This design comes from an exercise in tuning for small area on the open sky130 flow, not from production work.
Function was checked by simulation only, so behaviour that the tests miss may differ from the original.
Not every run is shown, and edits may drop behaviour that the tests do not exercise.
Power figures rest on the tool's default switching activity, not on a simulated workload.

Figure 1. Sequential cells coloured by netlist name (run 1).
Other sequential cells in the stronger grey, the rest of the logic in the fainter grey.
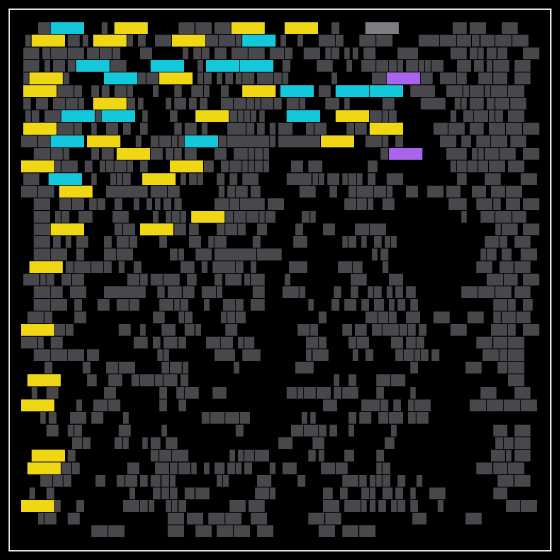
Figure 2. Met4 routing (run 1).
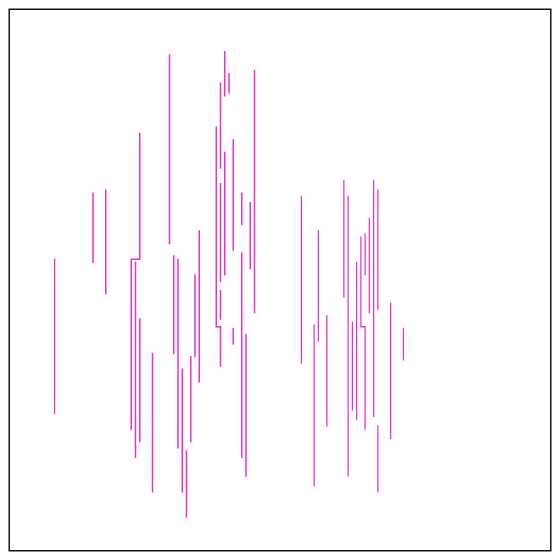
Figure 3. Cell sizes after repair (run 1).
The bar under the picture is 20 um long.
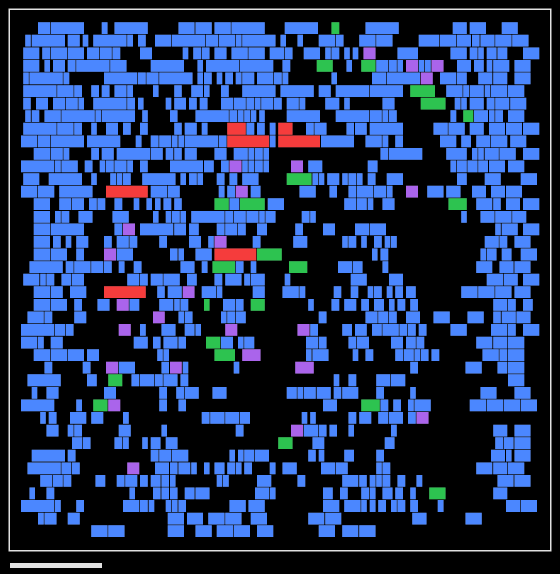
Figure 4. Signal routing as the flow saved it (run 1).
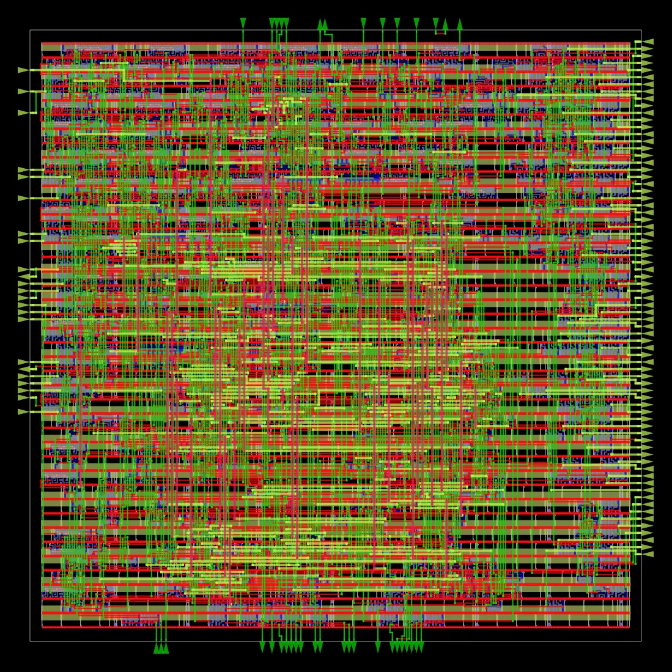
--- design/flow/config.mk ---
export PLATFORM = sky130hd
export DESIGN_NAME = c_top
export DESIGN_NICKNAME = c_top
export VERILOG_FILES = /design/flow/design.v
export SDC_FILE = /design/flow/constraint.sdc
export NUM_CORES = 4
export LEC_CHECK = 0
export CAP_MARGIN = 20
export CORE_MARGIN = 2
export CORE_UTILIZATION = 40
export SLEW_MARGIN = 20
--- design/flow/constraint.sdc ---
create_clock -name core_clock -period 10.0 [get_ports {clk}]
set_input_delay 2.0000 -clock core_clock [delete_from_list [all_inputs] [get_ports {clk}]]
set_output_delay 2.0000 -clock core_clock [all_outputs]
set_load 0.01 [all_outputs]
--- design/flow/design.v ---
/*verilator lint_off UNUSED*/
module c_decode (
    input logic [31:0] inst,input logic  pc,pc_missallign,  output logic next_comp16, output logic [31:0] compressed_inst_out
);
    logic [1:0] comp_opcode;
    logic [11:0] comp_load_i_type, comp_imm_stack_store,comp_imm_load_store, imm_Li, comp_i_tpye;
    logic [4:0] rs2, rs1,rd ; 
    logic [19:0] imm_jump, imm_LUI, imm_LUI_addi_16_sp;
    logic [2:0] comp_func3;
    logic [4:0] comp_rs1, comp_rs2, comp_rd;
    logic [15:0] comp_inst;
    logic illegal;	 
    logic [4:0]imm_sLLI;	 
    logic [7:0]imm;		 
    logic [11:0] comp_imm_branch, comp_addi_14_sp, imm_ANDI;
    logic [31:0] inst_load, inst_store, inst_load_stack, inst_store_stack, inst_jal , inst_j, inst_jalr,inst_jr, inst_branch_not, inst_branch_equal,inst_LI, inst_LUI, inst_r_type, inst_r_comp_type,inst_nop, inst_i_type, inst_addi_16_sp, inst_addi_14_sp, inst_SLLI, inst_sRLI, inst_sRAI, inst_ADD, inst_ANDI, inst_MV, inst_AND, inst_OR, inst_XOR, inst_SUB,inst_E_Break;	 
    logic [6:0] load_opcode, store_opcode, R_type_opcode, I_type_opcode, Jal_opcode, B_type_opcode, Jalr_opcode,LUI_opcode, AUIPC_opcode ;
    assign illegal =| comp_inst; 
    assign comp_opcode = comp_inst [1:0];
    assign comp_load_i_type = (({{6'b0},{comp_inst[3:2]},{comp_inst[12]}, {comp_inst[6:4]}}) << 2);  
    assign comp_imm_stack_store = (({{6'b0},{comp_inst[8:7]},{comp_inst[12:9]}}) << 2);   
    assign imm = comp_inst[12:5];    
    assign comp_imm_load_store = (({{7'b0},{comp_inst[5]},{comp_inst[12:10]}, {comp_inst[6]}}) << 2);  
    assign comp_imm_branch = {{3{comp_inst[12]}}, {comp_inst[12]},{comp_inst[6:5]},{comp_inst[2]}, {comp_inst[11:10]}, {comp_inst[4:3]}, {1'b0}};  
    assign rs2 = comp_inst [6:2];    
    assign rs1 = comp_inst [11:7];   
    assign rd =rs1;     	     
    assign comp_rs1 = {{2'b01},{comp_inst[9:7]}};    
    assign comp_rs2 = {{2'b01},{comp_inst[4:2]}};    
    assign comp_rd = {{2'b01},{comp_inst[4:2]}};     
    assign imm_jump =  (({{8{comp_inst[12]}},{comp_inst[12]}, {comp_inst[8]},{comp_inst[10:9]} , {comp_inst[6]} , {comp_inst[7]} , {comp_inst[2]} , {comp_inst[11]} , {comp_inst[5:3]} , 1'b0 }));  
    assign imm_Li = {{6{comp_inst[12]}} , {comp_inst[12]} , {comp_inst[6:2]}};
    assign imm_LUI = { {2{comp_inst[12]} },{comp_inst[12]} , {comp_inst [6:2]}, {12'b0}};
    assign imm_LUI_addi_16_sp =  {{10{comp_inst[12]}} ,{comp_inst[12]}, {comp_inst [4:3]},{comp_inst[5]},{comp_inst[2]},{comp_inst[6]} ,{4'b0} } ;
    assign comp_addi_14_sp = (({{4'b0}, {comp_inst[10:7]} ,  {comp_inst[12:11]},{comp_inst[5]} , {comp_inst[6]}} ) << 4);
    assign imm_sLLI = comp_inst[6:2] ;		     
    assign imm_ANDI = {{6{comp_inst[12]}} , {comp_inst[12]} , {comp_inst[6:2]}};
    assign comp_i_tpye = {{6{comp_inst[12]} }  ,  {comp_inst[12]}, {comp_inst [6:2]}};
    assign comp_func3 = comp_inst[15:13];
    assign load_opcode = 7'b0000011;
    assign store_opcode =7'b0100011;
    assign R_type_opcode =7'b0110011;
    assign I_type_opcode = 7'b0010011;
    assign B_type_opcode = 7'b1100011;
    assign Jal_opcode =7'b1101111;
    assign Jalr_opcode = 7'b1100111;
    assign LUI_opcode =7'b0110111;
    assign AUIPC_opcode= 7'b0010111;
    always_comb begin  
    if (pc_missallign) begin 
        comp_inst = inst[15:0];  
    end
    else begin 
        if(pc) comp_inst = inst[31:16];
        else comp_inst = inst[15:0]; 
    end
    end
    always_comb begin  
    if (illegal) begin  
    case (comp_opcode)
       2'b00 : next_comp16 =1'b1;
       2'b01 : next_comp16=1'b1;
       2'b10 : next_comp16=1'b1;
       2'b11 : next_comp16 =1'b0; 
        default: next_comp16 =1'b0;
    endcase
    end
    else next_comp16= 1'b0;
    end
    always_comb begin  
        if (~next_comp16) compressed_inst_out = inst;
        else begin 
            case (comp_opcode)
            2'b00 : begin 
                    case (comp_func3)
                    3'b000 :  compressed_inst_out = inst_addi_14_sp;
                    3'b010 :  compressed_inst_out = inst_load;
                    3'b110 :  compressed_inst_out = inst_store;
                    default compressed_inst_out = 32'h0000_0013; 
                    endcase
                end 
            2'b01 : begin 
                    case(comp_func3)
                    3'b000 : begin 
                            if (comp_inst[11:7] == 5'b0) compressed_inst_out = 32'h0000_0013; 
                            else compressed_inst_out = inst_i_type;
                            end
                    3'b001 : compressed_inst_out = inst_jal;
                    3'b010 : compressed_inst_out = inst_LI;
                    3'b011 : begin  if (rd == 5'h02 & rd!=5'h00)  compressed_inst_out = inst_addi_16_sp;
                                    else compressed_inst_out = inst_LUI;
                            end
                    3'b100 : begin 
                            case (comp_inst[11:10])
                            2'b00 : compressed_inst_out = inst_sRLI;
                            2'b01 : compressed_inst_out = inst_sRAI;
                            2'b10 : compressed_inst_out = inst_ANDI;
                            2'b11 : begin 
                                    case (comp_inst[6:5])
                                    2'b00 : compressed_inst_out = inst_SUB;
                                    2'b01 : compressed_inst_out = inst_XOR;
                                    2'b10 : compressed_inst_out = inst_OR;
                                    2'b11 : compressed_inst_out = inst_AND;
                                    endcase
                                    end
                            default compressed_inst_out = 32'h0000_0013;
                            endcase
                            end
                    3'b101 : compressed_inst_out = inst_j;
                    3'b110 : compressed_inst_out = inst_branch_equal;
                    3'b111 : compressed_inst_out = inst_branch_not;
                    endcase
                    end
            2'b10 : begin 
                    case (comp_func3)
                    3'b000 : compressed_inst_out = inst_SLLI;
                    3'b010 : compressed_inst_out =inst_load_stack;
                    3'b100 :  begin
                        case(comp_inst[12])
                        1'b0 : begin 
                            if((rs2 == 5'h00) & (rs1!=5'h00)) compressed_inst_out = inst_jr;
                            else compressed_inst_out = inst_MV;
                                end
                        1'b1 : begin
                            if ((rs1==5'h00) & (rs2 == 5'h00)) compressed_inst_out =inst_E_Break;
                            else if ((rs1!=5'h00) & (rs2 == 5'h00))compressed_inst_out= inst_jalr;
                            else compressed_inst_out = inst_ADD;
                        end
                        endcase
                                end 
                    3'b110 : compressed_inst_out = inst_store_stack;
                    default compressed_inst_out = 32'h0000_0013;
                    endcase
                    end
            2'b11 : compressed_inst_out = inst;
            endcase
        end
    end
    always_comb begin   
        inst_load_stack = { {comp_load_i_type}, {5'h02} , {comp_func3} , {rs1}, {load_opcode}};      
        inst_store_stack = {{comp_imm_stack_store[11:5]} , {rs2}, {5'h02},{3'b010}, {comp_imm_stack_store[4:0]}, {store_opcode}};    
        inst_load = {{comp_imm_load_store}, {comp_rs1}, {comp_func3}, {comp_rd}, {load_opcode}};     
        inst_store = {{comp_imm_load_store[11:5]}, {comp_rs2},{comp_rs1}, {3'b010}, {comp_imm_load_store[4:0]}, {store_opcode}};     
        inst_jal = {  {{imm_jump[19]},{imm_jump[9:0]},{imm_jump[10]},{imm_jump[18:11]}} , {5'h01}, {Jal_opcode}};   
        inst_j = {  {{imm_jump[19]},{imm_jump[9:0]},{imm_jump[10]},{imm_jump[18:11]}} , {5'h00}, {Jal_opcode}};     
        inst_jr = {{12'h0} , {rs1} , {3'b0}, {5'h00}, {Jalr_opcode}};    
        inst_jalr= {{12'h0} , {rs1} , {3'b0}, {5'h01}, {Jalr_opcode}};   
        inst_branch_equal = {{{comp_imm_branch[11]} , {comp_imm_branch [9:4]}} ,{5'h00} ,  {comp_rs1} , {3'b000} , {{comp_imm_branch[3:0]},{comp_imm_branch[10]}} ,  {B_type_opcode}};   
        inst_branch_not = {{{comp_imm_branch[11]} , {comp_imm_branch [9:4]}} ,{5'h00} ,  {comp_rs1} , {3'b001} , {{comp_imm_branch[3:0]},{comp_imm_branch[10]}} ,  {B_type_opcode}};     
        inst_LI = {{imm_Li}, {5'h00} , {3'b0} , {rd} , {I_type_opcode}};                                 
        inst_LUI = { {imm_LUI} , {rd} , {LUI_opcode}};                                                   
        inst_i_type = { {comp_i_tpye} , {rs1} , {comp_func3} , {rs1} , {I_type_opcode}}  ;               
        inst_addi_16_sp = {{imm_LUI_addi_16_sp} , {5'h02} , {LUI_opcode}};                               
        inst_addi_14_sp = {{comp_addi_14_sp}, {5'h02} , {comp_func3} , {comp_rd} , {I_type_opcode}};     
        inst_SLLI = {{7'b0} , {imm_sLLI} ,{rs1} , {3'b001}, {rs1}, {I_type_opcode}};                     
        inst_sRLI = {{7'b0} , {imm_sLLI} ,{comp_rs1} , {3'b101}, {comp_rs1}, {I_type_opcode}};           
        inst_sRAI = {{7'b0100000} , {imm_sLLI} ,{comp_rs1} , {3'b101}, {comp_rs1}, {I_type_opcode}};     
        inst_ANDI = {{imm_ANDI} ,{comp_rs1}, {3'b111}, {comp_rs1}, {I_type_opcode}};                     
        inst_ADD = {{7'b0}, {rs2}, {rs1}, {3'b0} , {rs1} , {R_type_opcode} };                            
        inst_MV ={{7'b0}, {rs2}, {5'b0}, {3'b0} , {rs1} , {R_type_opcode} };                             
        inst_AND = {{7'b0}, {comp_rs2}, {comp_rs1}, {3'b111} , {comp_rs1} , {R_type_opcode} };            
        inst_OR = {{7'b0}, {comp_rs2}, {comp_rs1}, {3'b110} , {comp_rs1} , {R_type_opcode} };             
        inst_XOR = {{7'b0}, {comp_rs2}, {comp_rs1}, {3'b100} , {comp_rs1} , {R_type_opcode} };            
        inst_SUB = {{7'b0100000}, {comp_rs2}, {comp_rs1}, {3'b000} , {comp_rs1} , {R_type_opcode} };      
	    inst_E_Break ={{12'b000000000001},{5'b0},{3'b0},{5'b0},{7'b1110011}};
    end
endmodule
module c_misalign (
    input   logic           clk, 
    input   logic           reset, 
    input   logic           sel_for_branch,
    input   logic   [31:0]  pc_in, 
    input   logic   [31:0]  inst_in,
    output  logic           stall_pc,
    output  logic           pc_misaligned_o,
    output  logic   [31:0]  pc_out, 
    output  logic   [31:0]  inst_out
);
    logic [15:0] upper_16;
    logic [31:0] conc_32_misallign;
    logic is_missaligned, next_misaligned;
    typedef enum logic[1:0] {s0 = 2'b00, s1= 2'b01, s2=2'b10} states;
    states current_state, next_state;
    always_comb begin  
        if((inst_in[17:16] == 2'b11) )begin
             is_missaligned =1'b1;
        end
        else is_missaligned =1'b0;
    end
    always_ff @( posedge clk  ) begin    
        if (reset) next_misaligned<=1'b0;
        else next_misaligned<=is_missaligned;
    end
    always_ff @( posedge clk ) begin  
        if (reset) upper_16 <=16'b0;
        else begin
        if (current_state != s1) begin 
            if (is_missaligned & (current_state == s0)) upper_16<= inst_in[31:16];
            else if ((next_misaligned)& (current_state == s2))upper_16<=conc_32_misallign[31:16];
        end
        else upper_16 <=upper_16;
    end
    end
    always_ff @( posedge clk ) begin  
        if (reset) conc_32_misallign<=32'b0;
        else begin 
            if (current_state == s1) conc_32_misallign<=inst_in;
            else if (current_state == s0) conc_32_misallign<=32'b0;
        end
    end
    always_ff @( posedge clk ) begin  
        if (reset) current_state<=s0;
        else current_state<=next_state;
    end
    always_comb begin   
        stall_pc = 1'b0;
        pc_out=pc_in;
        inst_out=inst_in;
        pc_misaligned_o =1'b0;
        case(current_state)
        s0 : begin  
                pc_out=pc_in;
                inst_out=inst_in;
                stall_pc=1'b0;
                pc_misaligned_o =1'b0;
                if (is_missaligned) next_state = s1;
                else begin 
                    next_state =s0;
                end
        end
        s1 : begin  
            pc_out = pc_in+32'd2;
            inst_out =32'h0000_0013;
            stall_pc =1'b1;
            pc_misaligned_o =1'b1;
            if (sel_for_branch) next_state = s0;   
            else  next_state =s2;            
        end
        s2 : begin   
            inst_out = {{conc_32_misallign[15:0]},{upper_16}};
            pc_out = pc_in; 
            pc_misaligned_o =1'b1;
            stall_pc = 1'b0;
            if (sel_for_branch) next_state=s0;
            else begin
                if (next_misaligned ) next_state =s1;         
                else next_state =s0;
            end
        end
        default next_state =s0;
        endcase
    end
endmodule
module c_top(
    input   logic           clk,
    input   logic           reset_i,
    input   logic   [31:0]  pc_i,
    input   logic   [31:0]  instr_i,
    input   logic           br_taken_i,
    output  logic   [31:0]  pc_realigned_o,
    output  logic           pc_half_o,
    output  logic           stall_o,
    output  logic   [31:0]  instr_o
);
    logic                   pc_misalign;
    logic           [31:0]  instruction;
c_misalign misalign (
    .clk                    (clk), 
    .reset                  (reset_i), 
    .sel_for_branch         (br_taken_i),
    .pc_in                  (pc_i), 
    .inst_in                (instr_i),
    .stall_pc               (stall_o),
    .pc_misaligned_o        (pc_misalign),
    .pc_out                 (pc_realigned_o), 
    .inst_out               (instruction)
);
c_decode decode (
    .inst                   (instruction),
    .pc                     (pc_i[1]),
    .pc_missallign        (pc_misalign),  
    .next_comp16            (pc_half_o), 
    .compressed_inst_out    (instr_o)
);
endmodule
--- design/flow/run.sh ---
#!/bin/bash
# synth_recipe.tcl (not shown) runs the flow's synth.tcl, then flattens the netlist and writes it again
# the make line also repeats each setting of config.mk as NAME=value (left out here)
make -C /OpenROAD-flow-scripts/flow DESIGN_CONFIG=/design/flow/config.mk WORK_HOME=/design/flow/orfs CLKGATE_MAP_FILE= SYNTH_SCRIPT=/design/flow/synth_recipe.tcl finish
==> run summary, run 1 <==
- The clock root buffer is clkbuf_16.
- The signal on the critical path passes through clkdlybuf4s50_1 > buf_4 > mux2i_1 > o21ai_0 > nor3_1 > nand4_1 > o21ai_2 > buf_4 > inv_2 > a211oi_1 > a31oi_1 > clkdlybuf4s50_1.
- The path with the worst hold slack has its endpoint at misalign.upper_16[1].
- At the end of the flow, the number of nets in the layout was 911.
- The placer's final routability congestion estimate is 1.017.
- The minimum clock period is 8.361 ns.
- During placement, the flow inserted port buffers numbering 130.
- The register share of total power is 28.8%.
- Setup repair after global routing left no endpoint under its margin.
- By area the synthesized netlist is led by dfxtp_1, a21oi_1, nor2_1.
- Timing analysis after detailed placement gives a worst setup slack of 1.807 ns.
- STA classifies the critical path startpoint as a primary input.
- The post-route worst setup slack is 1.639 ns.
- The post-cts hold buffer count is 0.
- The most used flip-flop cell after synthesis is dfxtp_1.
- The async set-or-reset flop fraction in the synthesized netlist is 0%.
- The number of tapcells is 172.
- The first-pass detailed-route iteration total is 7.
- For this run, the slowest stage of the critical path takes 1.04 ns.
- Synthesis produced a netlist with a net count of 815.
- The number of top-level design ports is 133.
- TritonCTS built the clock tree.
- The number of cells traversed by the worst hold path is 2.
- The number of antenna violations at the first check in global routing came to 0.
- A synthesized cell averages 6.850 um^2.
- The via count of the first global-routing pass was 6043.
- The die span in y is 116.8 um.
- The synthesized design spends more area on one cell type than any other, namely dfxtp_1.
- The launching point of the worst reg2reg path is misalign.current_state[0].
- The hold violation count in the final report came to 0.
- The DRC marker count from the first detailed-route iteration is 982.
- The total area inside the core boundary comes to 12520 um^2.
- Across the whole layout, storage elements account for 1021 um^2.
- The max-cap violation count is 0.
- The type of destination of the critical path is an output pin.
- The actual transition at the worst max-transition pin is 0.9555 ns.
- Across all hold checks on the routed design, the worst slack comes to 0.4952 ns.
- The initial core utilization is 40.66%.
- The flow ran to the end and the layout has no timing, DRC or antenna violations.
- The path class of the lowest-slack min-delay path is reg2reg.
- After synthesis, the most frequently instantiated cells are nor2_1, a21oi_1, nand2_1, o21ai_0, dfxtp_1.
- The source of the worst hold timing path is misalign.conc_32_misallign[17].
- The count of plain and timing-repair buffers in the layout is 152.
About Figure 1:
- misalign.upper_16: cyan (sequential cells 16)
- misalign.current_state: purple (sequential cells 2)
- misalign.conc_32_misallign: yellow (sequential cells 32)
- not coloured: 1

About Figure 2:
- longest straight run: 60.5 um
- main direction: vertical
- wire length on this layer: 1220 um
- share of all routed wire: 4.9%

About Figure 3:
- x1 and smaller: blue (cells 786; share 94%)
- x6 and larger: red (cells 7; share 0.83%)
- x2: green (cells 22; share 2.6%)
- x3 and x4: purple (cells 25; share 3.0%)
area added between synthesis and finish: 30.56%
Final Instance Area: 6645 um^2

About Figure 4:
count of vias placed by the detailed router: 6560
total length of routed met2 wires: 11.28 mm
Post-Route WL: 24.63 mm
global router's overall resource usage: 35.07%

run 1: critical path: cells and delay by family:
kind            cells  cell delay [ns]
simple gates        2             0.93
buf+inv             5             2.37
compound gates      4             0.84
mux                 1             0.19
run 1: power by group through the flow:
stage               logic, W  clock network, W  registers (W)
finish              0.000349          0.000180       0.000214
detailed placement  0.000338                 0       0.000219
floorplan           0.000175                 0       0.000217
global route        0.000366          0.000191       0.000215
CTS                 0.000338          0.000182       0.000214
global placement    0.000342                 0       0.000218
run 1: registers in the layout (all words and copies together), names as in the netlist:
signal and cells:
misalign.upper_16 16, misalign.next_misaligned 1, misalign.current_state 2, misalign.conc_32_misallign 32
run 1: logic make-up (layout without fill, tap and decap cells):
family / Yosys count / in the layout / share of synthesized area (%)
AND/OR/NAND/NOR: 290 / 290 / 28.42
AO/OA/AOI/OAI: 256 / 256 / 32.40
buffers and inverters: 84 / 181 / 7.276
flip-flops: 51 / 51 / 20.06
XOR/XNOR: 30 / 30 / 5.162
multiplexers: 27 / 27 / 5.457
adder cells (fa/ha/maj): 5 / 5 / 1.229
run 1: metal layers:
layer / track usage, % / part of all wire, %
met1: 43.39 / 37
met2: 58.61 / 46
met4: 15.61 / 4.9
met5: 0 / 0
met3: 7.621 / 12
## Run 2: files that changed since run 1, shown whole
==> design/flow/design.v <==
module c_decode (
    input  logic [31:0] inst,
    input  logic        pc,
    output logic        next_comp16,
    output logic [31:0] compressed_inst_out
);
    logic [15:0] c;
    logic [2:0]  f3;
    logic [4:0]  rd, rs2, rdp, rs1p;
    logic [11:0] imm6;
    logic [19:0] jimm;
    logic [11:0] bimm;
    logic [31:0] x;
    localparam logic [31:0] NOP = 32'h0000_0013;
    assign c    = pc ? inst[31:16] : inst[15:0];
    assign f3   = c[15:13];
    assign rd   = c[11:7];
    assign rs2  = c[6:2];
    assign rdp  = {2'b01, c[4:2]};
    assign rs1p = {2'b01, c[9:7]};
    assign imm6 = {{7{c[12]}}, c[6:2]};
    assign jimm = {{9{c[12]}}, c[8], c[10:9], c[6], c[7], c[2], c[11], c[5:3], 1'b0};
    assign bimm = {{4{c[12]}}, c[6:5], c[2], c[11:10], c[4:3], 1'b0};
    assign next_comp16 = (c != 16'h0) & (c[1:0] != 2'b11);
    always_comb begin
        x = NOP;
        case (c[1:0])
        2'b00: case (f3)
            3'b000: x = {c[10:7], c[12:11], c[5], c[6], 4'b0, 5'h02, 3'b000, rdp, 7'b0010011};
            3'b010: x = {5'b0, c[5], c[12:10], c[6], 2'b0, rs1p, 3'b010, rdp, 7'b0000011};
            3'b110: x = {5'b0, c[5], c[12], rdp, rs1p, 3'b010, c[11:10], c[6], 2'b0, 7'b0100011};
            default: x = NOP;
            endcase
        2'b01: case (f3)
            3'b000: x = (rd == 5'b0) ? NOP : {imm6, rd, 3'b000, rd, 7'b0010011};
            3'b001: x = {jimm[19], jimm[9:0], jimm[10], jimm[18:11], 5'h01, 7'b1101111};
            3'b010: x = {imm6, 5'h00, 3'b000, rd, 7'b0010011};
            3'b011: x = (rd == 5'h02) ? {{11{c[12]}}, c[4:3], c[5], c[2], c[6], 4'b0, 5'h02, 7'b0110111}
                                      : {{3{c[12]}}, c[6:2], 12'b0, rd, 7'b0110111};
            3'b100: case (c[11:10])
                2'b00: x = {7'b0000000, c[6:2], rs1p, 3'b101, rs1p, 7'b0010011};
                2'b01: x = {7'b0100000, c[6:2], rs1p, 3'b101, rs1p, 7'b0010011};
                2'b10: x = {imm6, rs1p, 3'b111, rs1p, 7'b0010011};
                2'b11: case (c[6:5])
                    2'b00: x = {7'b0100000, rdp, rs1p, 3'b000, rs1p, 7'b0110011};
                    2'b01: x = {7'b0000000, rdp, rs1p, 3'b100, rs1p, 7'b0110011};
                    2'b10: x = {7'b0000000, rdp, rs1p, 3'b110, rs1p, 7'b0110011};
                    2'b11: x = {7'b0000000, rdp, rs1p, 3'b111, rs1p, 7'b0110011};
                    endcase
                endcase
            3'b101: x = {jimm[19], jimm[9:0], jimm[10], jimm[18:11], 5'h00, 7'b1101111};
            3'b110: x = {bimm[11], bimm[9:4], 5'h00, rs1p, 3'b000, bimm[3:0], bimm[10], 7'b1100011};
            3'b111: x = {bimm[11], bimm[9:4], 5'h00, rs1p, 3'b001, bimm[3:0], bimm[10], 7'b1100011};
            endcase
        2'b10: case (f3)
            3'b000: x = {7'b0, c[6:2], rd, 3'b001, rd, 7'b0010011};
            3'b010: x = {4'b0, c[3:2], c[12], c[6:4], 2'b0, 5'h02, 3'b010, rd, 7'b0000011};
            3'b100: if (!c[12]) x = (rs2 == 5'h0 && rd != 5'h0) ? {12'h0, rd, 3'b000, 5'h00, 7'b1100111}
                                                               : {7'b0, rs2, 5'h00, 3'b000, rd, 7'b0110011};
                    else if (rs2 == 5'h0) x = (rd == 5'h0) ? 32'h0010_0073 : {12'h0, rd, 3'b000, 5'h01, 7'b1100111};
                    else x = {7'b0, rs2, rd, 3'b000, rd, 7'b0110011};
            3'b110: x = {4'b0, c[8:7], c[12], rs2, 5'h02, 3'b010, c[11:9], 2'b0, 7'b0100011};
            default: x = NOP;
            endcase
        default: x = NOP;
        endcase
    end
    assign compressed_inst_out = next_comp16 ? x : inst;
endmodule
module c_misalign (
    input   logic           clk,
    input   logic           reset,
    input   logic           sel_for_branch,
    input   logic   [31:0]  inst_in,
    output  logic           st_s0,
    output  logic           st_s1,
    output  logic   [29:0]  split_inst
);
    logic [31:0] conc;
    logic [13:0] upper;
    logic        s1, s2;
    assign st_s1 = s1;
    assign st_s0 = ~s1 & ~s2;
    assign split_inst = {conc[15:0], upper};
    always_ff @(posedge clk) begin
        if (!s2) conc <= inst_in;
        upper <= conc[31:18];
    end
    always_ff @(posedge clk) begin
        if (reset) begin
            s1 <= 1'b0;
            s2 <= 1'b0;
        end else begin
            s1 <= (st_s0 & (inst_in[17:16] == 2'b11)) | (s2 & ~sel_for_branch & (conc[17:16] == 2'b11));
            s2 <= s1 & ~sel_for_branch;
        end
    end
endmodule
module c_top(
    input   logic           clk,
    input   logic           reset_i,
    input   logic   [31:0]  pc_i,
    input   logic   [31:0]  instr_i,
    input   logic           br_taken_i,
    output  logic   [31:0]  pc_realigned_o,
    output  logic           pc_half_o,
    output  logic           stall_o,
    output  logic   [31:0]  instr_o
);
    logic        s0, s1;
    logic [29:0] split_inst;
    logic        comp16;
    logic [31:0] expanded;
    c_misalign misalign (
        .clk            (clk),
        .reset          (reset_i),
        .sel_for_branch (br_taken_i),
        .inst_in        (instr_i),
        .st_s0          (s0),
        .st_s1          (s1),
        .split_inst     (split_inst)
    );
    c_decode decode (
        .inst                (instr_i),
        .pc                  (pc_i[1]),
        .next_comp16         (comp16),
        .compressed_inst_out (expanded)
    );
    assign stall_o        = s1;
    assign pc_realigned_o = {pc_i[31:1] + {30'b0, s1}, pc_i[0]};
    assign pc_half_o      = s0 & comp16;
    assign instr_o        = s0 ? expanded : s1 ? 32'h0000_0013 : {split_inst, 2'b11};
endmodule
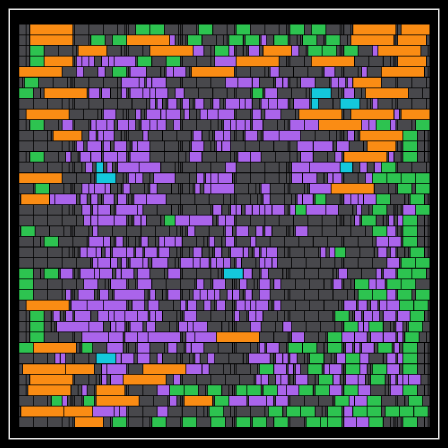
Figure 5: run 2, placed cells, one colour a class.
Fill, decap, tap and diode cells in grey.
- sequential cells: orange (cells 48; share of their area 22%)
- remaining buffers and delay cells: green (cells 139; share of their area 24%)
- remaining logic cells: purple (cells 441; share of their area 52%)
- clock drivers and dummy loads: cyan (cells 8; share of their area 1.5%)
Final Instance Area: 5906 um^2
core box area: 10890 um^2
sequential portion of the cell area: 21.69%
fin util: 54.24%

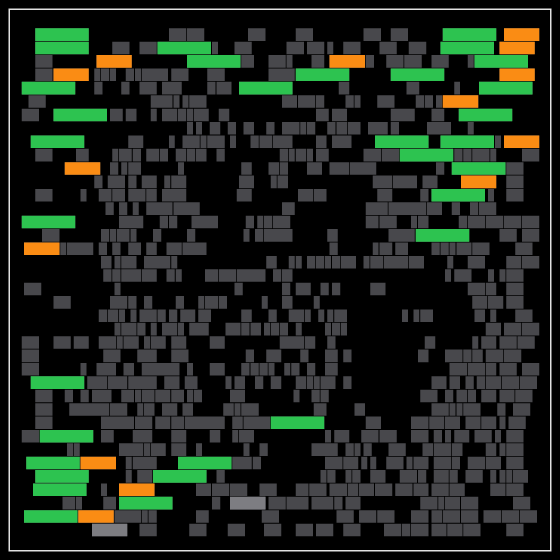
Figure 6: run 2, sequential cells coloured by netlist name.
Other sequential cells in the stronger grey, the rest of the logic in the fainter grey.
- misalign.conc: green (sequential cells 32; where widely spread)
- misalign.upper: orange (sequential cells 14; where widely spread)

==> run 2 against run 1 <==
Final area is 11% lower. First-iteration DRC count is 31% lower. Critical path depth decreased by 1. Worst setup slack better by 0.56 ns. Maximum frequency up 7.2%.
==> run summary, run 2 <==
- Timing analysis after detailed placement gives a worst setup slack of 2.290 ns.
- The amount of wire on met3 after detailed routing is 1.927 mm.
- By area, the combinational part of the netlist is dominated by compound AO/OA/AOI/OAI gates.
- The largest share of the power goes to combinational logic.
- The max-cap violation count is 0.
- The actual transition at the worst max-transition pin is 1.067 ns.
- Setup repair after global routing left no endpoint under its margin.
- The flow ran to the end and the layout has no timing, DRC or antenna violations.
- Summing the areas of all compound-gate instances in the mapped netlist gives 32.49% of the synthesized area.
- For this run, the leading register cell type out of synthesis is edfxtp_1.
- Hold is met by 0.3434 ns.
- The share of cell area taken by muxes after synthesis is 7.445%.
- The area share of fa/ha/maj cells after synthesis is 0.5598%.
- Counting instances in the post-synthesis netlist gives the leading cell types as nand2_1, nor2_1, o21ai_0.
- The tightest min-delay check is of the reg2reg type.
- The launching point of the worst reg2reg path is misalign.s2.
- The worst hold path terminates at misalign.upper[1].
- The startpoint identified for the worst hold timing path is misalign.conc[19].
- For this configuration, the core starts out at a cell density of 41.06%.
- Yosys attributes the largest share of cell area to edfxtp_1, dfxtp_1, nand2_1.
- The register bank with the most flops is misalign.conc.
- The critical path contains buffers and inverters numbering 4 combined.
- After clock tree synthesis, the flow added hold-fix buffers numbering 0.
- The first detailed-routing pass ran for 7 iterations.
- The global routing usage on met3 is 8.180%.
- The growth of design area from synthesis to finish is 32.10%.
- The power in combinational cells is 0.000253 W.
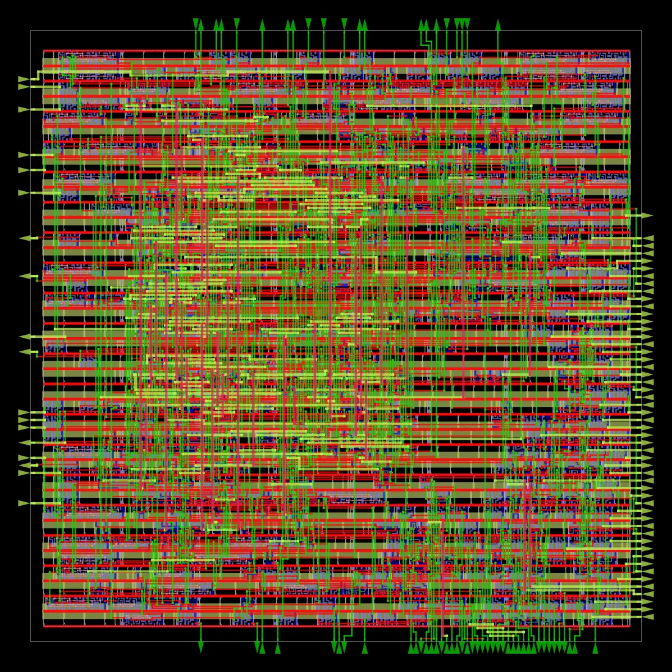
Figure 7: run 2, signal routing as the flow saved it.
total length of routed met2 wires: 8.481 mm
WL per Instance: 24.53 um
Post-Route WL: 19.03 mm
count of vias placed by the detailed router: 5048

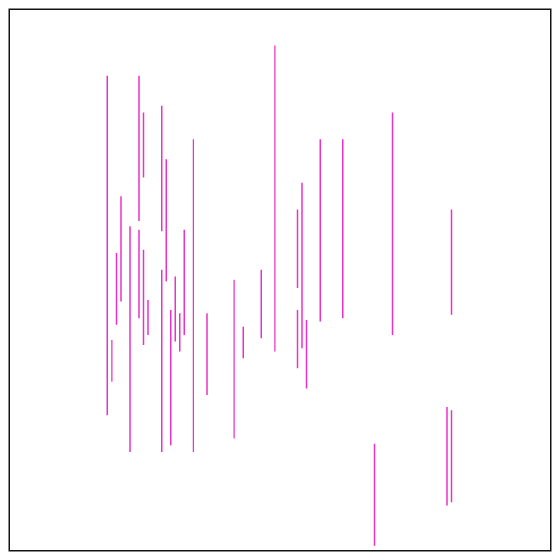
Figure 8: run 2, met4 routing.
- nets with wire on the layer: 28
- main direction: vertical

[run 2: cell count changes after synthesis, sizes merged, moves of 19 or more]
cell	before	now
a21oi	72	39
edfxtp	0	32
nand3	40	21
nor3b	32	3
dfxtp	51	16
nor2	92	42
o21ai	71	46
clkbuf	39	8
[run 2: worst max-delay path by stage]
stage,startpoint,end,slack (ns),depth (start not counted)
4_1_cts,pc_i[1],instr_o[24],2.29,11
3_5_place_dp,pc_i[1],instr_o[24],2.29,11
3_3_place_gp,pc_i[1],instr_o[24],2.35,11
2_1_floorplan,pc_i[1],pc_realigned_o[29],4.29,9
6_report,pc_i[1],instr_o[24],2.20,11
5_1_grt,pc_i[1],instr_o[24],1.91,11
[run 2: layout make-up]
type / instances / area (um^2) / area share, %
Multi-Input combinational cell: 426 / 2942 / 49.81
Sequential cell: 48 / 1281 / 21.69
Tap cell: 140 / 175.2 / 2.966
Inverter: 15 / 56.30 / 0.9534
Clock inverter: 3 / 18.77 / 0.3178
Clock buffer: 5 / 68.82 / 1.165
Timing Repair Buffer: 139 / 1364 / 23.09
--- run 3 (diff from run 2) ---
==> design/flow/flow/run.sh (new file) <==
#!/bin/bash
# Own layout flow: the standard ORFS flow (standard.sh) with two changes:
#  - synthesis maps the logic with an area-oriented ABC script (area.abc)
#    instead of ORFS's delay-oriented one; everything else in synthesis,
#    including register mapping and naming, is the standard flow's synthesis script;
#  - every port gets the smallest buffer (buf_1) rather than the default.
# Each step's full output goes to its own log in this folder.
set -euo pipefail
W=$(pwd)
F=$W/flow
export MY_ABC_SCRIPT=$F/area.abc
export BUFFER_PORTS_ARGS="-buffer_cell sky130_fd_sc_hd__buf_1"
ARGS=(SYNTH_SCRIPT=$F/synth.tcl "BUFFER_PORTS_ARGS=$BUFFER_PORTS_ARGS")
bash standard.sh "${ARGS[@]}" synth > synth.log 2>&1
bash standard.sh "${ARGS[@]}" finish > layout.log 2>&1
==> design/flow/flow/area.abc (new file) <==
strash
&get -n
&deepsyn -T 60
&put
dch -f
map -a
topo
==> design/flow/flow/synth.tcl (new file) <==
# The standard flow's synthesis script (synth_recipe.tcl), with ABC's mapping script
# replaced by flow/area.abc.
proc synth {args} { yosys synth -nofsm -noshare {*}$args }
proc abc {args} {
  set i [lsearch -exact $args -script]
  if { $i >= 0 } { lset args [expr {$i + 1}] $::env(MY_ABC_SCRIPT) }
  yosys abc {*}$args
}
source $::env(SCRIPTS_DIR)/synth.tcl
# left out here: clear keep_hierarchy, flatten, clean up, hide names made inside functions, write 1_2_yosys.v
==> design/flow/standard.sh (new file) <==
#!/bin/bash
# synth_recipe.tcl (not shown) runs the flow's synth.tcl, then flattens the netlist and writes it again
# the make line also repeats each setting of config.mk as NAME=value (left out here)
make -C /OpenROAD-flow-scripts/flow DESIGN_CONFIG=/design/flow/config.mk WORK_HOME=/design/flow/orfs CLKGATE_MAP_FILE= SYNTH_SCRIPT=/design/flow/synth_recipe.tcl "${@:-finish}"
removed: design/flow/run.sh
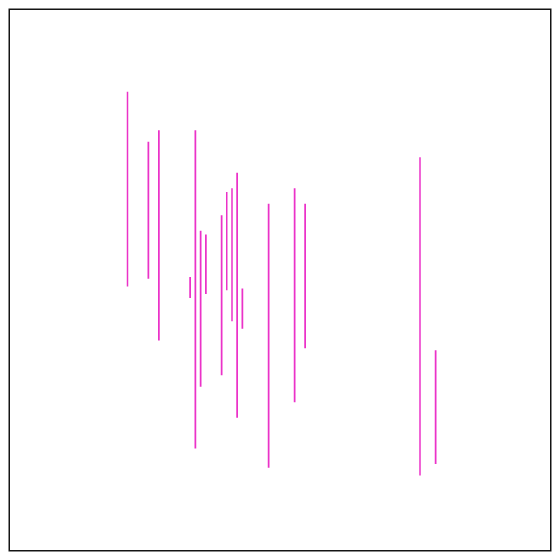
Figure 9: run 3, met4 routing.
- nets with wire on the layer: 16
- longest straight run: 55.8 um
- wire length on this layer: 493 um
- share of all routed wire: 3.9%
Post-Route WL: 12.73 mm
count of vias placed by the detailed router: 3974

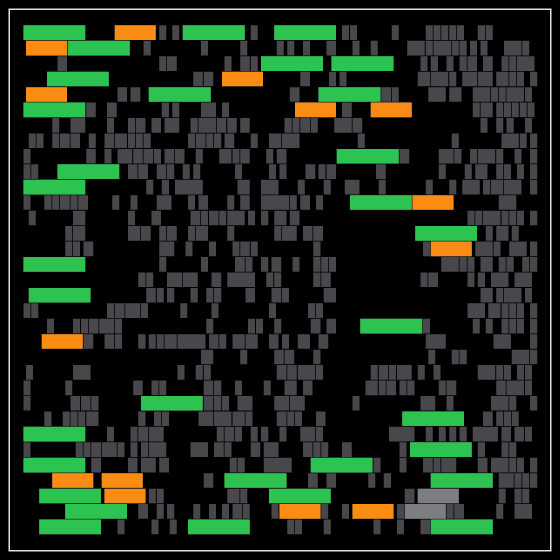
Figure 10: run 3, sequential cells coloured by netlist name.
Other sequential cells in the stronger grey, the rest of the logic in the fainter grey.
- misalign.upper: orange (sequential cells 14; where widely spread)
- misalign.conc: green (sequential cells 32; where widely spread)
sequential portion of the cell area: 31.42%
sequential cell area in the final layout: 1281 um^2
sequential power: 0.000226 W
fin util: 50.13%

==> run 3 against run 2 <==
Highest routed layer unchanged. Wire length decreased by 33%. Total power down 18%. Area after synthesis is 26% lower. Die area is 25% lower. Sequential share of layout area rose by 9.7 points. Hold slack improved by 0.0017 ns. Final area fell by 31%. Worst setup slack worse by 0.58 ns. Register-to-register slack worse by 0.09 ns. Count of clock-buffer cells in the layout grew 3.
==> run summary, run 3 <==
- The flow ran to the end and the layout has no timing, DRC or antenna violations.
- The met2 routed wirelength is 5.926 mm.
- The count of buffers added on input and output ports is 130.
- The all-layer global routing usage is 27.52%.
- The number of top-level design ports is 133.
- The sum of routed wire segments on met1 is 5.100 mm.
- The number of nets handed over by synthesis was 525.
- In this run the worst hold path is classified as reg2reg.
- In the final layout, multi-input gates take up 43.11% of the cell area.
- The design received a total of 105 well taps at floorplan.
- By area the synthesized netlist is led by edfxtp_1, dfxtp_1, clkinv_1.
- The die is 95.12 um tall.
- The hold violation count in the final report is 0.
- The dominant cell type by area after synthesis is edfxtp_1.
- The initial core utilization is 40.82%.
- The number of antenna violations at the first check in global routing is 0.
- The multi-input combinational cells in the finished layout cover a total of 1758 um^2.
- The number of clock buffers in the layout is 8.
- After layout, the buffer instance count without clock buffers stands at 139.
- The source of the worst hold timing path is misalign.conc[26].
- The kind of cell with the highest combined delay along the critical path is buffers and inverters.
- The tightest hold path in the finished design has a slack of 0.3452 ns.
- The layout inverter count without the clock tree is 73.
- In this run, post-CTS hold repair placed 0 buffers.
- The startpoint kind of the worst setup timing path is a primary input.
- Of all flip-flops after synthesis, the portion carrying an async set or reset was 0%.
- The launching point of the worst reg2reg path is misalign.s2.
- The signal on the critical path passes through buf_1 > buf_4 > o21ai_0 > clkinv_1 > nor2_1 > clkinv_1 > nor2_1 > clkinv_1 > nor2_1 > clkinv_1 > nor2_1 > nand4_1 > nand2_1 > a31oi_1 > clkinv_1 > nand2_1 > a41oi_1 > buf_1.
- By count the netlist is led by clkinv_1, nand2_1, nor2_1.
- The global-route met1 utilization is 34.34%.
- The count of buffer and inverter cells on the critical path is 8.
- The largest registers in the layout are misalign.conc x32, misalign.upper x14.
- The highest metal layer carrying signal wires in the routed design is met4.
- The type of destination of the critical path is an output pin.
- Setup repair after global routing left no endpoint under its margin.
- The net total in the final layout is 670.
- The growth of design area from synthesis to finish is 22.80%.
- The number of multi-input combinational cells is 334.
- The register with the most flip-flops in the layout has 32 of them.
- The busiest metal layer after global routing is met2.
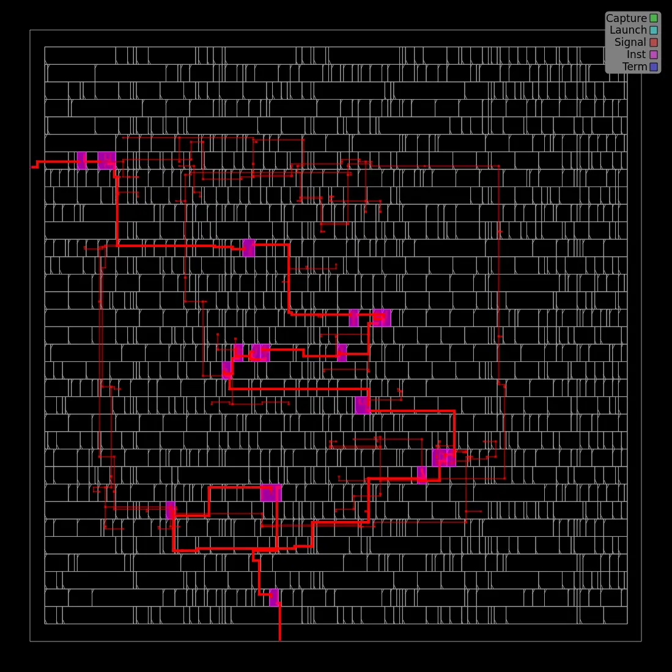
Figure 11: run 3, path with the least slack.
post-layout instance count excluding filler cells: 707
minimum period implied by the final worst setup slack: 8.384 ns

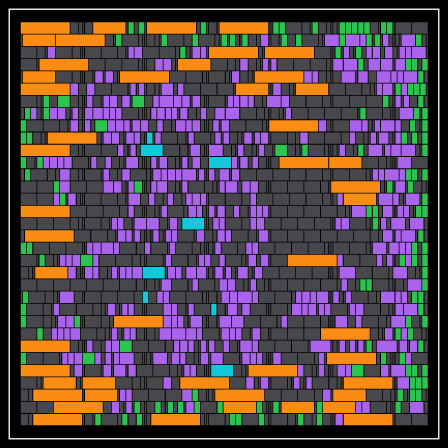
Figure 12: run 3, placed cells, one colour a class.
Fill, decap, tap and diode cells in grey.
- clock drivers and dummy loads: cyan (cells 8; share of their area 2.0%)
- sequential cells: orange (cells 48; share of their area 32%)
- remaining logic cells: purple (cells 407; share of their area 51%)
- remaining buffers and delay cells: green (cells 139; share of their area 14%)
row cnt: 33
Final Instance Area: 4078 um^2
core box area: 8134 um^2

==> run 3: worst max-delay path by stage <==
stage | from | to | slack [ns] | depth (start not counted)
finish | pc_i[1] | instr_o[22] | 1.62 | 18
floorplan | pc_i[1] | instr_o[11] | 3.33 | 17
global placement | pc_i[1] | instr_o[24] | 1.87 | 14
CTS | pc_i[1] | instr_o[24] | 1.76 | 19
global route | pc_i[1] | instr_o[11] | 1.23 | 20
detailed placement | pc_i[1] | instr_o[24] | 1.77 | 19
==> run 3: kinds of logic after synthesis <==
| logic type | after synthesis | share of synthesized area [%] |
|---|---|---|
| AND/OR/NAND/NOR | 163 | 20.35 |
| adder cells (fa/ha/maj) | 2 | 0.7535 |
| flip-flops | 48 | 38.58 |
| XOR/XNOR | 27 | 7.121 |
| buffers and inverters | 74 | 8.478 |
| AO/OA/AOI/OAI | 142 | 24.72 |
==> run 3: report_power, final <==
group          total [W]  leakage [nW]  switching [W]  internal [W]
Sequential      0.000226         0.472     0.00000309      0.000223
Clock           0.000115        0.0395      0.0000647     0.0000499
Combinational   0.000152         0.885       0.000105     0.0000471
==> run 3: worst reg2reg max path, delay by kind of cell (launching register included) <==
kind	cells	cell delay, ns
buffers and inverters	2	0.56
DFF	1	0.42
--- run 4 (diff from run 3) ---
--- a/design/flow/design.v
+++ b/design/flow/design.v
@@ -76,23 +76,30 @@
     output  logic           st_s1,
     output  logic   [29:0]  split_inst
 );
-    logic [31:0] conc;
+    logic [15:0] conc_lo;
+    logic [13:0] conc_hi;
+    logic        mis_d;
     logic [13:0] upper;
-    logic        s1, s2;
-    assign st_s1 = s1;
-    assign st_s0 = ~s1 & ~s2;
-    assign split_inst = {conc[15:0], upper};
+    logic        st_a, st_b;        
+    logic        is_mis, s2;
+    assign is_mis     = inst_in[17] & inst_in[16];
+    assign st_s1      = st_a;
+    assign st_s0      = ~st_a & ~st_b;
+    assign s2         = ~st_a & st_b;
+    assign split_inst = {conc_lo, upper};
     always_ff @(posedge clk) begin
-        if (!s2) conc <= inst_in;
-        upper <= conc[31:18];
+        conc_lo <= inst_in[15:0];
+        conc_hi <= inst_in[31:18];
+        mis_d   <= is_mis;
+        if (!(st_a & st_b)) upper <= conc_hi;
     end
     always_ff @(posedge clk) begin
         if (reset) begin
-            s1 <= 1'b0;
-            s2 <= 1'b0;
+            st_a <= 1'b0;
+            st_b <= 1'b0;
         end else begin
-            s1 <= (st_s0 & (inst_in[17:16] == 2'b11)) | (s2 & ~sel_for_branch & (conc[17:16] == 2'b11));
-            s2 <= s1 & ~sel_for_branch;
+            st_a <= (st_s0 & is_mis) | (s2 & ~sel_for_branch & mis_d);
+            st_b <= (st_a & ~sel_for_branch) | (s2 & ~sel_for_branch & mis_d);
         end
     end
 endmodule
--- a/design/flow/config.mk
+++ b/design/flow/config.mk
@@ -8,4 +8,7 @@
 export CAP_MARGIN = 20
 export CORE_MARGIN = 2
 export CORE_UTILIZATION = 40
+export CTS_BUF_LIST = sky130_fd_sc_hd__clkbuf_8
+export CTS_CLUSTER_DIAMETER = 300
+export CTS_CLUSTER_SIZE = 50
 export SLEW_MARGIN = 20
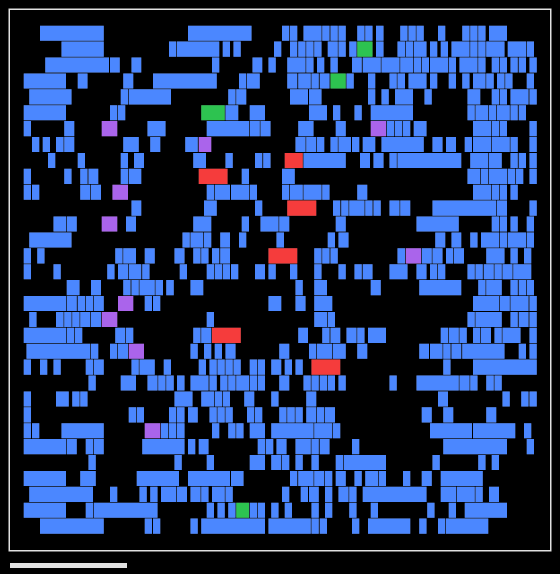
Figure 13: run 4, cell sizes after repair.
The bar under the picture is 20 um long.
- x1 and smaller: blue (cells 579; share 97%)
- x2: green (cells 4; share 0.67%)
- x6 and larger: red (cells 6; share 1.0%)
- x3 and x4: purple (cells 10; share 1.7%)
post-layout worst setup margin: 1.611 ns
Final Instance Area: 3887 um^2
area added between synthesis and finish: 24.43%
Non-CTS buffers: 139

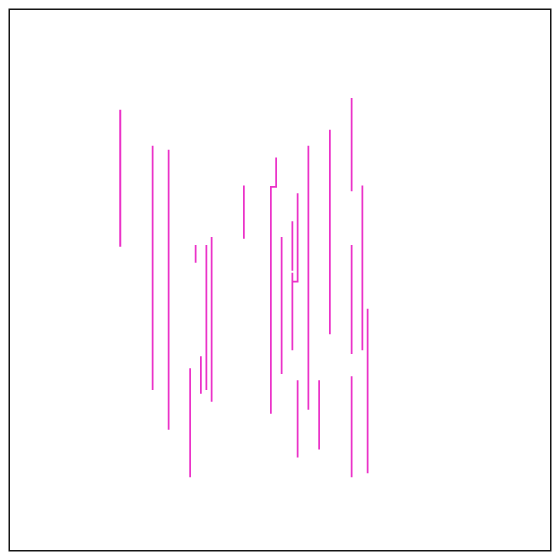
Figure 14: run 4, met4 routing.
- wire length on this layer: 516 um
- longest straight run: 47.6 um
- share of all routed wire: 4.0%
- main direction: vertical
Post-Route WL: 13.01 mm
count of vias placed by the detailed router: 3960

==> run 4 against run 3 <==
Count of clock-buffer cells in the layout is 3 lower. Utilization is 0.70 points higher. Final area is 4.7% lower. Clock power is 6% higher. Still clean on timing, DRC and antenna. Area after synthesis is 5.9% lower. Clock skew is 0.0035 ns higher. Worst setup slack worse by 0.0047 ns. First-iteration DRC count is 12% lower. Critical path depth is 2 lower.
==> run summary, run 4 <==
- The final hold slack is 0.4107 ns.
- The startpoint kind of the worst setup timing path is a primary input.
- The area share of fa/ha/maj cells after synthesis is 0.8010%.
- The flow ran to the end and the layout has no timing, DRC or antenna violations.
- At the pin with the least slew margin, the transition time is 1.024 ns.
- For this run, the share of the core covered by cells in the final layout is 50.83%.
- The final cell count without fillers is 701.
- The placer's final routability congestion estimate is 1.005.
- The largest registers in the layout are misalign.conc_lo x16, misalign.conc_hi x14, misalign.upper x14.
- The signal on the critical path passes through buf_1 > buf_4 > o21ai_0 > clkinv_1 > nor2_1 > clkinv_1 > nor2_1 > clkinv_1 > nor2_1 > clkinv_1 > nor2_1 > a31oi_1 > clkinv_1 > a2111oi_0 > o21ai_0 > buf_1.
- The clock tree from TritonCTS is yes.
- The most used flip-flop cell after synthesis is dfxtp_1.
- The die span in y is 92.38 um.
- The register share of total power is 43.6%.
- The all-layer global routing usage is 30.12%.
- In the synthesized netlist, the cells that appear most often are clkinv_1, nand2_1, nor2_1.
- For the combinational group, total power comes out at 0.000148 W.
- Setup repair after global routing left no endpoint under its margin.
- The quantity of I/O buffers inserted on ports is 130.
- The hold violation count in the final report came to 0.
- The root buffer cell chosen for the clock tree is clkbuf_8.
- In this run, the number of DRC markers left after iteration 0 of detailed routing was 331.
- The xor/xnor cell area share of the yosys netlist is 7.569%.
- The share of cell area taken by muxes after synthesis is 0.3604%.
- The global-route met1 utilization is 37.58%.
- The number of antenna violations at the first check in global routing is 0.
- The area fraction in compound gates after synthesis is 25.39%.
- The routed design uses 1.105 mm of met3 wire.
- In this run, the clock network consumes 25.5% of the power.
- STA classifies the critical path endpoint as an output pin.
- The power of the sequential group is 0.000209 W.
- The analysis attributes to net switching a power of 0.0001790 W.
- The path class of the lowest-slack min-delay path is reg2reg.
- The area of the core region is 7647 um^2.
- Ranked by flip-flop count, first place goes to misalign.conc_lo.
- By area, the combinational part of the netlist is dominated by compound AO/OA/AOI/OAI gates.
- The smallest clock period supported by the final layout is computed as 8.389 ns.
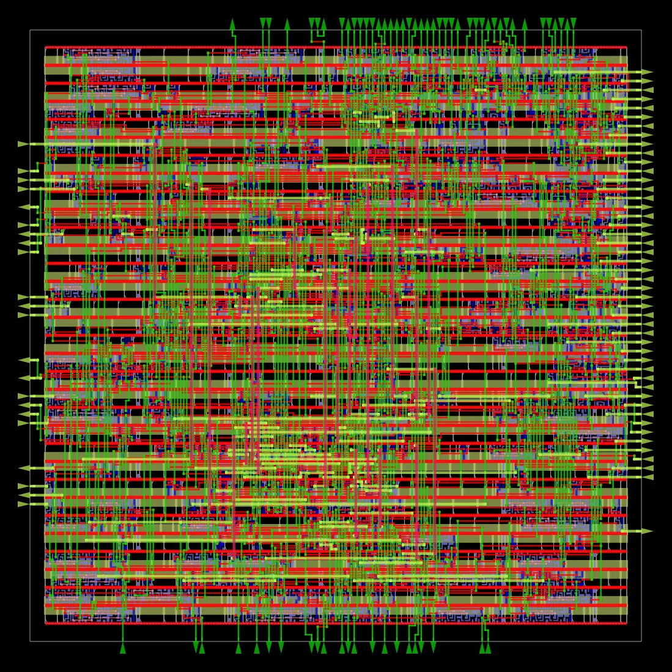
Figure 15: run 4, signal routing as the flow saved it.
highest metal layer used by the detailed router: met4
total length of routed met2 wires: 6.182 mm
met1 routed wirelength after detailed routing: 5.202 mm

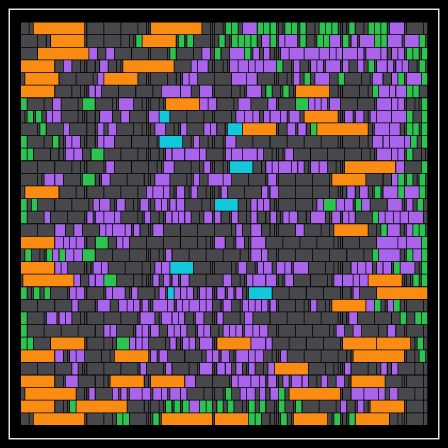
Figure 16: run 4, placed cells, one colour a class.
Fill, decap, tap and diode cells in grey.
- sequential cells: orange (cells 47; share of their area 29%)
- clock drivers and dummy loads: cyan (cells 8; share of their area 2.3%)
- remaining logic cells: purple (cells 405; share of their area 54%)
- remaining buffers and delay cells: green (cells 139; share of their area 15%)

## run 4: cell count changes in the layout (fill, tap and decap cells not counted), moves of 5 or more
cell / delta
dfxtp_1: +17
edfxtp_1: -18
a211oi_1: -5
a31oi_1: +10
clkinv_1: +5
a21oi_1: -17
nand2_1: -7
## run 4: worst max-delay path, delay by kind of cell
kind / cells / cell delay, ns
AOI/OAI and AO/OA: 4 / 1.22
buffers and inverters: 8 / 1.84
and+or+nand+nor: 4 / 1.32
## run 4: layout make-up
cell class / instances / area, um^2 / share of cell area, %
Clock inverter: 3 / 18.77 / 0.4828
Tap cell: 102 / 127.6 / 3.283
Sequential cell: 47 / 1081 / 27.81
Multi-Input combinational cell: 327 / 1743 / 44.83
Timing Repair Buffer: 139 / 555.5 / 14.29
Inverter: 78 / 292.8 / 7.531
Clock buffer: 5 / 68.82 / 1.770
## run 4: final timing paths
kind / from / endpoint / slack, ns / depth (start not counted)
max: pc_i[1] / instr_o[24] / 1.61 / 16
max reg2reg: misalign.st_b / misalign.st_a / 7.77 / 5
min reg2reg: misalign.conc_hi[12] / misalign.upper[12] / 0.41 / 0
min: misalign.conc_hi[12] / misalign.upper[12] / 0.41 / 0
--- run 5 (diff from run 4) ---
--- a/design/flow/config.mk
+++ b/design/flow/config.mk
@@ -8,7 +8,4 @@
 export CAP_MARGIN = 20
 export CORE_MARGIN = 2
 export CORE_UTILIZATION = 40
-export CTS_BUF_LIST = sky130_fd_sc_hd__clkbuf_8
-export CTS_CLUSTER_DIAMETER = 300
-export CTS_CLUSTER_SIZE = 50
 export SLEW_MARGIN = 20
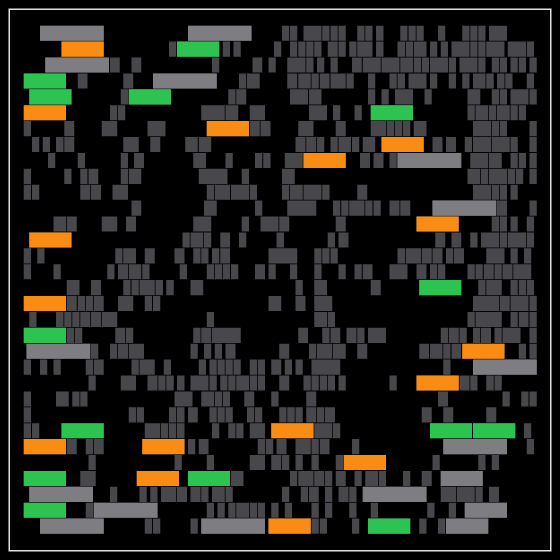
Figure 17: run 5, sequential cells coloured by netlist name.
Other sequential cells in the stronger grey, the rest of the logic in the fainter grey.
- misalign.conc_lo: orange (sequential cells 16; where widely spread)
- misalign.conc_hi: green (sequential cells 14; where widely spread)

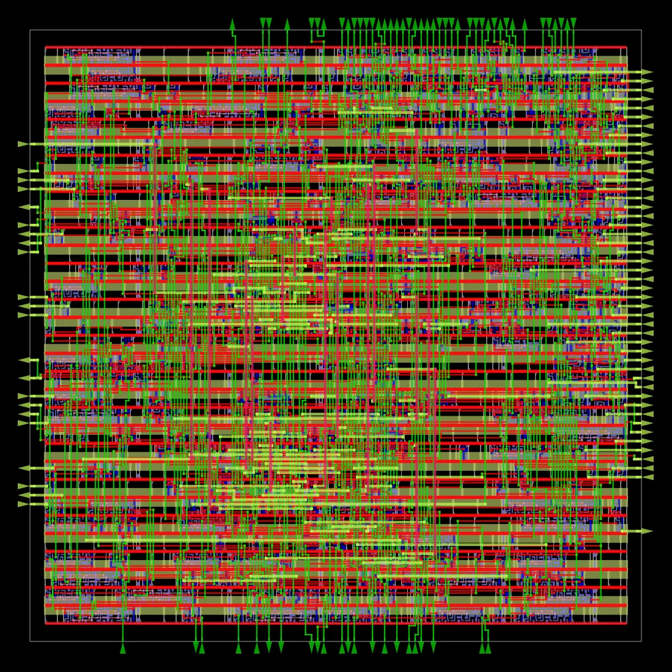
Figure 18: run 5, signal routing as the flow saved it.
WL per Instance: 18.49 um
total length of routed met2 wires: 6.213 mm
global router's overall resource usage: 30.12%

==> run 5 against run 4 <==
Still clean on timing, DRC and antenna. Final area unchanged. Sequential cell count unchanged. Worst setup slack got worse by 0.015 ns. Area after synthesis unchanged. First-iteration DRC count increased by 1.5%. Combinational power about the same. Critical endpoint unchanged.
==> run summary, run 5 <==
- The net load switching power is 0.0001787 W.
- The power of the sequential group is 0.000209 W.
- Internal power comes to 0.0003019 W.
- Sorting the synthesized cells by how often they occur yields clkinv_1, nand2_1, nor2_1.
- Hold timing on the final database bottoms out at a slack of 0.4107 ns.
- The first detailed-routing pass ran for 5 iterations.
- Hold repair after CTS inserted 0 buffers.
- The routed design has 12.96 mm of wire.
- The die span in y is 92.38 um.
- In this run the core area contains 32 standard-cell rows.
- For this run, the post-layout net count is 667.
- The critical path's top delay family is buffers and inverters.
- With fillers left out, the area of the finished cells amounts to 3887 um^2.
- CTS placed an instance of clkbuf_8 at the clock tree root.
- The growth of design area from synthesis to finish is 24.43%.
- Summed over all instances, the cell type with the most area after synthesis is dfxtp_1.
- The signal on the critical path passes through buf_1 > buf_4 > o21ai_0 > clkinv_1 > nor2_1 > clkinv_1 > nor2_1 > clkinv_1 > nor2_1 > clkinv_1 > nor2_1 > a31oi_1 > clkinv_1 > a2111oi_0 > o21ai_0 > buf_1.
- Net switching is 37.18% of the power.
- In this run, power in combinational logic comes to 0.000148 W.
- Buffers placed on the I/O ports in this run total 130.
- The global-route met1 utilization is 37.58%.
- Timing analysis after detailed placement gives a worst setup slack of 1.746 ns.
- Across all layers, the routed design uses 3944 vias.
- The congestion estimate from routability-driven global placement came to 1.005.
- The core region is 7647 um^2.
- Per report_power, the sequential group accounts for 43.5% of the total.
- The flow ran to the end and the layout has no timing, DRC or antenna violations.
- The async set-or-reset flop fraction in the synthesized netlist is 0%.
- Combinational cells account for 30.8% of the total power.
- The global routing usage on met3 is 5.777%.
- In the final layout, the registers with the most flip-flops are misalign.conc_lo x16, misalign.conc_hi x14, misalign.upper x14.
- The net count after synthesis is 522.
- The register with the most flip-flops in the layout has 16 of them.
- The tightest min-delay check is of the reg2reg type.
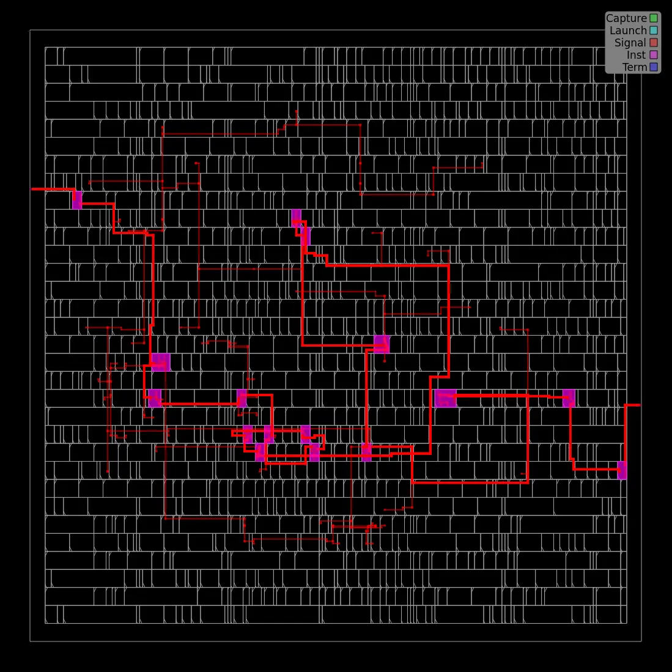
Figure 19: run 5, path with the least slack.
fin util: 50.83%
post-layout worst setup margin: 1.595 ns
aggregate negative setup slack: 0 ns
post-layout instance count excluding filler cells: 701
minimum period implied by the final worst setup slack: 8.405 ns

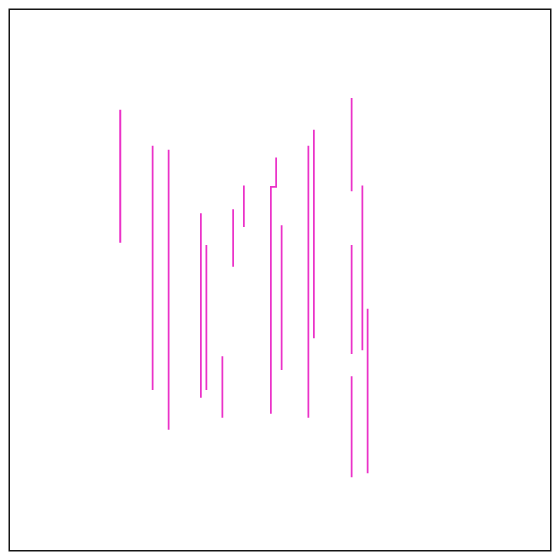
Figure 20: run 5, met4 routing.
- longest straight run: 47.6 um
- wire length on this layer: 451 um

run 5: worst paths after layout:
path                   startpoint                 end  slack (ns)  cells past startpoint
max                       pc_i[1]         instr_o[24]        1.60                     16
min reg2reg  misalign.conc_hi[12]  misalign.upper[12]        0.41                      0
max reg2reg         misalign.st_b       misalign.st_a        7.80                      5
min          misalign.conc_hi[12]  misalign.upper[12]        0.41                      0
run 5: layout make-up:
class	count	area, um^2	share of cell area [%]
multi-input cells	327	1743	44.83
flip-flops and latches	47	1081	27.81
repair buffers	139	555.5	14.29
inverters	78	292.8	7.531
well taps	102	127.6	3.283
clock buffers	6	72.57	1.867
clock inverters	2	15.01	0.3862
run 5: cells by family (layout without fill, tap and decap cells):
logic type	after synthesis	count (layout)	synth area share, %
compound gates	135	135	25.39
xor+xnor	27	27	7.569
fa+ha+maj	2	2	0.8008
buf+inv	79	225	9.612
flops	47	47	34.60
mux	1	1	0.3604
simple gates	162	162	21.67
--- run 6 (diff from run 5) ---
--- a/design/flow/design.v
+++ b/design/flow/design.v
@@ -134,7 +134,17 @@
         .compressed_inst_out (expanded)
     );
     assign stall_o        = s1;
-    assign pc_realigned_o = {pc_i[31:1] + {30'b0, s1}, pc_i[0]};
+    logic [31:1] carry;
+    assign pc_realigned_o[0] = pc_i[0];
+    genvar i;
+    for (i = 1; i < 31; i++) begin : g_inc
+        logic co;
+        assign {co, pc_realigned_o[i]} = pc_i[i] + carry[i];
+        if (i != 15) assign carry[i+1] = co;
+    end
+    assign carry[1]  = s1;
+    assign carry[16] = s1 & (&pc_i[15:1]);
+    assign pc_realigned_o[31] = pc_i[31] ^ carry[31];
     assign pc_half_o      = s0 & comp16;
     assign instr_o        = s0 ? expanded : s1 ? 32'h0000_0013 : {split_inst, 2'b11};
 endmodule
==> design/flow/flow/area.abc (replaced) <==
strash
&get -n
&deepsyn -T 60
&put
dch -f
amap
topo
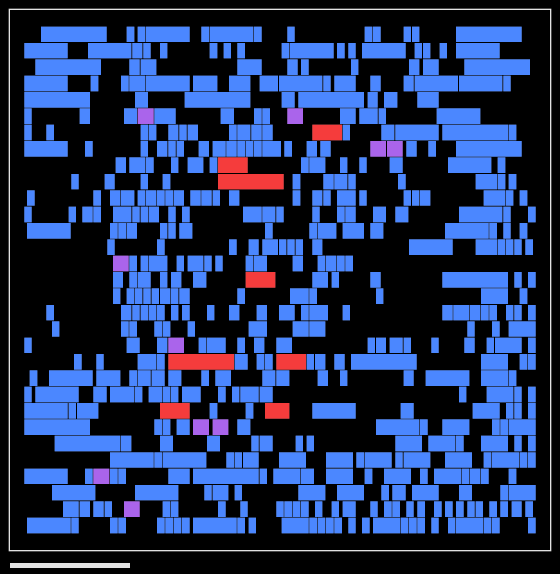
Figure 21: run 6, cell sizes after repair.
The bar under the picture is 20 um long.
- x6 and larger: red (cells 8; share 1.6%)
- x1 and smaller: blue (cells 492; share 96%)
- x3 and x4: purple (cells 10; share 2.0%)
area added between synthesis and finish: 27.88%
post-layout worst setup margin: 1.449 ns

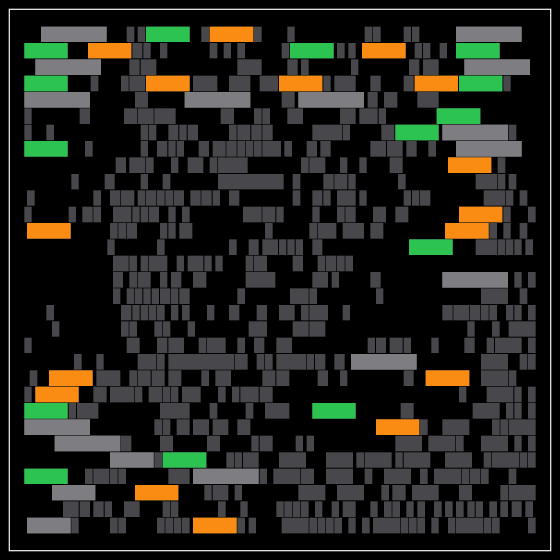
Figure 22: run 6, sequential cells coloured by netlist name.
Other sequential cells in the stronger grey, the rest of the logic in the fainter grey.
- misalign.conc_hi: green (sequential cells 14; where widely spread)
- misalign.conc_lo: orange (sequential cells 16; where widely spread)
sequential portion of the cell area: 28.76%
sequential cell area in the final layout: 1081 um^2
sequential power: 0.000209 W
fin util: 52.38%

==> run 6 against run 5 <==
Total power increased by 10%. Via count decreased by 6.1%. Clock power increased by 42%. Critical path depth increased by 1. First-iteration DRC count increased by 58%. Combinational power about the same. Worst setup slack got worse by 0.15 ns. Global-route usage increased by 0.51 points. Die area decreased by 5.7%.
==> run summary, run 6 <==
- The multi-input logic area is 1670 um^2.
- In the synthesized netlist the async set-or-reset flop fraction comes to 0%.
- The actual transition at the worst max-transition pin is 0.7738 ns.
- The count of standard-cell rows is 31.
- Per report_power, the combinational group accounts for 27.4% of the total.
- The power in combinational cells is 0.000145 W.
- The startpoint kind of the worst setup timing path is a primary input.
- The all-layer global routing usage is 30.62%.
- The net switching share of the total power is 32.99%.
- For met3 alone, demand over resource in global routing was 5.281%.
- Registers are responsible for 39.4% of the overall power.
- The register bank with the most flops is misalign.conc_lo.
- Counting instances in the post-synthesis netlist gives the leading cell types as nor2_1, clkinv_1, dfxtp_1, nand2_1, o21ai_0.
- Hold timing on the final database bottoms out at a slack of 0.4100 ns.
- The worst hold path belongs to the class reg2reg.
- The area of the core region is 7176 um^2.
- The via count of the first global-routing pass came to 3582.
- The xor/xnor cell area share of the yosys netlist is 0%.
- The type of destination of the critical path is an output pin.
- After synthesis, the cell types taking the most area are dfxtp_1, edfxtp_1, ha_1.
- The number of hold buffers added after CTS was 0.
- The post-route standard cell area excluding fillers is 3759 um^2.
- The post-route setup TNS is 0 ns.
- The number of antenna violations at the first check in global routing is 0.
- The most used flip-flop cell after synthesis is dfxtp_1.
- The max-cap violation count is 0.
- The run finished with no timing, DRC or antenna violations.
- The placer's final routability congestion estimate is 1.068.
- Dividing the detail-routed wire length by the instance count gives 20.37 um.
- After Yosys synthesis, and, or, nand and nor cells account for 16.22% of the synthesized area.
- The quantity of I/O buffers inserted on ports is 130.
- The area share of fa/ha/maj cells after synthesis is 12.35%.
- The worst setup slack after placement is 1.663 ns.
- The internal portion of the total power is 0.0003544 W.
- met2 is the most crowded layer.
- Wire segments on met2 add up to 5.584 mm in the final route.
- Ranked by power, first place goes to registers.
- The met2 usage is 48.93%.
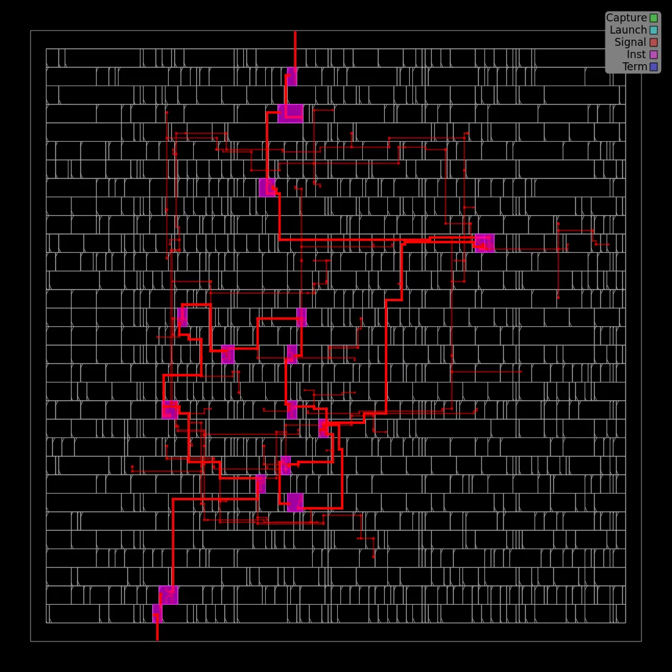
Figure 23: run 6, path with the least slack.
minimum period implied by the final worst setup slack: 8.551 ns
post-layout instance count excluding filler cells: 609

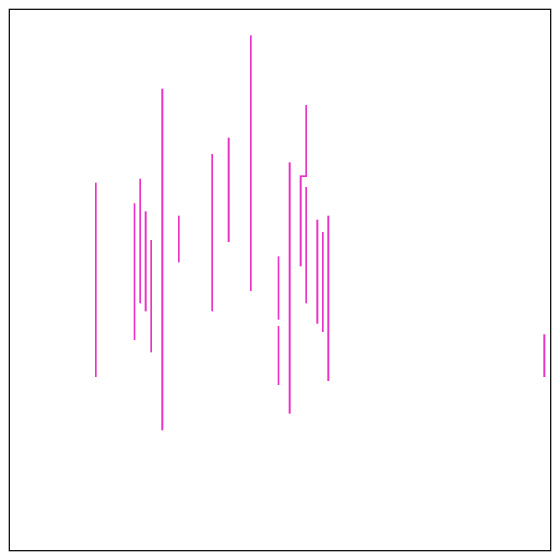
Figure 24: run 6, met4 routing.
- wire length on this layer: 433 um
- longest straight run: 56.4 um
- nets with wire on the layer: 19
count of vias placed by the detailed router: 3705
Post-Route WL: 12.40 mm

==> run 6: cell type report <==
type | count | share of cell area, %
clock inverters | 3 | 1.897
inverters | 48 | 4.794
clock buffers | 5 | 1.831
well taps | 99 | 3.296
flip-flops and latches | 47 | 28.76
repair buffers | 140 | 14.98
multi-input cells | 267 | 44.44
==> run 6: critical path, stage by stage <==
cell and delay, ns:
buf_1 0.06, buf_4 0.25, clkinv_1 0.27, o22ai_1 0.50, clkinv_1 0.39, nor3_1 0.55
clkinv_1 0.30, nor2_1 0.25, clkinv_1 0.23, nor2_1 0.16, a31oi_1 0.28, clkinv_1 0.44
nor2_1 0.19, clkinv_1 0.19, a31oi_1 0.07, a221o_1 0.28, buf_1 0.13
==> run 6: kinds of logic (layout without fill, tap and decap cells) <==
family,count (synthesis),in the layout
simple gates,114,114
buf+inv,49,196
flops,47,47
compound gates,124,124
fa+ha+maj,29,29
==> run 6: worst paths after layout <==
kind,startpoint,end,slack [ns],cells past startpoint
setup / recovery,pc_i[1],instr_o[10],1.45,17
hold / removal,misalign.conc_hi[2],misalign.upper[2],0.41,0
setup reg to reg,misalign.st_a,misalign.st_a,8.25,3
hold reg to reg,misalign.conc_hi[2],misalign.upper[2],0.41,0
--- run 7 (diff from run 6) ---
--- a/design/flow/design.v
+++ b/design/flow/design.v
@@ -24,14 +24,14 @@
     assign next_comp16 = (c != 16'h0) & (c[1:0] != 2'b11);
     always_comb begin
         x = NOP;
-        case (c[1:0])
+        casez (c[1:0])
         2'b00: case (f3)
             3'b000: x = {c[10:7], c[12:11], c[5], c[6], 4'b0, 5'h02, 3'b000, rdp, 7'b0010011};
             3'b010: x = {5'b0, c[5], c[12:10], c[6], 2'b0, rs1p, 3'b010, rdp, 7'b0000011};
             3'b110: x = {5'b0, c[5], c[12], rdp, rs1p, 3'b010, c[11:10], c[6], 2'b0, 7'b0100011};
             default: x = NOP;
             endcase
-        2'b01: case (f3)
+        2'b?1: case (f3)
             3'b000: x = (rd == 5'b0) ? NOP : {imm6, rd, 3'b000, rd, 7'b0010011};
             3'b001: x = {jimm[19], jimm[9:0], jimm[10], jimm[18:11], 5'h01, 7'b1101111};
             3'b010: x = {imm6, 5'h00, 3'b000, rd, 7'b0010011};
@@ -62,7 +62,6 @@
             3'b110: x = {4'b0, c[8:7], c[12], rs2, 5'h02, 3'b010, c[11:9], 2'b0, 7'b0100011};
             default: x = NOP;
             endcase
-        default: x = NOP;
         endcase
     end
     assign compressed_inst_out = next_comp16 ? x : inst;
==> design/flow/flow/run.sh (replaced) <==
#!/bin/bash
# Own layout flow: the standard ORFS flow (standard.sh) with two changes:
#  - synthesis maps the logic with an area-oriented ABC script (area.abc)
#    instead of ORFS's delay-oriented one; everything else in synthesis,
#    including register mapping and naming, is the standard flow's synthesis script;
#  - every port gets the smallest buffer (buf_1) rather than the default;
#  - the clock tree is built from clkbuf_8 alone, without dummy loads.
# Each step's full output goes to its own log in this folder.
set -euo pipefail
W=$(pwd)
F=$W/flow
export MY_ABC_SCRIPT=$F/area.abc
export BUFFER_PORTS_ARGS="-buffer_cell sky130_fd_sc_hd__buf_1"
# clock tree: clkbuf_8 only, no dummy load cells
export CTS_ARGS="-sink_clustering_enable -repair_clock_nets -dont_use_dummy_load -buf_list sky130_fd_sc_hd__clkbuf_8"
ARGS=(SYNTH_SCRIPT=$F/synth.tcl "BUFFER_PORTS_ARGS=$BUFFER_PORTS_ARGS")
bash standard.sh "${ARGS[@]}" synth > synth.log 2>&1
bash standard.sh "${ARGS[@]}" finish > layout.log 2>&1
--- a/design/flow/config.mk
+++ b/design/flow/config.mk
@@ -7,5 +7,6 @@
 export LEC_CHECK = 0
 export CAP_MARGIN = 20
 export CORE_MARGIN = 2
-export CORE_UTILIZATION = 40
+export CORE_UTILIZATION = 65
+export PLACE_DENSITY = 0.75
 export SLEW_MARGIN = 20
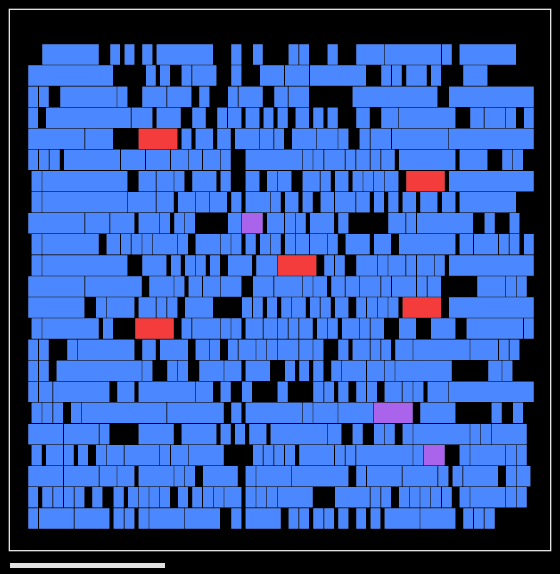
Figure 25: run 7, cell sizes after repair.
The bar under the picture is 20 um long.
- x3 and x4: purple (cells 3; share 0.65%)
- x6 and larger: red (cells 5; share 1.1%)
- x1 and smaller: blue (cells 451; share 98%)
post-layout worst setup margin: 1.310 ns
area added between synthesis and finish: 22.63%
Non-CTS buffers: 132
Final Instance Area: 3437 um^2

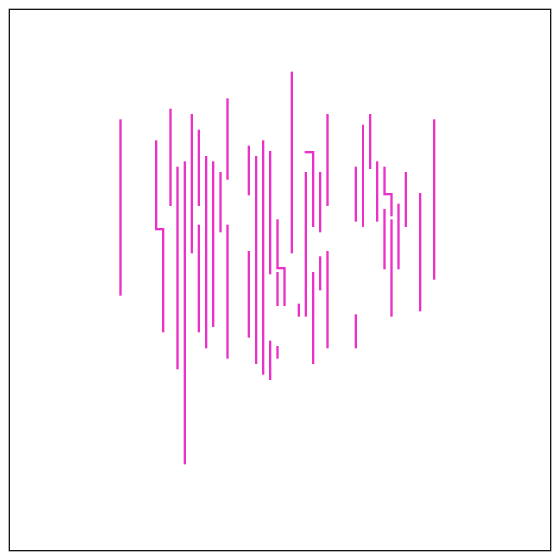
Figure 26: run 7, met4 routing.
- nets with wire on the layer: 39
- main direction: vertical
Post-Route WL: 10.01 mm
count of vias placed by the detailed router: 3518

==> run 7 against run 6 <==
Critical path depth is 6 higher. Clock skew up 0.0095 ns. Largest cell class unchanged. Utilization grew 32 points. Still clean. Sequential share of layout area increased by 2.7 points. Worst setup slack got worse by 0.14 ns. Sequential power is essentially flat. Critical endpoint is now instr_o[15].
==> run summary, run 7 <==
- The flow ran to the end and the layout has no timing, DRC or antenna violations.
- The number of cells traversed by the worst hold path is 0.
- The area share of fa/ha/maj cells after synthesis is 12.95%.
- At the placement stage, the worst setup path has a slack of 1.631 ns.
- The initial core utilization is 68.59%.
- The largest family of logic cells by synthesized area is compound AO/OA/AOI/OAI gates.
- The first detailed-routing pass ran for 13 iterations.
- The DRC marker count from the first detailed-route iteration is 773.
- On the worst path, the slowest cell contributes a delay of 0.51 ns.
- The most repeated library cell on the critical path is clkinv_1.
- The placer's final routability congestion estimate is 1.210.
- The met2 usage is 66.35%.
- In the final routed layout, each cell accounts on average for 19.67 um.
- The source of the worst hold timing path is misalign.conc_hi[2].
- The internal power summed over all cells is 0.0002972 W.
- The floorplan step set the die height to 69.67 um.
- Adding up every negative setup slack in the final design gives 0 ns.
- The count of standard-cell rows is 23.
- The max-cap violation count is 0.
- The clock network is responsible for 22.0% of the overall power.
- For this run, global-route usage on met1 was measured as 48.85%.
- After clock tree synthesis, the flow added hold-fix buffers numbering 0.
- In the final layout, the registers with the most flip-flops are misalign.conc_lo x16, misalign.conc_hi x14, misalign.upper x14.
- The critical path crosses 23 cells after its start point.
- The critical path goes through buf_1 > buf_4 > clkinv_1 > buf_4 > o22ai_1 > clkinv_1 > nand4_1 > nor2_1 > nand2_1 > o32ai_1 > nor2_1 > clkinv_1 > nor2_1 > clkinv_1 > nor2_1 > clkinv_1 > nor2_1 > a311oi_1 > nand2_1 > clkinv_1 > a21oi_1 > a221o_1 > buf_1.
- The most used flip-flop cell after synthesis is dfxtp_1.
- The via count of the first global-routing pass is 3339.
- The area of the core region is 4086 um^2.
- The busiest metal layer after global routing is met2.
- The hold violation count in the final report is 0.
- Registers are responsible for 45.7% of the overall power.
- The share of cell area taken by muxes after synthesis is 0%.
- In this run the worst setup path terminates at instr_o[15].
- For the worst flop-to-flop path, the logic depth is 3.
- The critical path's top delay family is buffers and inverters.
- A synthesized cell averages 8.677 um^2.
- At the pin with the least slew margin, the transition time is 0.8849 ns.
- The register with the most flip-flops in the layout has 16 of them.
- Ranked by total cell area, the synthesized netlist is headed by dfxtp_1, edfxtp_1, ha_1.
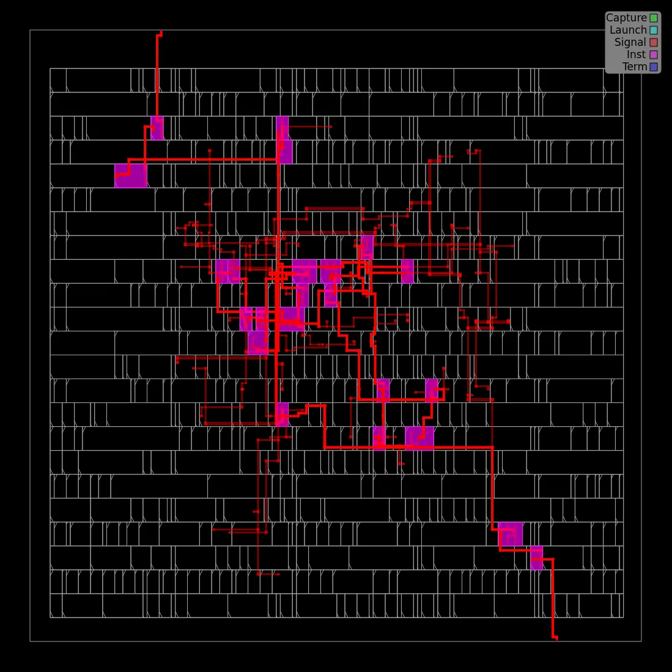
Figure 27: run 7, path with the least slack.
fin util: 84.11%
post-layout instance count excluding filler cells: 509
minimum period implied by the final worst setup slack: 8.690 ns

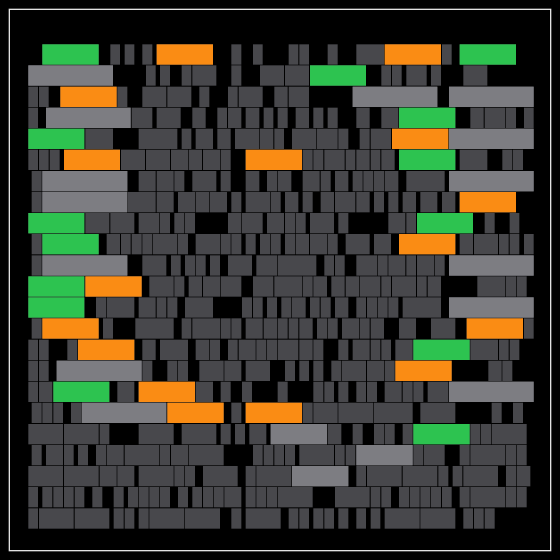
Figure 28: run 7, sequential cells coloured by netlist name.
Other sequential cells in the stronger grey, the rest of the logic in the fainter grey.
- misalign.conc_lo: orange (sequential cells 16; where widely spread)
- misalign.conc_hi: green (sequential cells 14)
sequential portion of the cell area: 31.45%

==> run 7: changes by cell type after synthesis, moves of 7 or more <==
cell	delta
clkinv_1	-11
nor2_1	-10
a21oi_1	-8
nand2_1	-9
o21ai_0	-13
a221oi_1	+7
==> run 7: cells by family after synthesis <==
family                     count (synthesis)
AOI/OAI and AO/OA                        105
and+or+nand+nor                          104
DFF                                       47
buffers and inverters                     38
adders and majority gates                 29
==> run 7: routing by layer <==
metal | up-vias | share of wire (%) | routed length, um
li1 | 1530 | - | -
met1 | 1574 | 34 | 3365
met2 | 317 | 46 | 4610
met3 | 97 | 15 | 1466
met4 | 0 | 5.7 | 572
met5 | - | 0 | 0
==> run 7: power by group through the flow <==
stage	clock, W	combinational, W	sequential [W]
4_1_cts	0.000100	0.000141	0.000209
6_report	0.000101	0.000148	0.000209
2_1_floorplan	0	0.0000848	0.000212
3_3_place_gp	0	0.000136	0.000213
5_1_grt	0.000107	0.000157	0.000210
3_5_place_dp	0	0.000139	0.000213
==> run 7: layout make-up <==
cell class	count	area (um^2)	area share (%)
timing repair buffer	132	503.0	14.63
inverter	37	138.9	4.041
sequential	47	1081	31.45
tap	50	62.56	1.820
clock buffer	5	68.82	2.002
multi-input combinational	238	1583	46.05
--- run 8 (diff from run 7) ---
--- a/design/flow/config.mk
+++ b/design/flow/config.mk
@@ -7,6 +7,5 @@
 export LEC_CHECK = 0
 export CAP_MARGIN = 20
 export CORE_MARGIN = 2
-export CORE_UTILIZATION = 65
-export PLACE_DENSITY = 0.75
+export CORE_UTILIZATION = 40
 export SLEW_MARGIN = 20
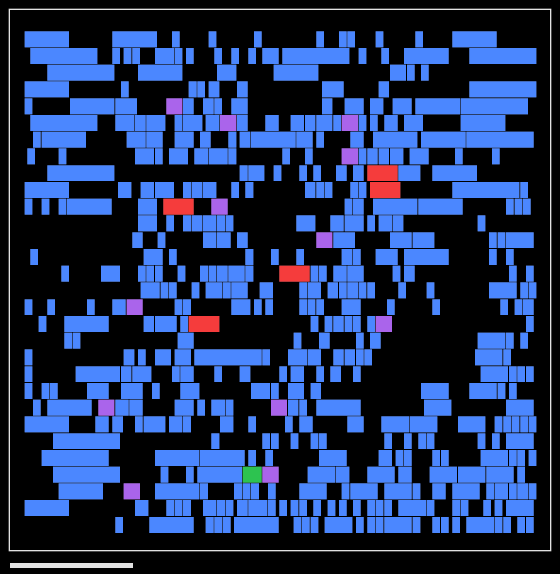
Figure 29: run 8, cell sizes after repair.
The bar under the picture is 20 um long.
- x3 and x4: purple (cells 12; share 2.6%)
- x1 and smaller: blue (cells 451; share 96%)
- x6 and larger: red (cells 5; share 1.1%)
- x2: green (cells 1; share 0.21%)
post-layout worst setup margin: 1.381 ns
Final Instance Area: 3565 um^2
area added between synthesis and finish: 27.19%
Non-CTS buffers: 142

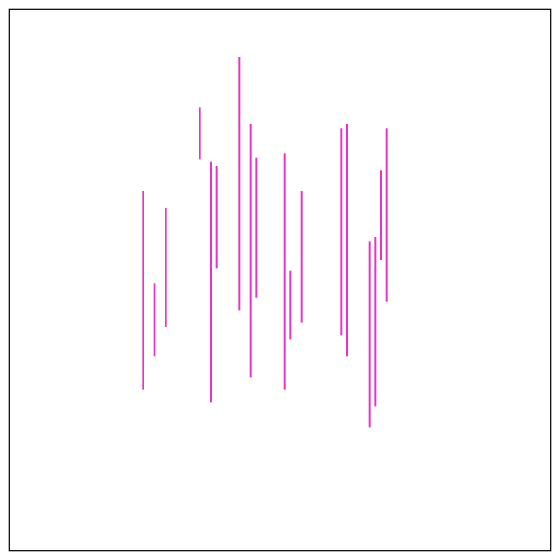
Figure 30: run 8, met4 routing.
- wire length on this layer: 470 um
- nets with wire on the layer: 16
- longest straight run: 40.8 um
Post-Route WL: 11.09 mm
count of vias placed by the detailed router: 3380

==> run 8 against run 7 <==
Area after synthesis is the same. Clock skew grew 0.015 ns. Clock power rose by 5%. Critical path type unchanged. Wire length increased by 11%. Global-route usage down 12 points. Worst setup slack improved by 0.071 ns.
==> run summary, run 8 <==
- The initialized floorplan defines 30 standard-cell rows.
- In the finished design the tool counted flip-flops and latches totalling 47.
- The clock tree from TritonCTS is yes.
- In the final layout, the registers with the most flip-flops are misalign.conc_lo x16, misalign.conc_hi x14, misalign.upper x14.
- The number of antenna violations at the first check in global routing was 0.
- Among all cell classes, the greatest summed area belongs to multi-input combinational cells.
- The post-route setup TNS is 0 ns.
- The multi-input combinational cells in the finished layout cover a total of 1578 um^2.
- The layout inverter count without the clock tree is 37.
- The combinational fraction of design power is 32.6%.
- The register bank with the most flops is misalign.conc_lo.
- The clock distribution area overhead in the final layout is 1.931%.
- The register with the most flip-flops in the layout has 16 of them.
- The launching point of the worst reg2reg path is misalign.st_a.
- The quantity of I/O buffers inserted on ports is 130.
- The number of cells traversed by the worst hold path is 0.
- At the end of the flow, the number of nets in the layout was 567.
- The run finished with no timing, DRC or antenna violations.
- The internal power summed over all cells is 0.0003008 W.
- The delay contributed by the slowest stage of the critical path is 0.56 ns.
- The dominant cell type by area after synthesis is dfxtp_1.
- The worst hold path begins at misalign.conc_hi[5].
- The global routing stage identified its most utilized layer as met2.
- Dividing the synthesized area by the synthesized cell count gives 8.677 um^2.
- The type of destination of the critical path is an output pin.
- The die span in y is 87.71 um.
- The initial core utilization is 41.25%.
- The worst-case hold path end point is misalign.upper[5].
- Clock tree synthesis selected as its root buffer the cell clkbuf_8.
- In this run the power spent charging and discharging nets is 0.0001671 W.
- The top layer used by detailed routing is met4.
- Net switching is 35.71% of the power.
- The launch point of the critical path is pc_i[1].
- Setup slack on the worst reg-to-reg path comes out at 8.57 ns.
- The DRC marker count from the first detailed-route iteration is 435.
- The area of the core region is 6794 um^2.
- The placer's final routability congestion estimate is 1.067.
- The via count of the first global-routing pass was 3183.
- The commonest cells after synthesis are nor2_1, clkinv_1, dfxtp_1.
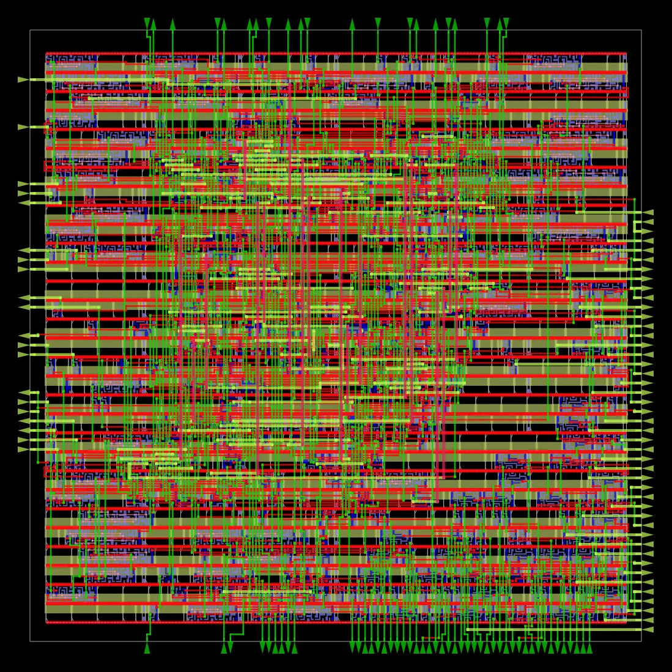
Figure 31: run 8, signal routing as the flow saved it.
global router's overall resource usage: 28.70%
WL per Instance: 19.64 um
met1 routed wirelength after detailed routing: 4.609 mm
WL met3: 1.067 mm
total length of routed met2 wires: 4.948 mm

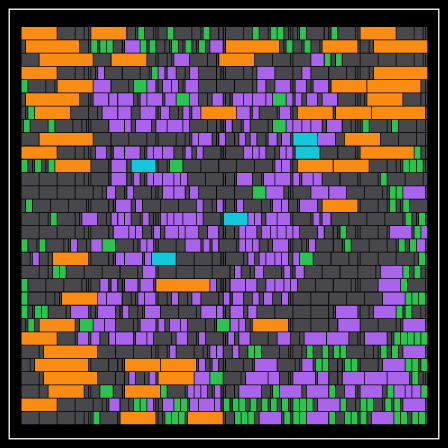
Figure 32: run 8, placed cells, one colour a class.
Fill, decap, tap and diode cells in grey.
- sequential cells: orange (cells 47; share of their area 31%)
- remaining buffers and delay cells: green (cells 142; share of their area 17%)
- remaining logic cells: purple (cells 275; share of their area 50%)
- clock-net drivers: cyan (cells 5; share of their area 2.0%)

## run 8: worst max-delay path by stage
stage / end / cells past startpoint
floorplan: instr_o[12] / 18
detailed placement: instr_o[7] / 20
global placement: instr_o[7] / 20
finish: instr_o[8] / 20
CTS: instr_o[8] / 20
global route: instr_o[8] / 20
## run 8: cell families (layout without fill, tap and decap cells)
logic type	count (synthesis)	after routing	synth area share [%]
flip-flops	47	47	38.57
buffers and inverters	38	184	5.223
adder cells (fa/ha/maj)	29	29	12.95
AO/OA/AOI/OAI	105	105	26.92
AND/OR/NAND/NOR	104	104	16.34
## run 8: through the flow
step	hold slack (ns)	total power, W
final	0.3845	0.0004679
after global routing	0.4102	0.0004883
after CTS	0.3951	0.0004668
after detailed placement	0.3897	0.0003622
after global placement	0.3872	0.0003655
after floorplan	0.3855	0.0002968
## run 8: power groups by stage
stage	clock (W)	sequential [W]	combinational (W)
finish	0.000106	0.000209	0.000153
global route	0.000113	0.000210	0.000166
CTS	0.000108	0.000209	0.000149
detailed placement	0	0.000214	0.000149
global placement	0	0.000213	0.000152
floorplan	0	0.000212	0.0000848
--- run 9 (diff from run 8) ---
--- a/design/flow/flow/run.sh
+++ b/design/flow/flow/run.sh
@@ -1,6 +1,6 @@
 #!/bin/bash
-# Own layout flow: the standard ORFS flow (standard.sh) with two changes:
-#  - synthesis maps the logic with an area-oriented ABC script (area.abc)
+# Own layout flow: the standard ORFS flow (standard.sh) with these changes:
+#  - synthesis maps the logic with area-oriented ABC scripts (see synth.tcl)
 #    instead of ORFS's delay-oriented one; everything else in synthesis,
 #    including register mapping and naming, is the standard flow's synthesis script;
 #  - every port gets the smallest buffer (buf_1) rather than the default;
@@ -9,7 +9,8 @@
 set -euo pipefail
 W=$(pwd)
 F=$W/flow
-export MY_ABC_SCRIPT=$F/area.abc
+export MY_ABC_SEEDS="1 2 3 4 5 6"
+export MY_ABC_SECONDS=40
 export BUFFER_PORTS_ARGS="-buffer_cell sky130_fd_sc_hd__buf_1"
 # clock tree: clkbuf_8 only, no dummy load cells
 export CTS_ARGS="-sink_clustering_enable -repair_clock_nets -dont_use_dummy_load -buf_list sky130_fd_sc_hd__clkbuf_8"
==> design/flow/flow/synth.tcl (replaced) <==
# The standard flow's synthesis script (synth_recipe.tcl), with ABC's delay-oriented
# mapping replaced by an area-oriented one: ABC's deep synthesis (&deepsyn)
# followed by area mapping (amap), tried with several random seeds; the
# smallest result is kept. Register mapping and naming are untouched.
proc synth {args} { yosys synth -nofsm -noshare {*}$args }
proc chip_area {} {
  set lib_args {}
  foreach lib $::env(LIB_FILES) { lappend lib_args -liberty $lib }
  set s [tee -q -s result.string stat {*}$lib_args]
  regexp {Chip area for module '[^']*': ([0-9.]+)} $s -> area
  return $area
}
proc abc {args} {
  set i [lsearch -exact $args -script]
  design -save pre_abc
  set best ""
  foreach seed $::env(MY_ABC_SEEDS) {
    set script $::env(RESULTS_DIR)/area_abc_$seed.script
    set f [open $script w]
    puts $f "strash\n&get -n\n&deepsyn -T $::env(MY_ABC_SECONDS) -S $seed\n&put\ndch -f\namap\ntopo"
    close $f
    design -load pre_abc
    lset args [expr {$i + 1}] $script
    yosys abc {*}$args
    set area [chip_area]
    puts "area-oriented ABC, seed $seed: chip area $area"
    if { $best eq "" || $area < $best } {
      set best $area
      design -save best_abc
    }
  }
  design -load best_abc
  puts "area-oriented ABC: kept chip area $best"
}
source $::env(SCRIPTS_DIR)/synth.tcl
# left out here: clear keep_hierarchy, flatten, clean up, hide names made inside functions, write 1_2_yosys.v
--- a/design/flow/config.mk
+++ b/design/flow/config.mk
@@ -8,4 +8,5 @@
 export CAP_MARGIN = 20
 export CORE_MARGIN = 2
 export CORE_UTILIZATION = 40
+export GPL_TIMING_DRIVEN = 0
 export SLEW_MARGIN = 20
removed: design/flow/flow/area.abc
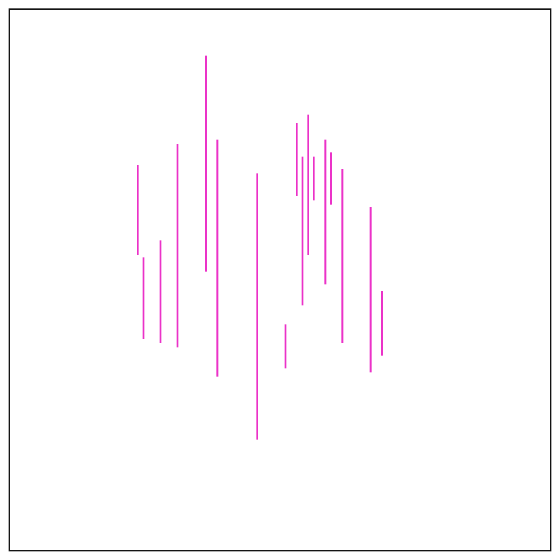
Figure 33: run 9, met4 routing.
- wire length on this layer: 359 um
- share of all routed wire: 3.2%
- longest straight run: 42.8 um

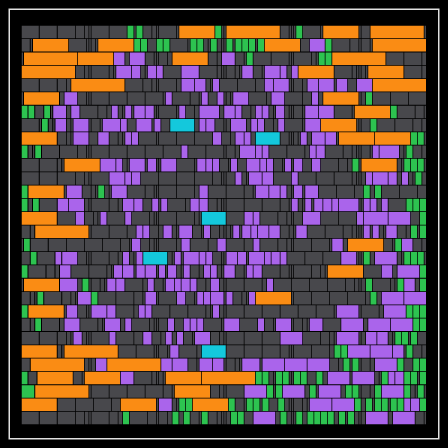
Figure 34: run 9, placed cells, one colour a class.
Fill, decap, tap and diode cells in grey.
- remaining buffers and delay cells: green (cells 132; share of their area 15%)
- clock-net drivers: cyan (cells 5; share of their area 2.0%)
- sequential cells: orange (cells 47; share of their area 32%)
- remaining logic cells: purple (cells 270; share of their area 51%)
fin util: 51.30%
Final Instance Area: 3466 um^2
core box area: 6756 um^2

==> run 9 against run 8 <==
Still clean. Utilization is 1.2 points lower. Worst setup slack worse by 1.1 ns. Clock skew shrank 0.0064 ns. Count of clock-buffer cells in the layout unchanged. Critical path depth down 4. Largest cell class unchanged.
==> run summary, run 9 <==
- From bottom edge to top edge, the die measures 87.46 um.
- The final hold slack is 0.3936 ns.
- Across the run, the number of max-cap violations was 0.
- The detailed router finished its first iteration with 308 violations.
- Net switching is 35.04% of the power.
- Summing all multi-input logic gate instances after layout gives 1593 um^2.
- STA classifies the critical path endpoint as an output pin.
- The final cell count without fillers is 534.
- The net count after synthesis is 414.
- The worst setup slack after placement is 0.3561 ns.
- The first-pass detailed-route iteration total is 5.
- The tree is rooted in a clkbuf_8.
- Walking the worst path, the cells encountered are buf_1 > clkinvlp_4 > o22ai_1 > nor2_1 > a21oi_1 > nand2_1 > nor2_1 > clkinv_1 > nor2_1 > clkinv_1 > nor2_1 > clkinv_1 > nor2_1 > clkinv_1 > o2111ai_1 > buf_1.
- The area share of fa/ha/maj cells after synthesis is 13.02%.
- The register with the most flip-flops in the layout has 16 of them.
- dfxtp_1 takes more of the synthesized area than any other cell.
- The hold violation count in the final report came to 0.
- Of all flip-flops after synthesis, the portion carrying an async set or reset was 0%.
- For this design, the slowest cell found on the critical path is buf_1.
- The run finished with no timing, DRC or antenna violations.
- The delay contributed by the slowest stage of the critical path is 0.80 ns.
- Per report_power, the Clock row totals 0.000103 W.
- The worst setup path is launched from a primary input.
- The clock network accounts for 22.7% of the total power.
- Setup total negative slack on the finished layout was measured at 0 ns.
- Setup slack closes at 0.2795 ns.
- Summing the areas of all compound-gate instances in the mapped netlist gives 29.32% of the synthesized area.
- By area, the combinational part of the netlist is dominated by compound AO/OA/AOI/OAI gates.
- The power of the sequential group is 0.000209 W.
- The synthesized-area fraction occupied by and/or/nand/nor cells is 14.28%.
- The worst hold path belongs to the class reg2reg.
- The net total in the final layout is 552.
- The most used flip-flop cell after synthesis is dfxtp_1.
- The combinational fraction of design power is 31.5%.
- The share of total power dissipated in sequential elements is 45.8%.
- The number of top-level design ports is 133.
- At the pin with the least slew margin, the transition time is 1.114 ns.
- The internal power of the cells totals 0.0002960 W.
- By count the netlist is led by nor2_1, dfxtp_1, clkinv_1.
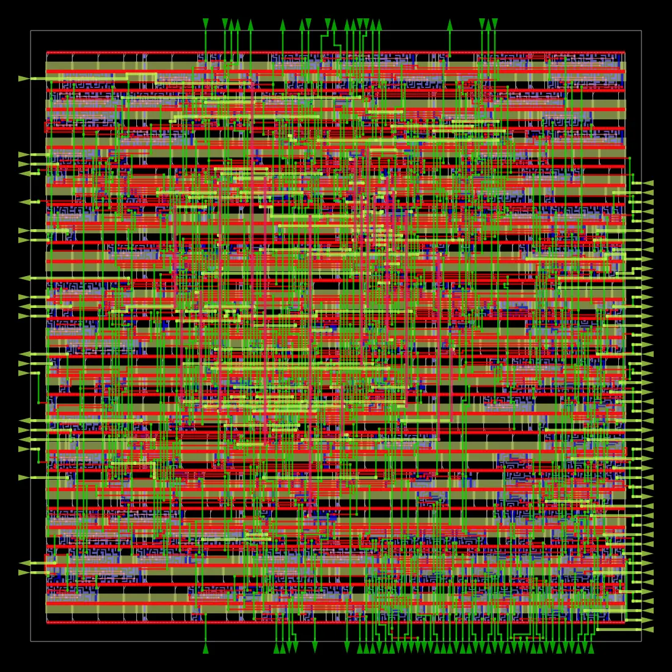
Figure 35: run 9, signal routing as the flow saved it.
met1 routed wirelength after detailed routing: 4.801 mm
global router's overall resource usage: 29.14%
WL per Instance: 21.16 um
count of vias placed by the detailed router: 3328
Post-Route WL: 11.30 mm

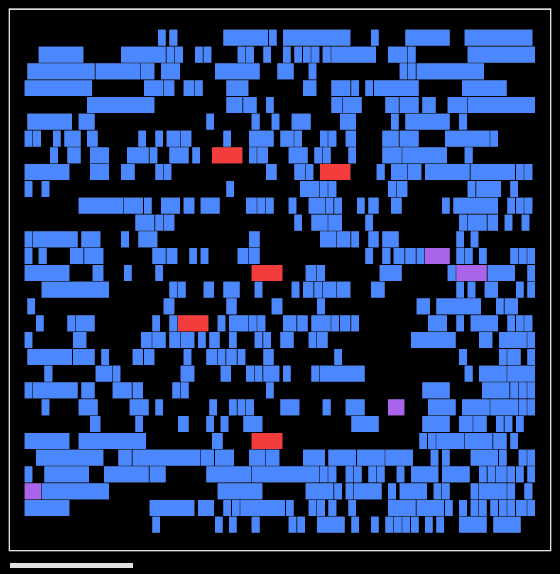
Figure 36: run 9, cell sizes after repair.
The bar under the picture is 20 um long.
- x6 and larger: red (cells 5; share 1.1%)
- x1 and smaller: blue (cells 445; share 98%)
- x3 and x4: purple (cells 4; share 0.88%)
Non-CTS buffers: 132
area added between synthesis and finish: 24.38%

==> run 9: changes by cell type after synthesis, moves of 3 or more <==
cell,previous run,this run
a222oi_1,7,1
clkinv_1,37,32
a21oi_1,11,16
a221oi_1,10,14
o21ai_0,18,23
nand3_1,9,2
nor2_1,47,50
nand2_1,24,17
==> run 9: layout make-up <==
cell class                      instances  share of cell area, %
Multi-Input combinational cell        238                  45.96
Sequential cell                        47                  31.19
Timing Repair Buffer                  131                  14.19
Inverter                               32                  3.574
Tap cell                               80                  2.888
Clock buffer                            5                  1.986
Buffer                                  1                 0.2166
==> run 9: per-layer routing <==
metal	GRT usage [%]	vias to the layer above	wire, um
li1	-	1513	-
met1	37.76	1572	4801
met2	48.35	206	5193
met3	5.308	37	943
met4	10.49	0	359
met5	0	-	0
==> run 9: critical path: cells and delay by family <==
family                 cells  cell delay (ns)
AO/OA/AOI/OAI              3             1.11
buffers and inverters      7             2.74
AND/OR/NAND/NOR            6             1.84
==> run 9: worst paths after layout <==
path,from,end,cells past startpoint
worst min-delay path,misalign.conc_hi[7],misalign.upper[7],0
worst max register to register,misalign.st_a,misalign.upper[1],1
worst max-delay path,pc_i[1],instr_o[19],16
worst min register to register,misalign.conc_hi[7],misalign.upper[7],0
--- run 10 (diff from run 9) ---
--- a/design/flow/config.mk
+++ b/design/flow/config.mk
@@ -9,4 +9,5 @@
 export CORE_MARGIN = 2
 export CORE_UTILIZATION = 40
 export GPL_TIMING_DRIVEN = 0
+export SETUP_SLACK_MARGIN = 0.3
 export SLEW_MARGIN = 20
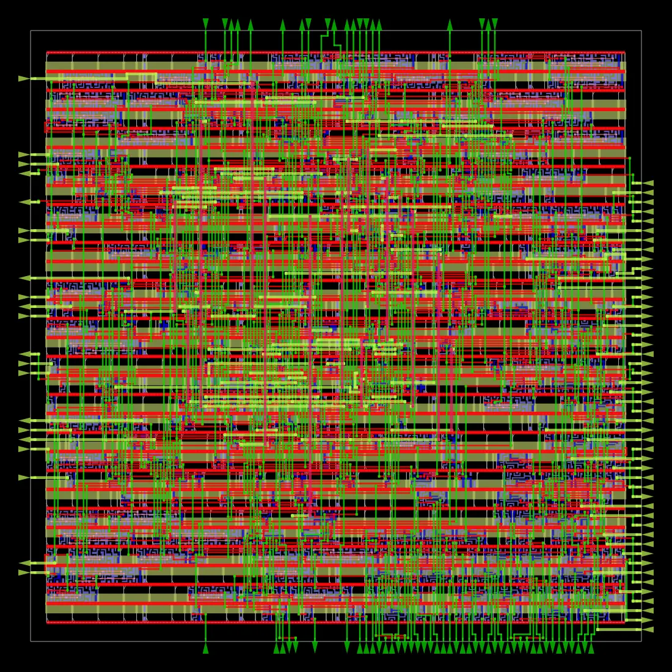
Figure 37: run 10, signal routing as the flow saved it.
WL per Instance: 20.94 um
WL met3: 855 um
count of vias placed by the detailed router: 3301

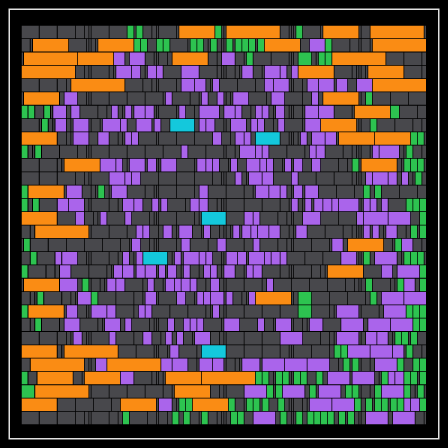
Figure 38: run 10, placed cells, one colour a class.
Fill, decap, tap and diode cells in grey.
- sequential cells: orange (cells 47; share of their area 32%)
- clock-net drivers: cyan (cells 5; share of their area 2.0%)
- remaining logic cells: purple (cells 270; share of their area 51%)
- remaining buffers and delay cells: green (cells 135; share of their area 15%)
fin util: 51.65%
sequential portion of the cell area: 30.98%

==> run 10 against run 9 <==
Still clean on timing, DRC and antenna. Synthesized cell count is the same. Sequential share of layout area shrank 0.21 points. Utilization grew 0.35 points. Register-to-register slack is essentially flat. Critical path depth grew 3. Clock power is essentially flat. Global-route usage is the same. Maximum frequency grew 6.8%. Count of clock-buffer cells in the layout is the same.
==> run summary, run 10 <==
- The flow ran to the end and the layout has no timing, DRC or antenna violations.
- At the placement stage, the worst setup path has a slack of 0.3561 ns.
- The power of the sequential group is 0.000209 W.
- After synthesis, the mean cell area works out to 8.762 um^2.
- In this run, the number of DRC markers left after iteration 0 of detailed routing was 284.
- The clock network accounts for 23.0% of the total power.
- The most repeated library cell on the critical path is nor2_1.
- The critical path ends at instr_o[19].
- Counting flops with an async set or reset pin after synthesis yields a share of 0%.
- Net switching is 35.24% of the power.
- The via count of the first global-routing pass is 3151.
- The final hold slack is 0.3941 ns.
- Setup slack closes at 0.8988 ns.
- The clock tree from TritonCTS is yes.
- The net count after synthesis is 414.
- The die span in y is 87.46 um.
- The total length of routed wires is 11.24 mm.
- Buffers placed on the I/O ports in this run total 131.
- The power attributed to the clock group is 0.000106 W.
- In this run the worst hold path is classified as reg2reg.
- The cell with the largest stage delay on the worst path is nor2_1.
- The minimum clock period is 9.101 ns.
- The count of cells in the finished layout, fillers not included, comes to 537.
- The hold violation count in the final report was 0.
- The count of buffer and inverter cells on the critical path is 9.
- The cell depth of the worst flop-to-flop path is 1.
- The placer's final routability congestion estimate is 0.9484.
- The net load switching power is 0.0001615 W.
- The register share of total power is 45.6%.
- The register bank with the most flops is misalign.conc_lo.
- The actual transition at the worst max-transition pin is 1.064 ns.
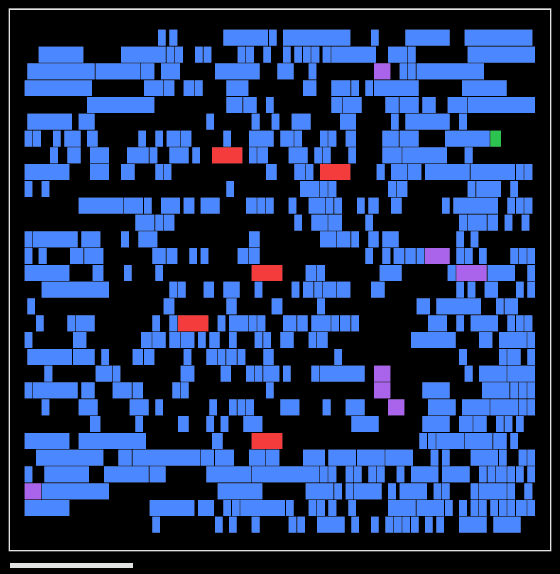
Figure 39: run 10, cell sizes after repair.
The bar under the picture is 20 um long.
- x2: green (cells 1; share 0.22%)
- x3 and x4: purple (cells 7; share 1.5%)
- x6 and larger: red (cells 5; share 1.1%)
- x1 and smaller: blue (cells 444; share 97%)

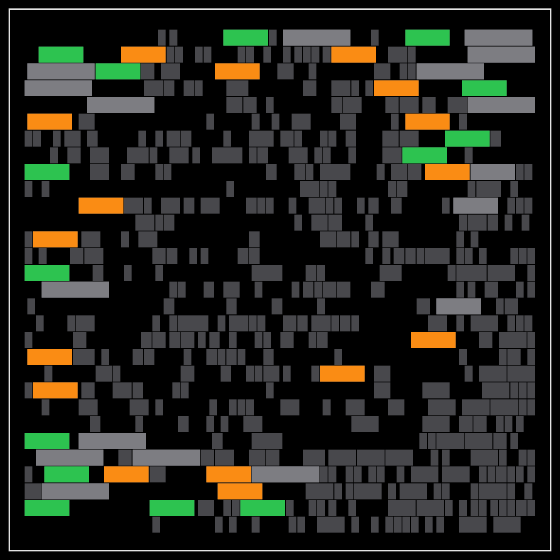
Figure 40: run 10, sequential cells coloured by netlist name.
Other sequential cells in the stronger grey, the rest of the logic in the fainter grey.
- misalign.conc_lo: orange (sequential cells 16; where widely spread)
- misalign.conc_hi: green (sequential cells 14; where widely spread)
- not coloured: 17

## run 10: final cells by class
class	instances	area (um^2)	share of cell area, %
sequential	47	1081	30.98
tap	80	100.1	2.868
clock buffer	5	68.82	1.972
multi-input combinational	238	1593	45.64
buffer	1	7.507	0.2151
inverter	32	123.9	3.550
timing repair buffer	134	515.5	14.77
## run 10: kinds of logic (layout without fill, tap and decap cells)
group,after synthesis,after routing,share of synthesized area (%)
AO/OA/AOI/OAI,117,117,29.32
adder cells (fa/ha/maj),29,29,13.02
buffers and inverters,33,172,4.580
flip-flops,47,47,38.80
AND/OR/NAND/NOR,92,92,14.28
## run 10: worst min path at each step
stage / to / slack, ns / cells past startpoint
after global routing: misalign.upper[7] / 0.41 / 0
after CTS: misalign.upper[7] / 0.40 / 0
after detailed placement: misalign.upper[9] / 0.39 / 0
after global placement: misalign.upper[4] / 0.39 / 0
after floorplan: misalign.upper[0] / 0.39 / 0
final: misalign.upper[7] / 0.39 / 0
## run 10: per-layer routing
layer	part of all wire, %	global-route usage, %
met3	7.6	5.308
met1	43	37.76
met5	0	0
met4	3.1	10.49
met2	47	48.35
--- run 11 (diff from run 10) ---
--- a/design/flow/config.mk
+++ b/design/flow/config.mk
@@ -7,7 +7,8 @@
 export LEC_CHECK = 0
 export CAP_MARGIN = 20
 export CORE_MARGIN = 2
-export CORE_UTILIZATION = 40
+export CORE_UTILIZATION = 55
 export GPL_TIMING_DRIVEN = 0
+export PLACE_DENSITY = 0.7
 export SETUP_SLACK_MARGIN = 0.3
 export SLEW_MARGIN = 20
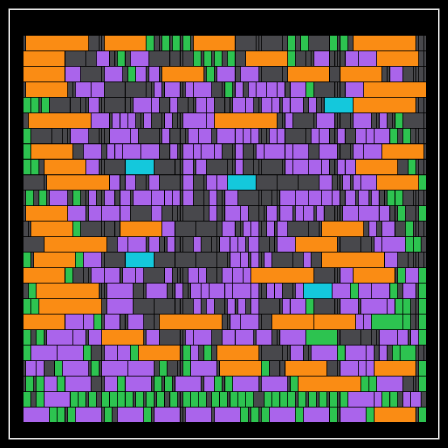
Figure 41: run 11, placed cells, one colour a class.
Fill, decap, tap and diode cells in grey.
- remaining buffers and delay cells: green (cells 134; share of their area 16%)
- clock-net drivers: cyan (cells 5; share of their area 2.0%)
- remaining logic cells: purple (cells 270; share of their area 50%)
- sequential cells: orange (cells 47; share of their area 32%)

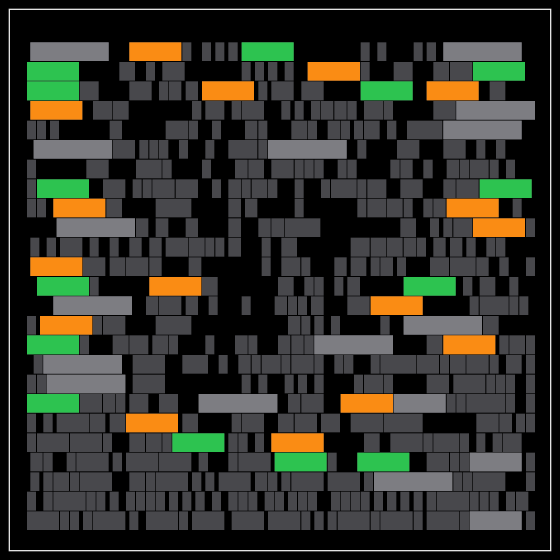
Figure 42: run 11, sequential cells coloured by netlist name.
Other sequential cells in the stronger grey, the rest of the logic in the fainter grey.
- misalign.conc_hi: green (sequential cells 14; where widely spread)
- misalign.conc_lo: orange (sequential cells 16; where widely spread)
sequential portion of the cell area: 31.16%
fin util: 72.03%

==> run 11 against run 10 <==
First-iteration DRC count up 58%. Sequential share of layout area up 0.18 points. Wire length down 7.0%. Sequential cell count unchanged. Still clean. Utilization up 20 points. Count of clock-buffer cells in the layout unchanged. Maximum frequency down 5.9%. Hold slack better by 0.017 ns. Worst setup slack worse by 0.57 ns.
==> run summary, run 11 <==
- The run finished with no timing, DRC or antenna violations.
- The initial core utilization is 57.84%.
- STA classifies the critical path startpoint as a primary input.
- By instance count, the cell type seen most on the critical path is nor2_1.
- TritonCTS built the clock tree.
- The congestion estimate from routability-driven global placement came to 1.068.
- The hold violation count in the final report is 0.
- After the last flow step, the layout net total stands at 554.
- Setup repair after global routing left no endpoint under its margin.
- The largest family of logic cells by synthesized area is compound AO/OA/AOI/OAI gates.
- Of the total synthesized cell area, the portion taken by AND, OR, NAND and NOR gates is 14.28%.
- Summing internal, switching and leakage power gives 0.0004571 W.
- STA classifies the critical path endpoint as an output pin.
- By area the synthesized netlist is led by dfxtp_1, edfxtp_1, ha_1.
- The most used flip-flop cell after synthesis is dfxtp_1.
- The DRC marker count from the first detailed-route iteration is 449.
- The clock root buffer is clkbuf_8.
- misalign.conc_lo holds more flip-flops than any other register.
- The number of nets in the synthesized netlist is 414.
- The count of standard-cell rows is 25.
- The xor/xnor cell area share of the yosys netlist is 0%.
- Buffers inserted to repair hold after CTS numbered 0.
- The combinational fraction of design power is 31.1%.
- The launching point of the worst reg2reg path is misalign.st_a.
- The power of the sequential group is 0.000209 W.
- The portion of synthesized area spent on multiplexers is 0%.
- The via count of the first global-routing pass is 3261.
- The source of the worst hold timing path is misalign.conc_hi[13].
- The minimum clock period is 9.669 ns.
- After synthesis, the share of flip-flops with an asynchronous set or reset is 0%.
- The dominant cell type by area after synthesis is dfxtp_1.
- The first-pass detailed-route iteration total is 5.
- With fillers left out, the area of the finished cells amounts to 3470 um^2.
- The delay contributed by the slowest stage of the critical path is 0.82 ns.
- The number of antenna violations at the first check in global routing is 0.
- Dividing the synthesized area by the synthesized cell count gives 8.762 um^2.
- The worst setup slack after placement is 0.5623 ns.
- The signal on the critical path passes through buf_1 > clkinvlp_4 > o22ai_1 > nor2_1 > a21oi_1 > nand2_1 > nor2_1 > clkinv_1 > nor2_1 > clkinv_1 > nor2_1 > clkinv_1 > nor2_1 > clkinv_1 > o2111ai_1 > buf_1.
- The power in combinational cells is 0.000142 W.
- The path with the worst hold slack has its endpoint at misalign.upper[13].
- The cell with the largest stage delay on the worst path is buf_1.
- The synthesized netlist devotes 29.32% of its cell area to compound gates.
- In the final routing, the length of wire on met1 measures 4.027 mm.
- The largest registers in the layout are misalign.conc_lo x16, misalign.conc_hi x14, misalign.upper x14.
- The net switching share of the total power is 35.08%.
- The slack of the worst reg-to-reg path is 8.50 ns.
- The cell depth of the worst flop-to-flop path is 3.
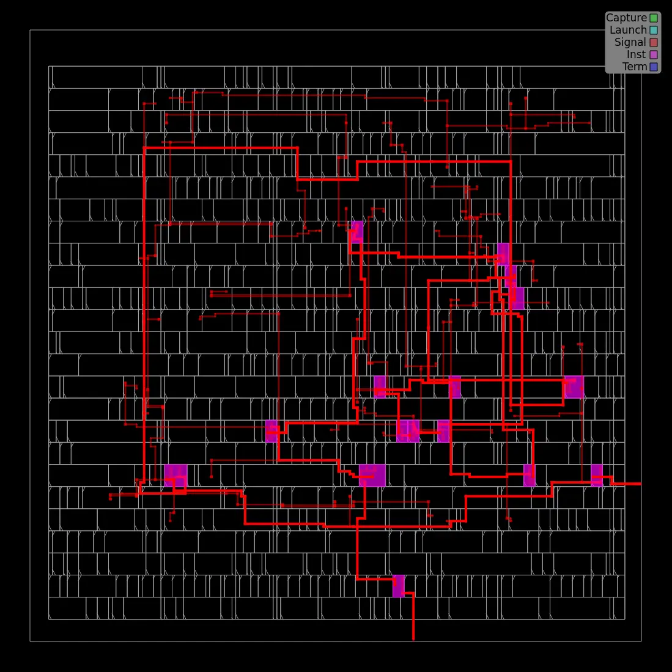
Figure 43: run 11, path with the least slack.
post-layout instance count excluding filler cells: 523
post-layout worst setup margin: 0.3313 ns

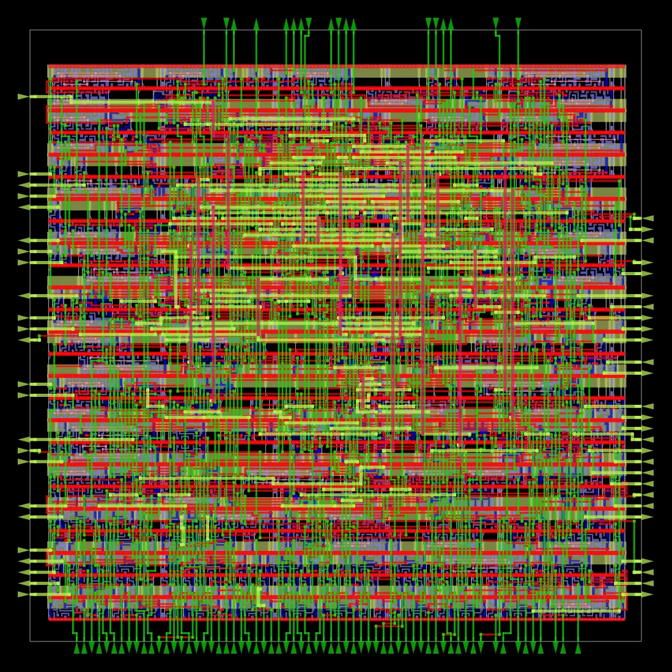
Figure 44: run 11, signal routing as the flow saved it.
global router's overall resource usage: 37.86%
count of vias placed by the detailed router: 3401
WL met3: 1.190 mm
WL per Instance: 20.00 um
total length of routed met2 wires: 4.943 mm

==> run 11: cell count changes in the layout (fill, tap and decap cells not counted) <==
cell and delta:
buf_4 -3, buf_1 +1, nor2_2 +1, nor2b_4 -1, nor2b_2 +1, nor2_4 -1, buf_8 +2, clkbuf_2 -1
==> run 11: layer usage <==
layer | track usage [%] | up-vias
met2 | 61.89 | 265
met4 | 16.96 | 0
met5 | 0 | -
met1 | 46.96 | 1575
li1 | - | 1523
met3 | 10.04 | 38
==> run 11: cell type report <==
type | instances | area (um^2)
inverters | 32 | 123.9
flip-flops and latches | 47 | 1081
multi-input cells | 238 | 1583
well taps | 67 | 83.83
repair buffers | 133 | 521.8
plain buffers | 1 | 7.507
fillers | 413 | 1348
clock buffers | 5 | 68.82
==> run 11: worst max-delay path by stage <==
stage	cells after the start	start	slack [ns]	to
floorplan	11	pc_i[1]	2.99	instr_o[4]
global placement	11	pc_i[1]	0.42	instr_o[23]
CTS	16	pc_i[1]	0.54	instr_o[19]
finish	16	pc_i[1]	0.33	instr_o[19]
detailed placement	16	pc_i[1]	0.56	instr_o[19]
global route	16	pc_i[1]	0.28	instr_o[19]

==> screenshots <==
Signal routing as the flow saved it.
(a)
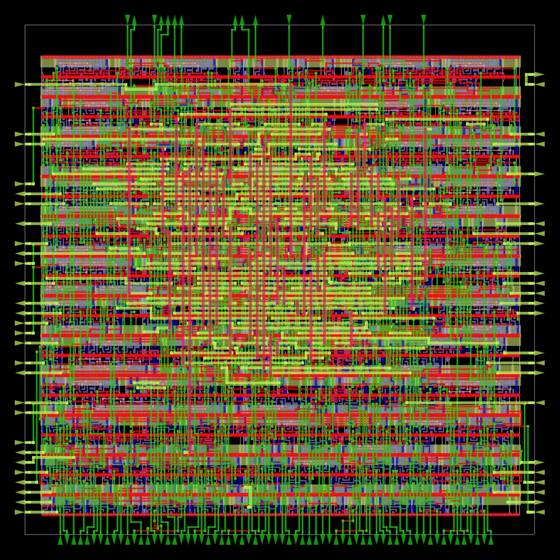
(b)
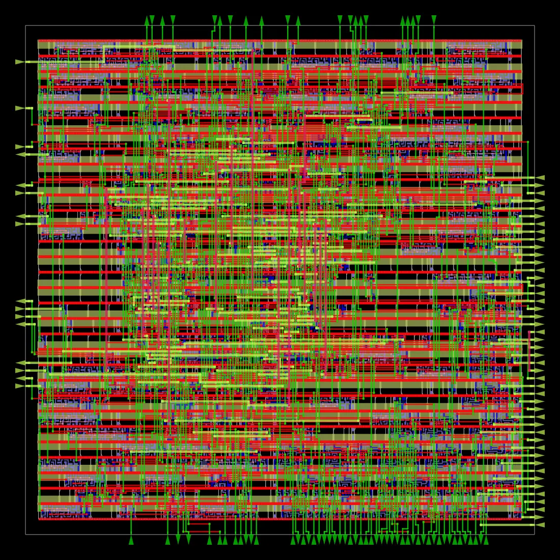
(c)
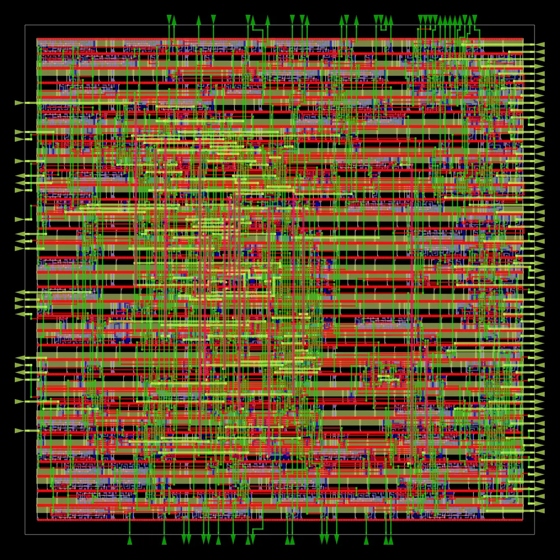
run 3: (c)
run 7: (a)
run 6: (b)
The one with the highest track usage is (a).
The one with the least wire is (a).


==> screenshots <==
Placed cells, one colour a class.
Fill, decap, tap and diode cells in grey.
panel A
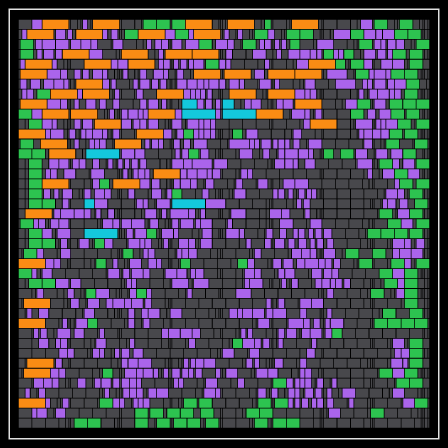
panel B
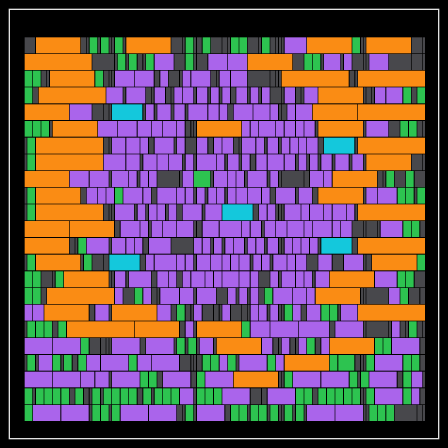
panel C
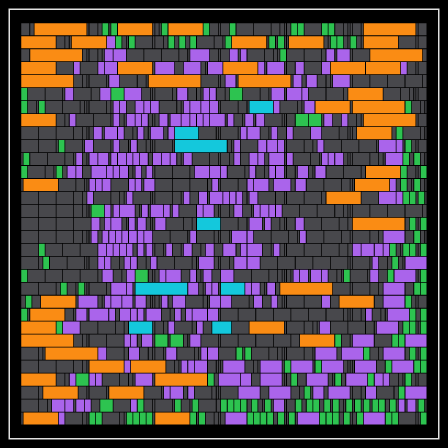
run 7: panel B
run 1: panel A
run 6: panel C
The one with the fewest cells is panel B.

==> port drivers added, routing unchanged <==
The results above use ideal ports. As a check the final layouts listed here were re-extracted and re-timed, cells and wires unchanged.
Step 1 sets driving cells, clkbuf_16 on the clock port and buf_2 on the other inputs (assumed; they add their load-dependent delay and slew).
Step 2 adds t to the input delays and takes it off the output delays; t is the mean of the earliest and latest rising clock arrival at the registers after step 1. Input paths then give back, and output paths get back, about the clock's delay inside the block.
Three values: ideal, step 1, step 2; two values: the first two.
run | t (ns) | setup slack, ns | hold slack, ns | worst setup path at the end | worst slew at a driven data input, ns
run 1 | 0.337 | 1.639 / 1.606 / 1.606 | 0.495 / 0.495 / 0.495 | input to output | 0.06
run 2 | 0.370 | 2.198 / 2.170 / 2.170 | 0.343 / 0.343 / 0.343 | input to output | 0.07
run 3 | 0.333 | 1.616 / 1.594 / 1.594 | 0.345 / 0.345 / 0.345 | input to output | 0.06
run 4 | 0.339 | 1.611 / 1.586 / 1.586 | 0.411 / 0.411 / 0.411 | input to output | 0.06
run 5 | 0.340 | 1.595 / 1.570 / 1.570 | 0.411 / 0.411 / 0.411 | input to output | 0.06
run 6 | 0.345 | 1.449 / 1.428 / 1.428 | 0.410 / 0.410 / 0.410 | input to output | 0.07
run 7 | 0.323 | 1.310 / 1.281 / 1.281 | 0.409 / 0.409 / 0.409 | input to output | 0.06
run 8 | 0.332 | 1.381 / 1.360 / 1.360 | 0.385 / 0.385 / 0.385 | input to output | 0.06
run 9 | 0.325 | 0.280 / 0.245 / 0.245 | 0.394 / 0.394 / 0.394 | input to output | 0.04
run 10 | 0.330 | 0.899 / 0.875 / 0.875 | 0.394 / 0.394 / 0.394 | input to output | 0.04
run 11 | 0.338 | 0.331 / 0.298 / 0.298 | 0.411 / 0.411 / 0.411 | input to output | 0.04
After both steps every run listed still meets setup and hold. For run 9, which loses most, drivers alone change the setup slack by -0.035 ns; drivers and shift together by -0.035 ns.
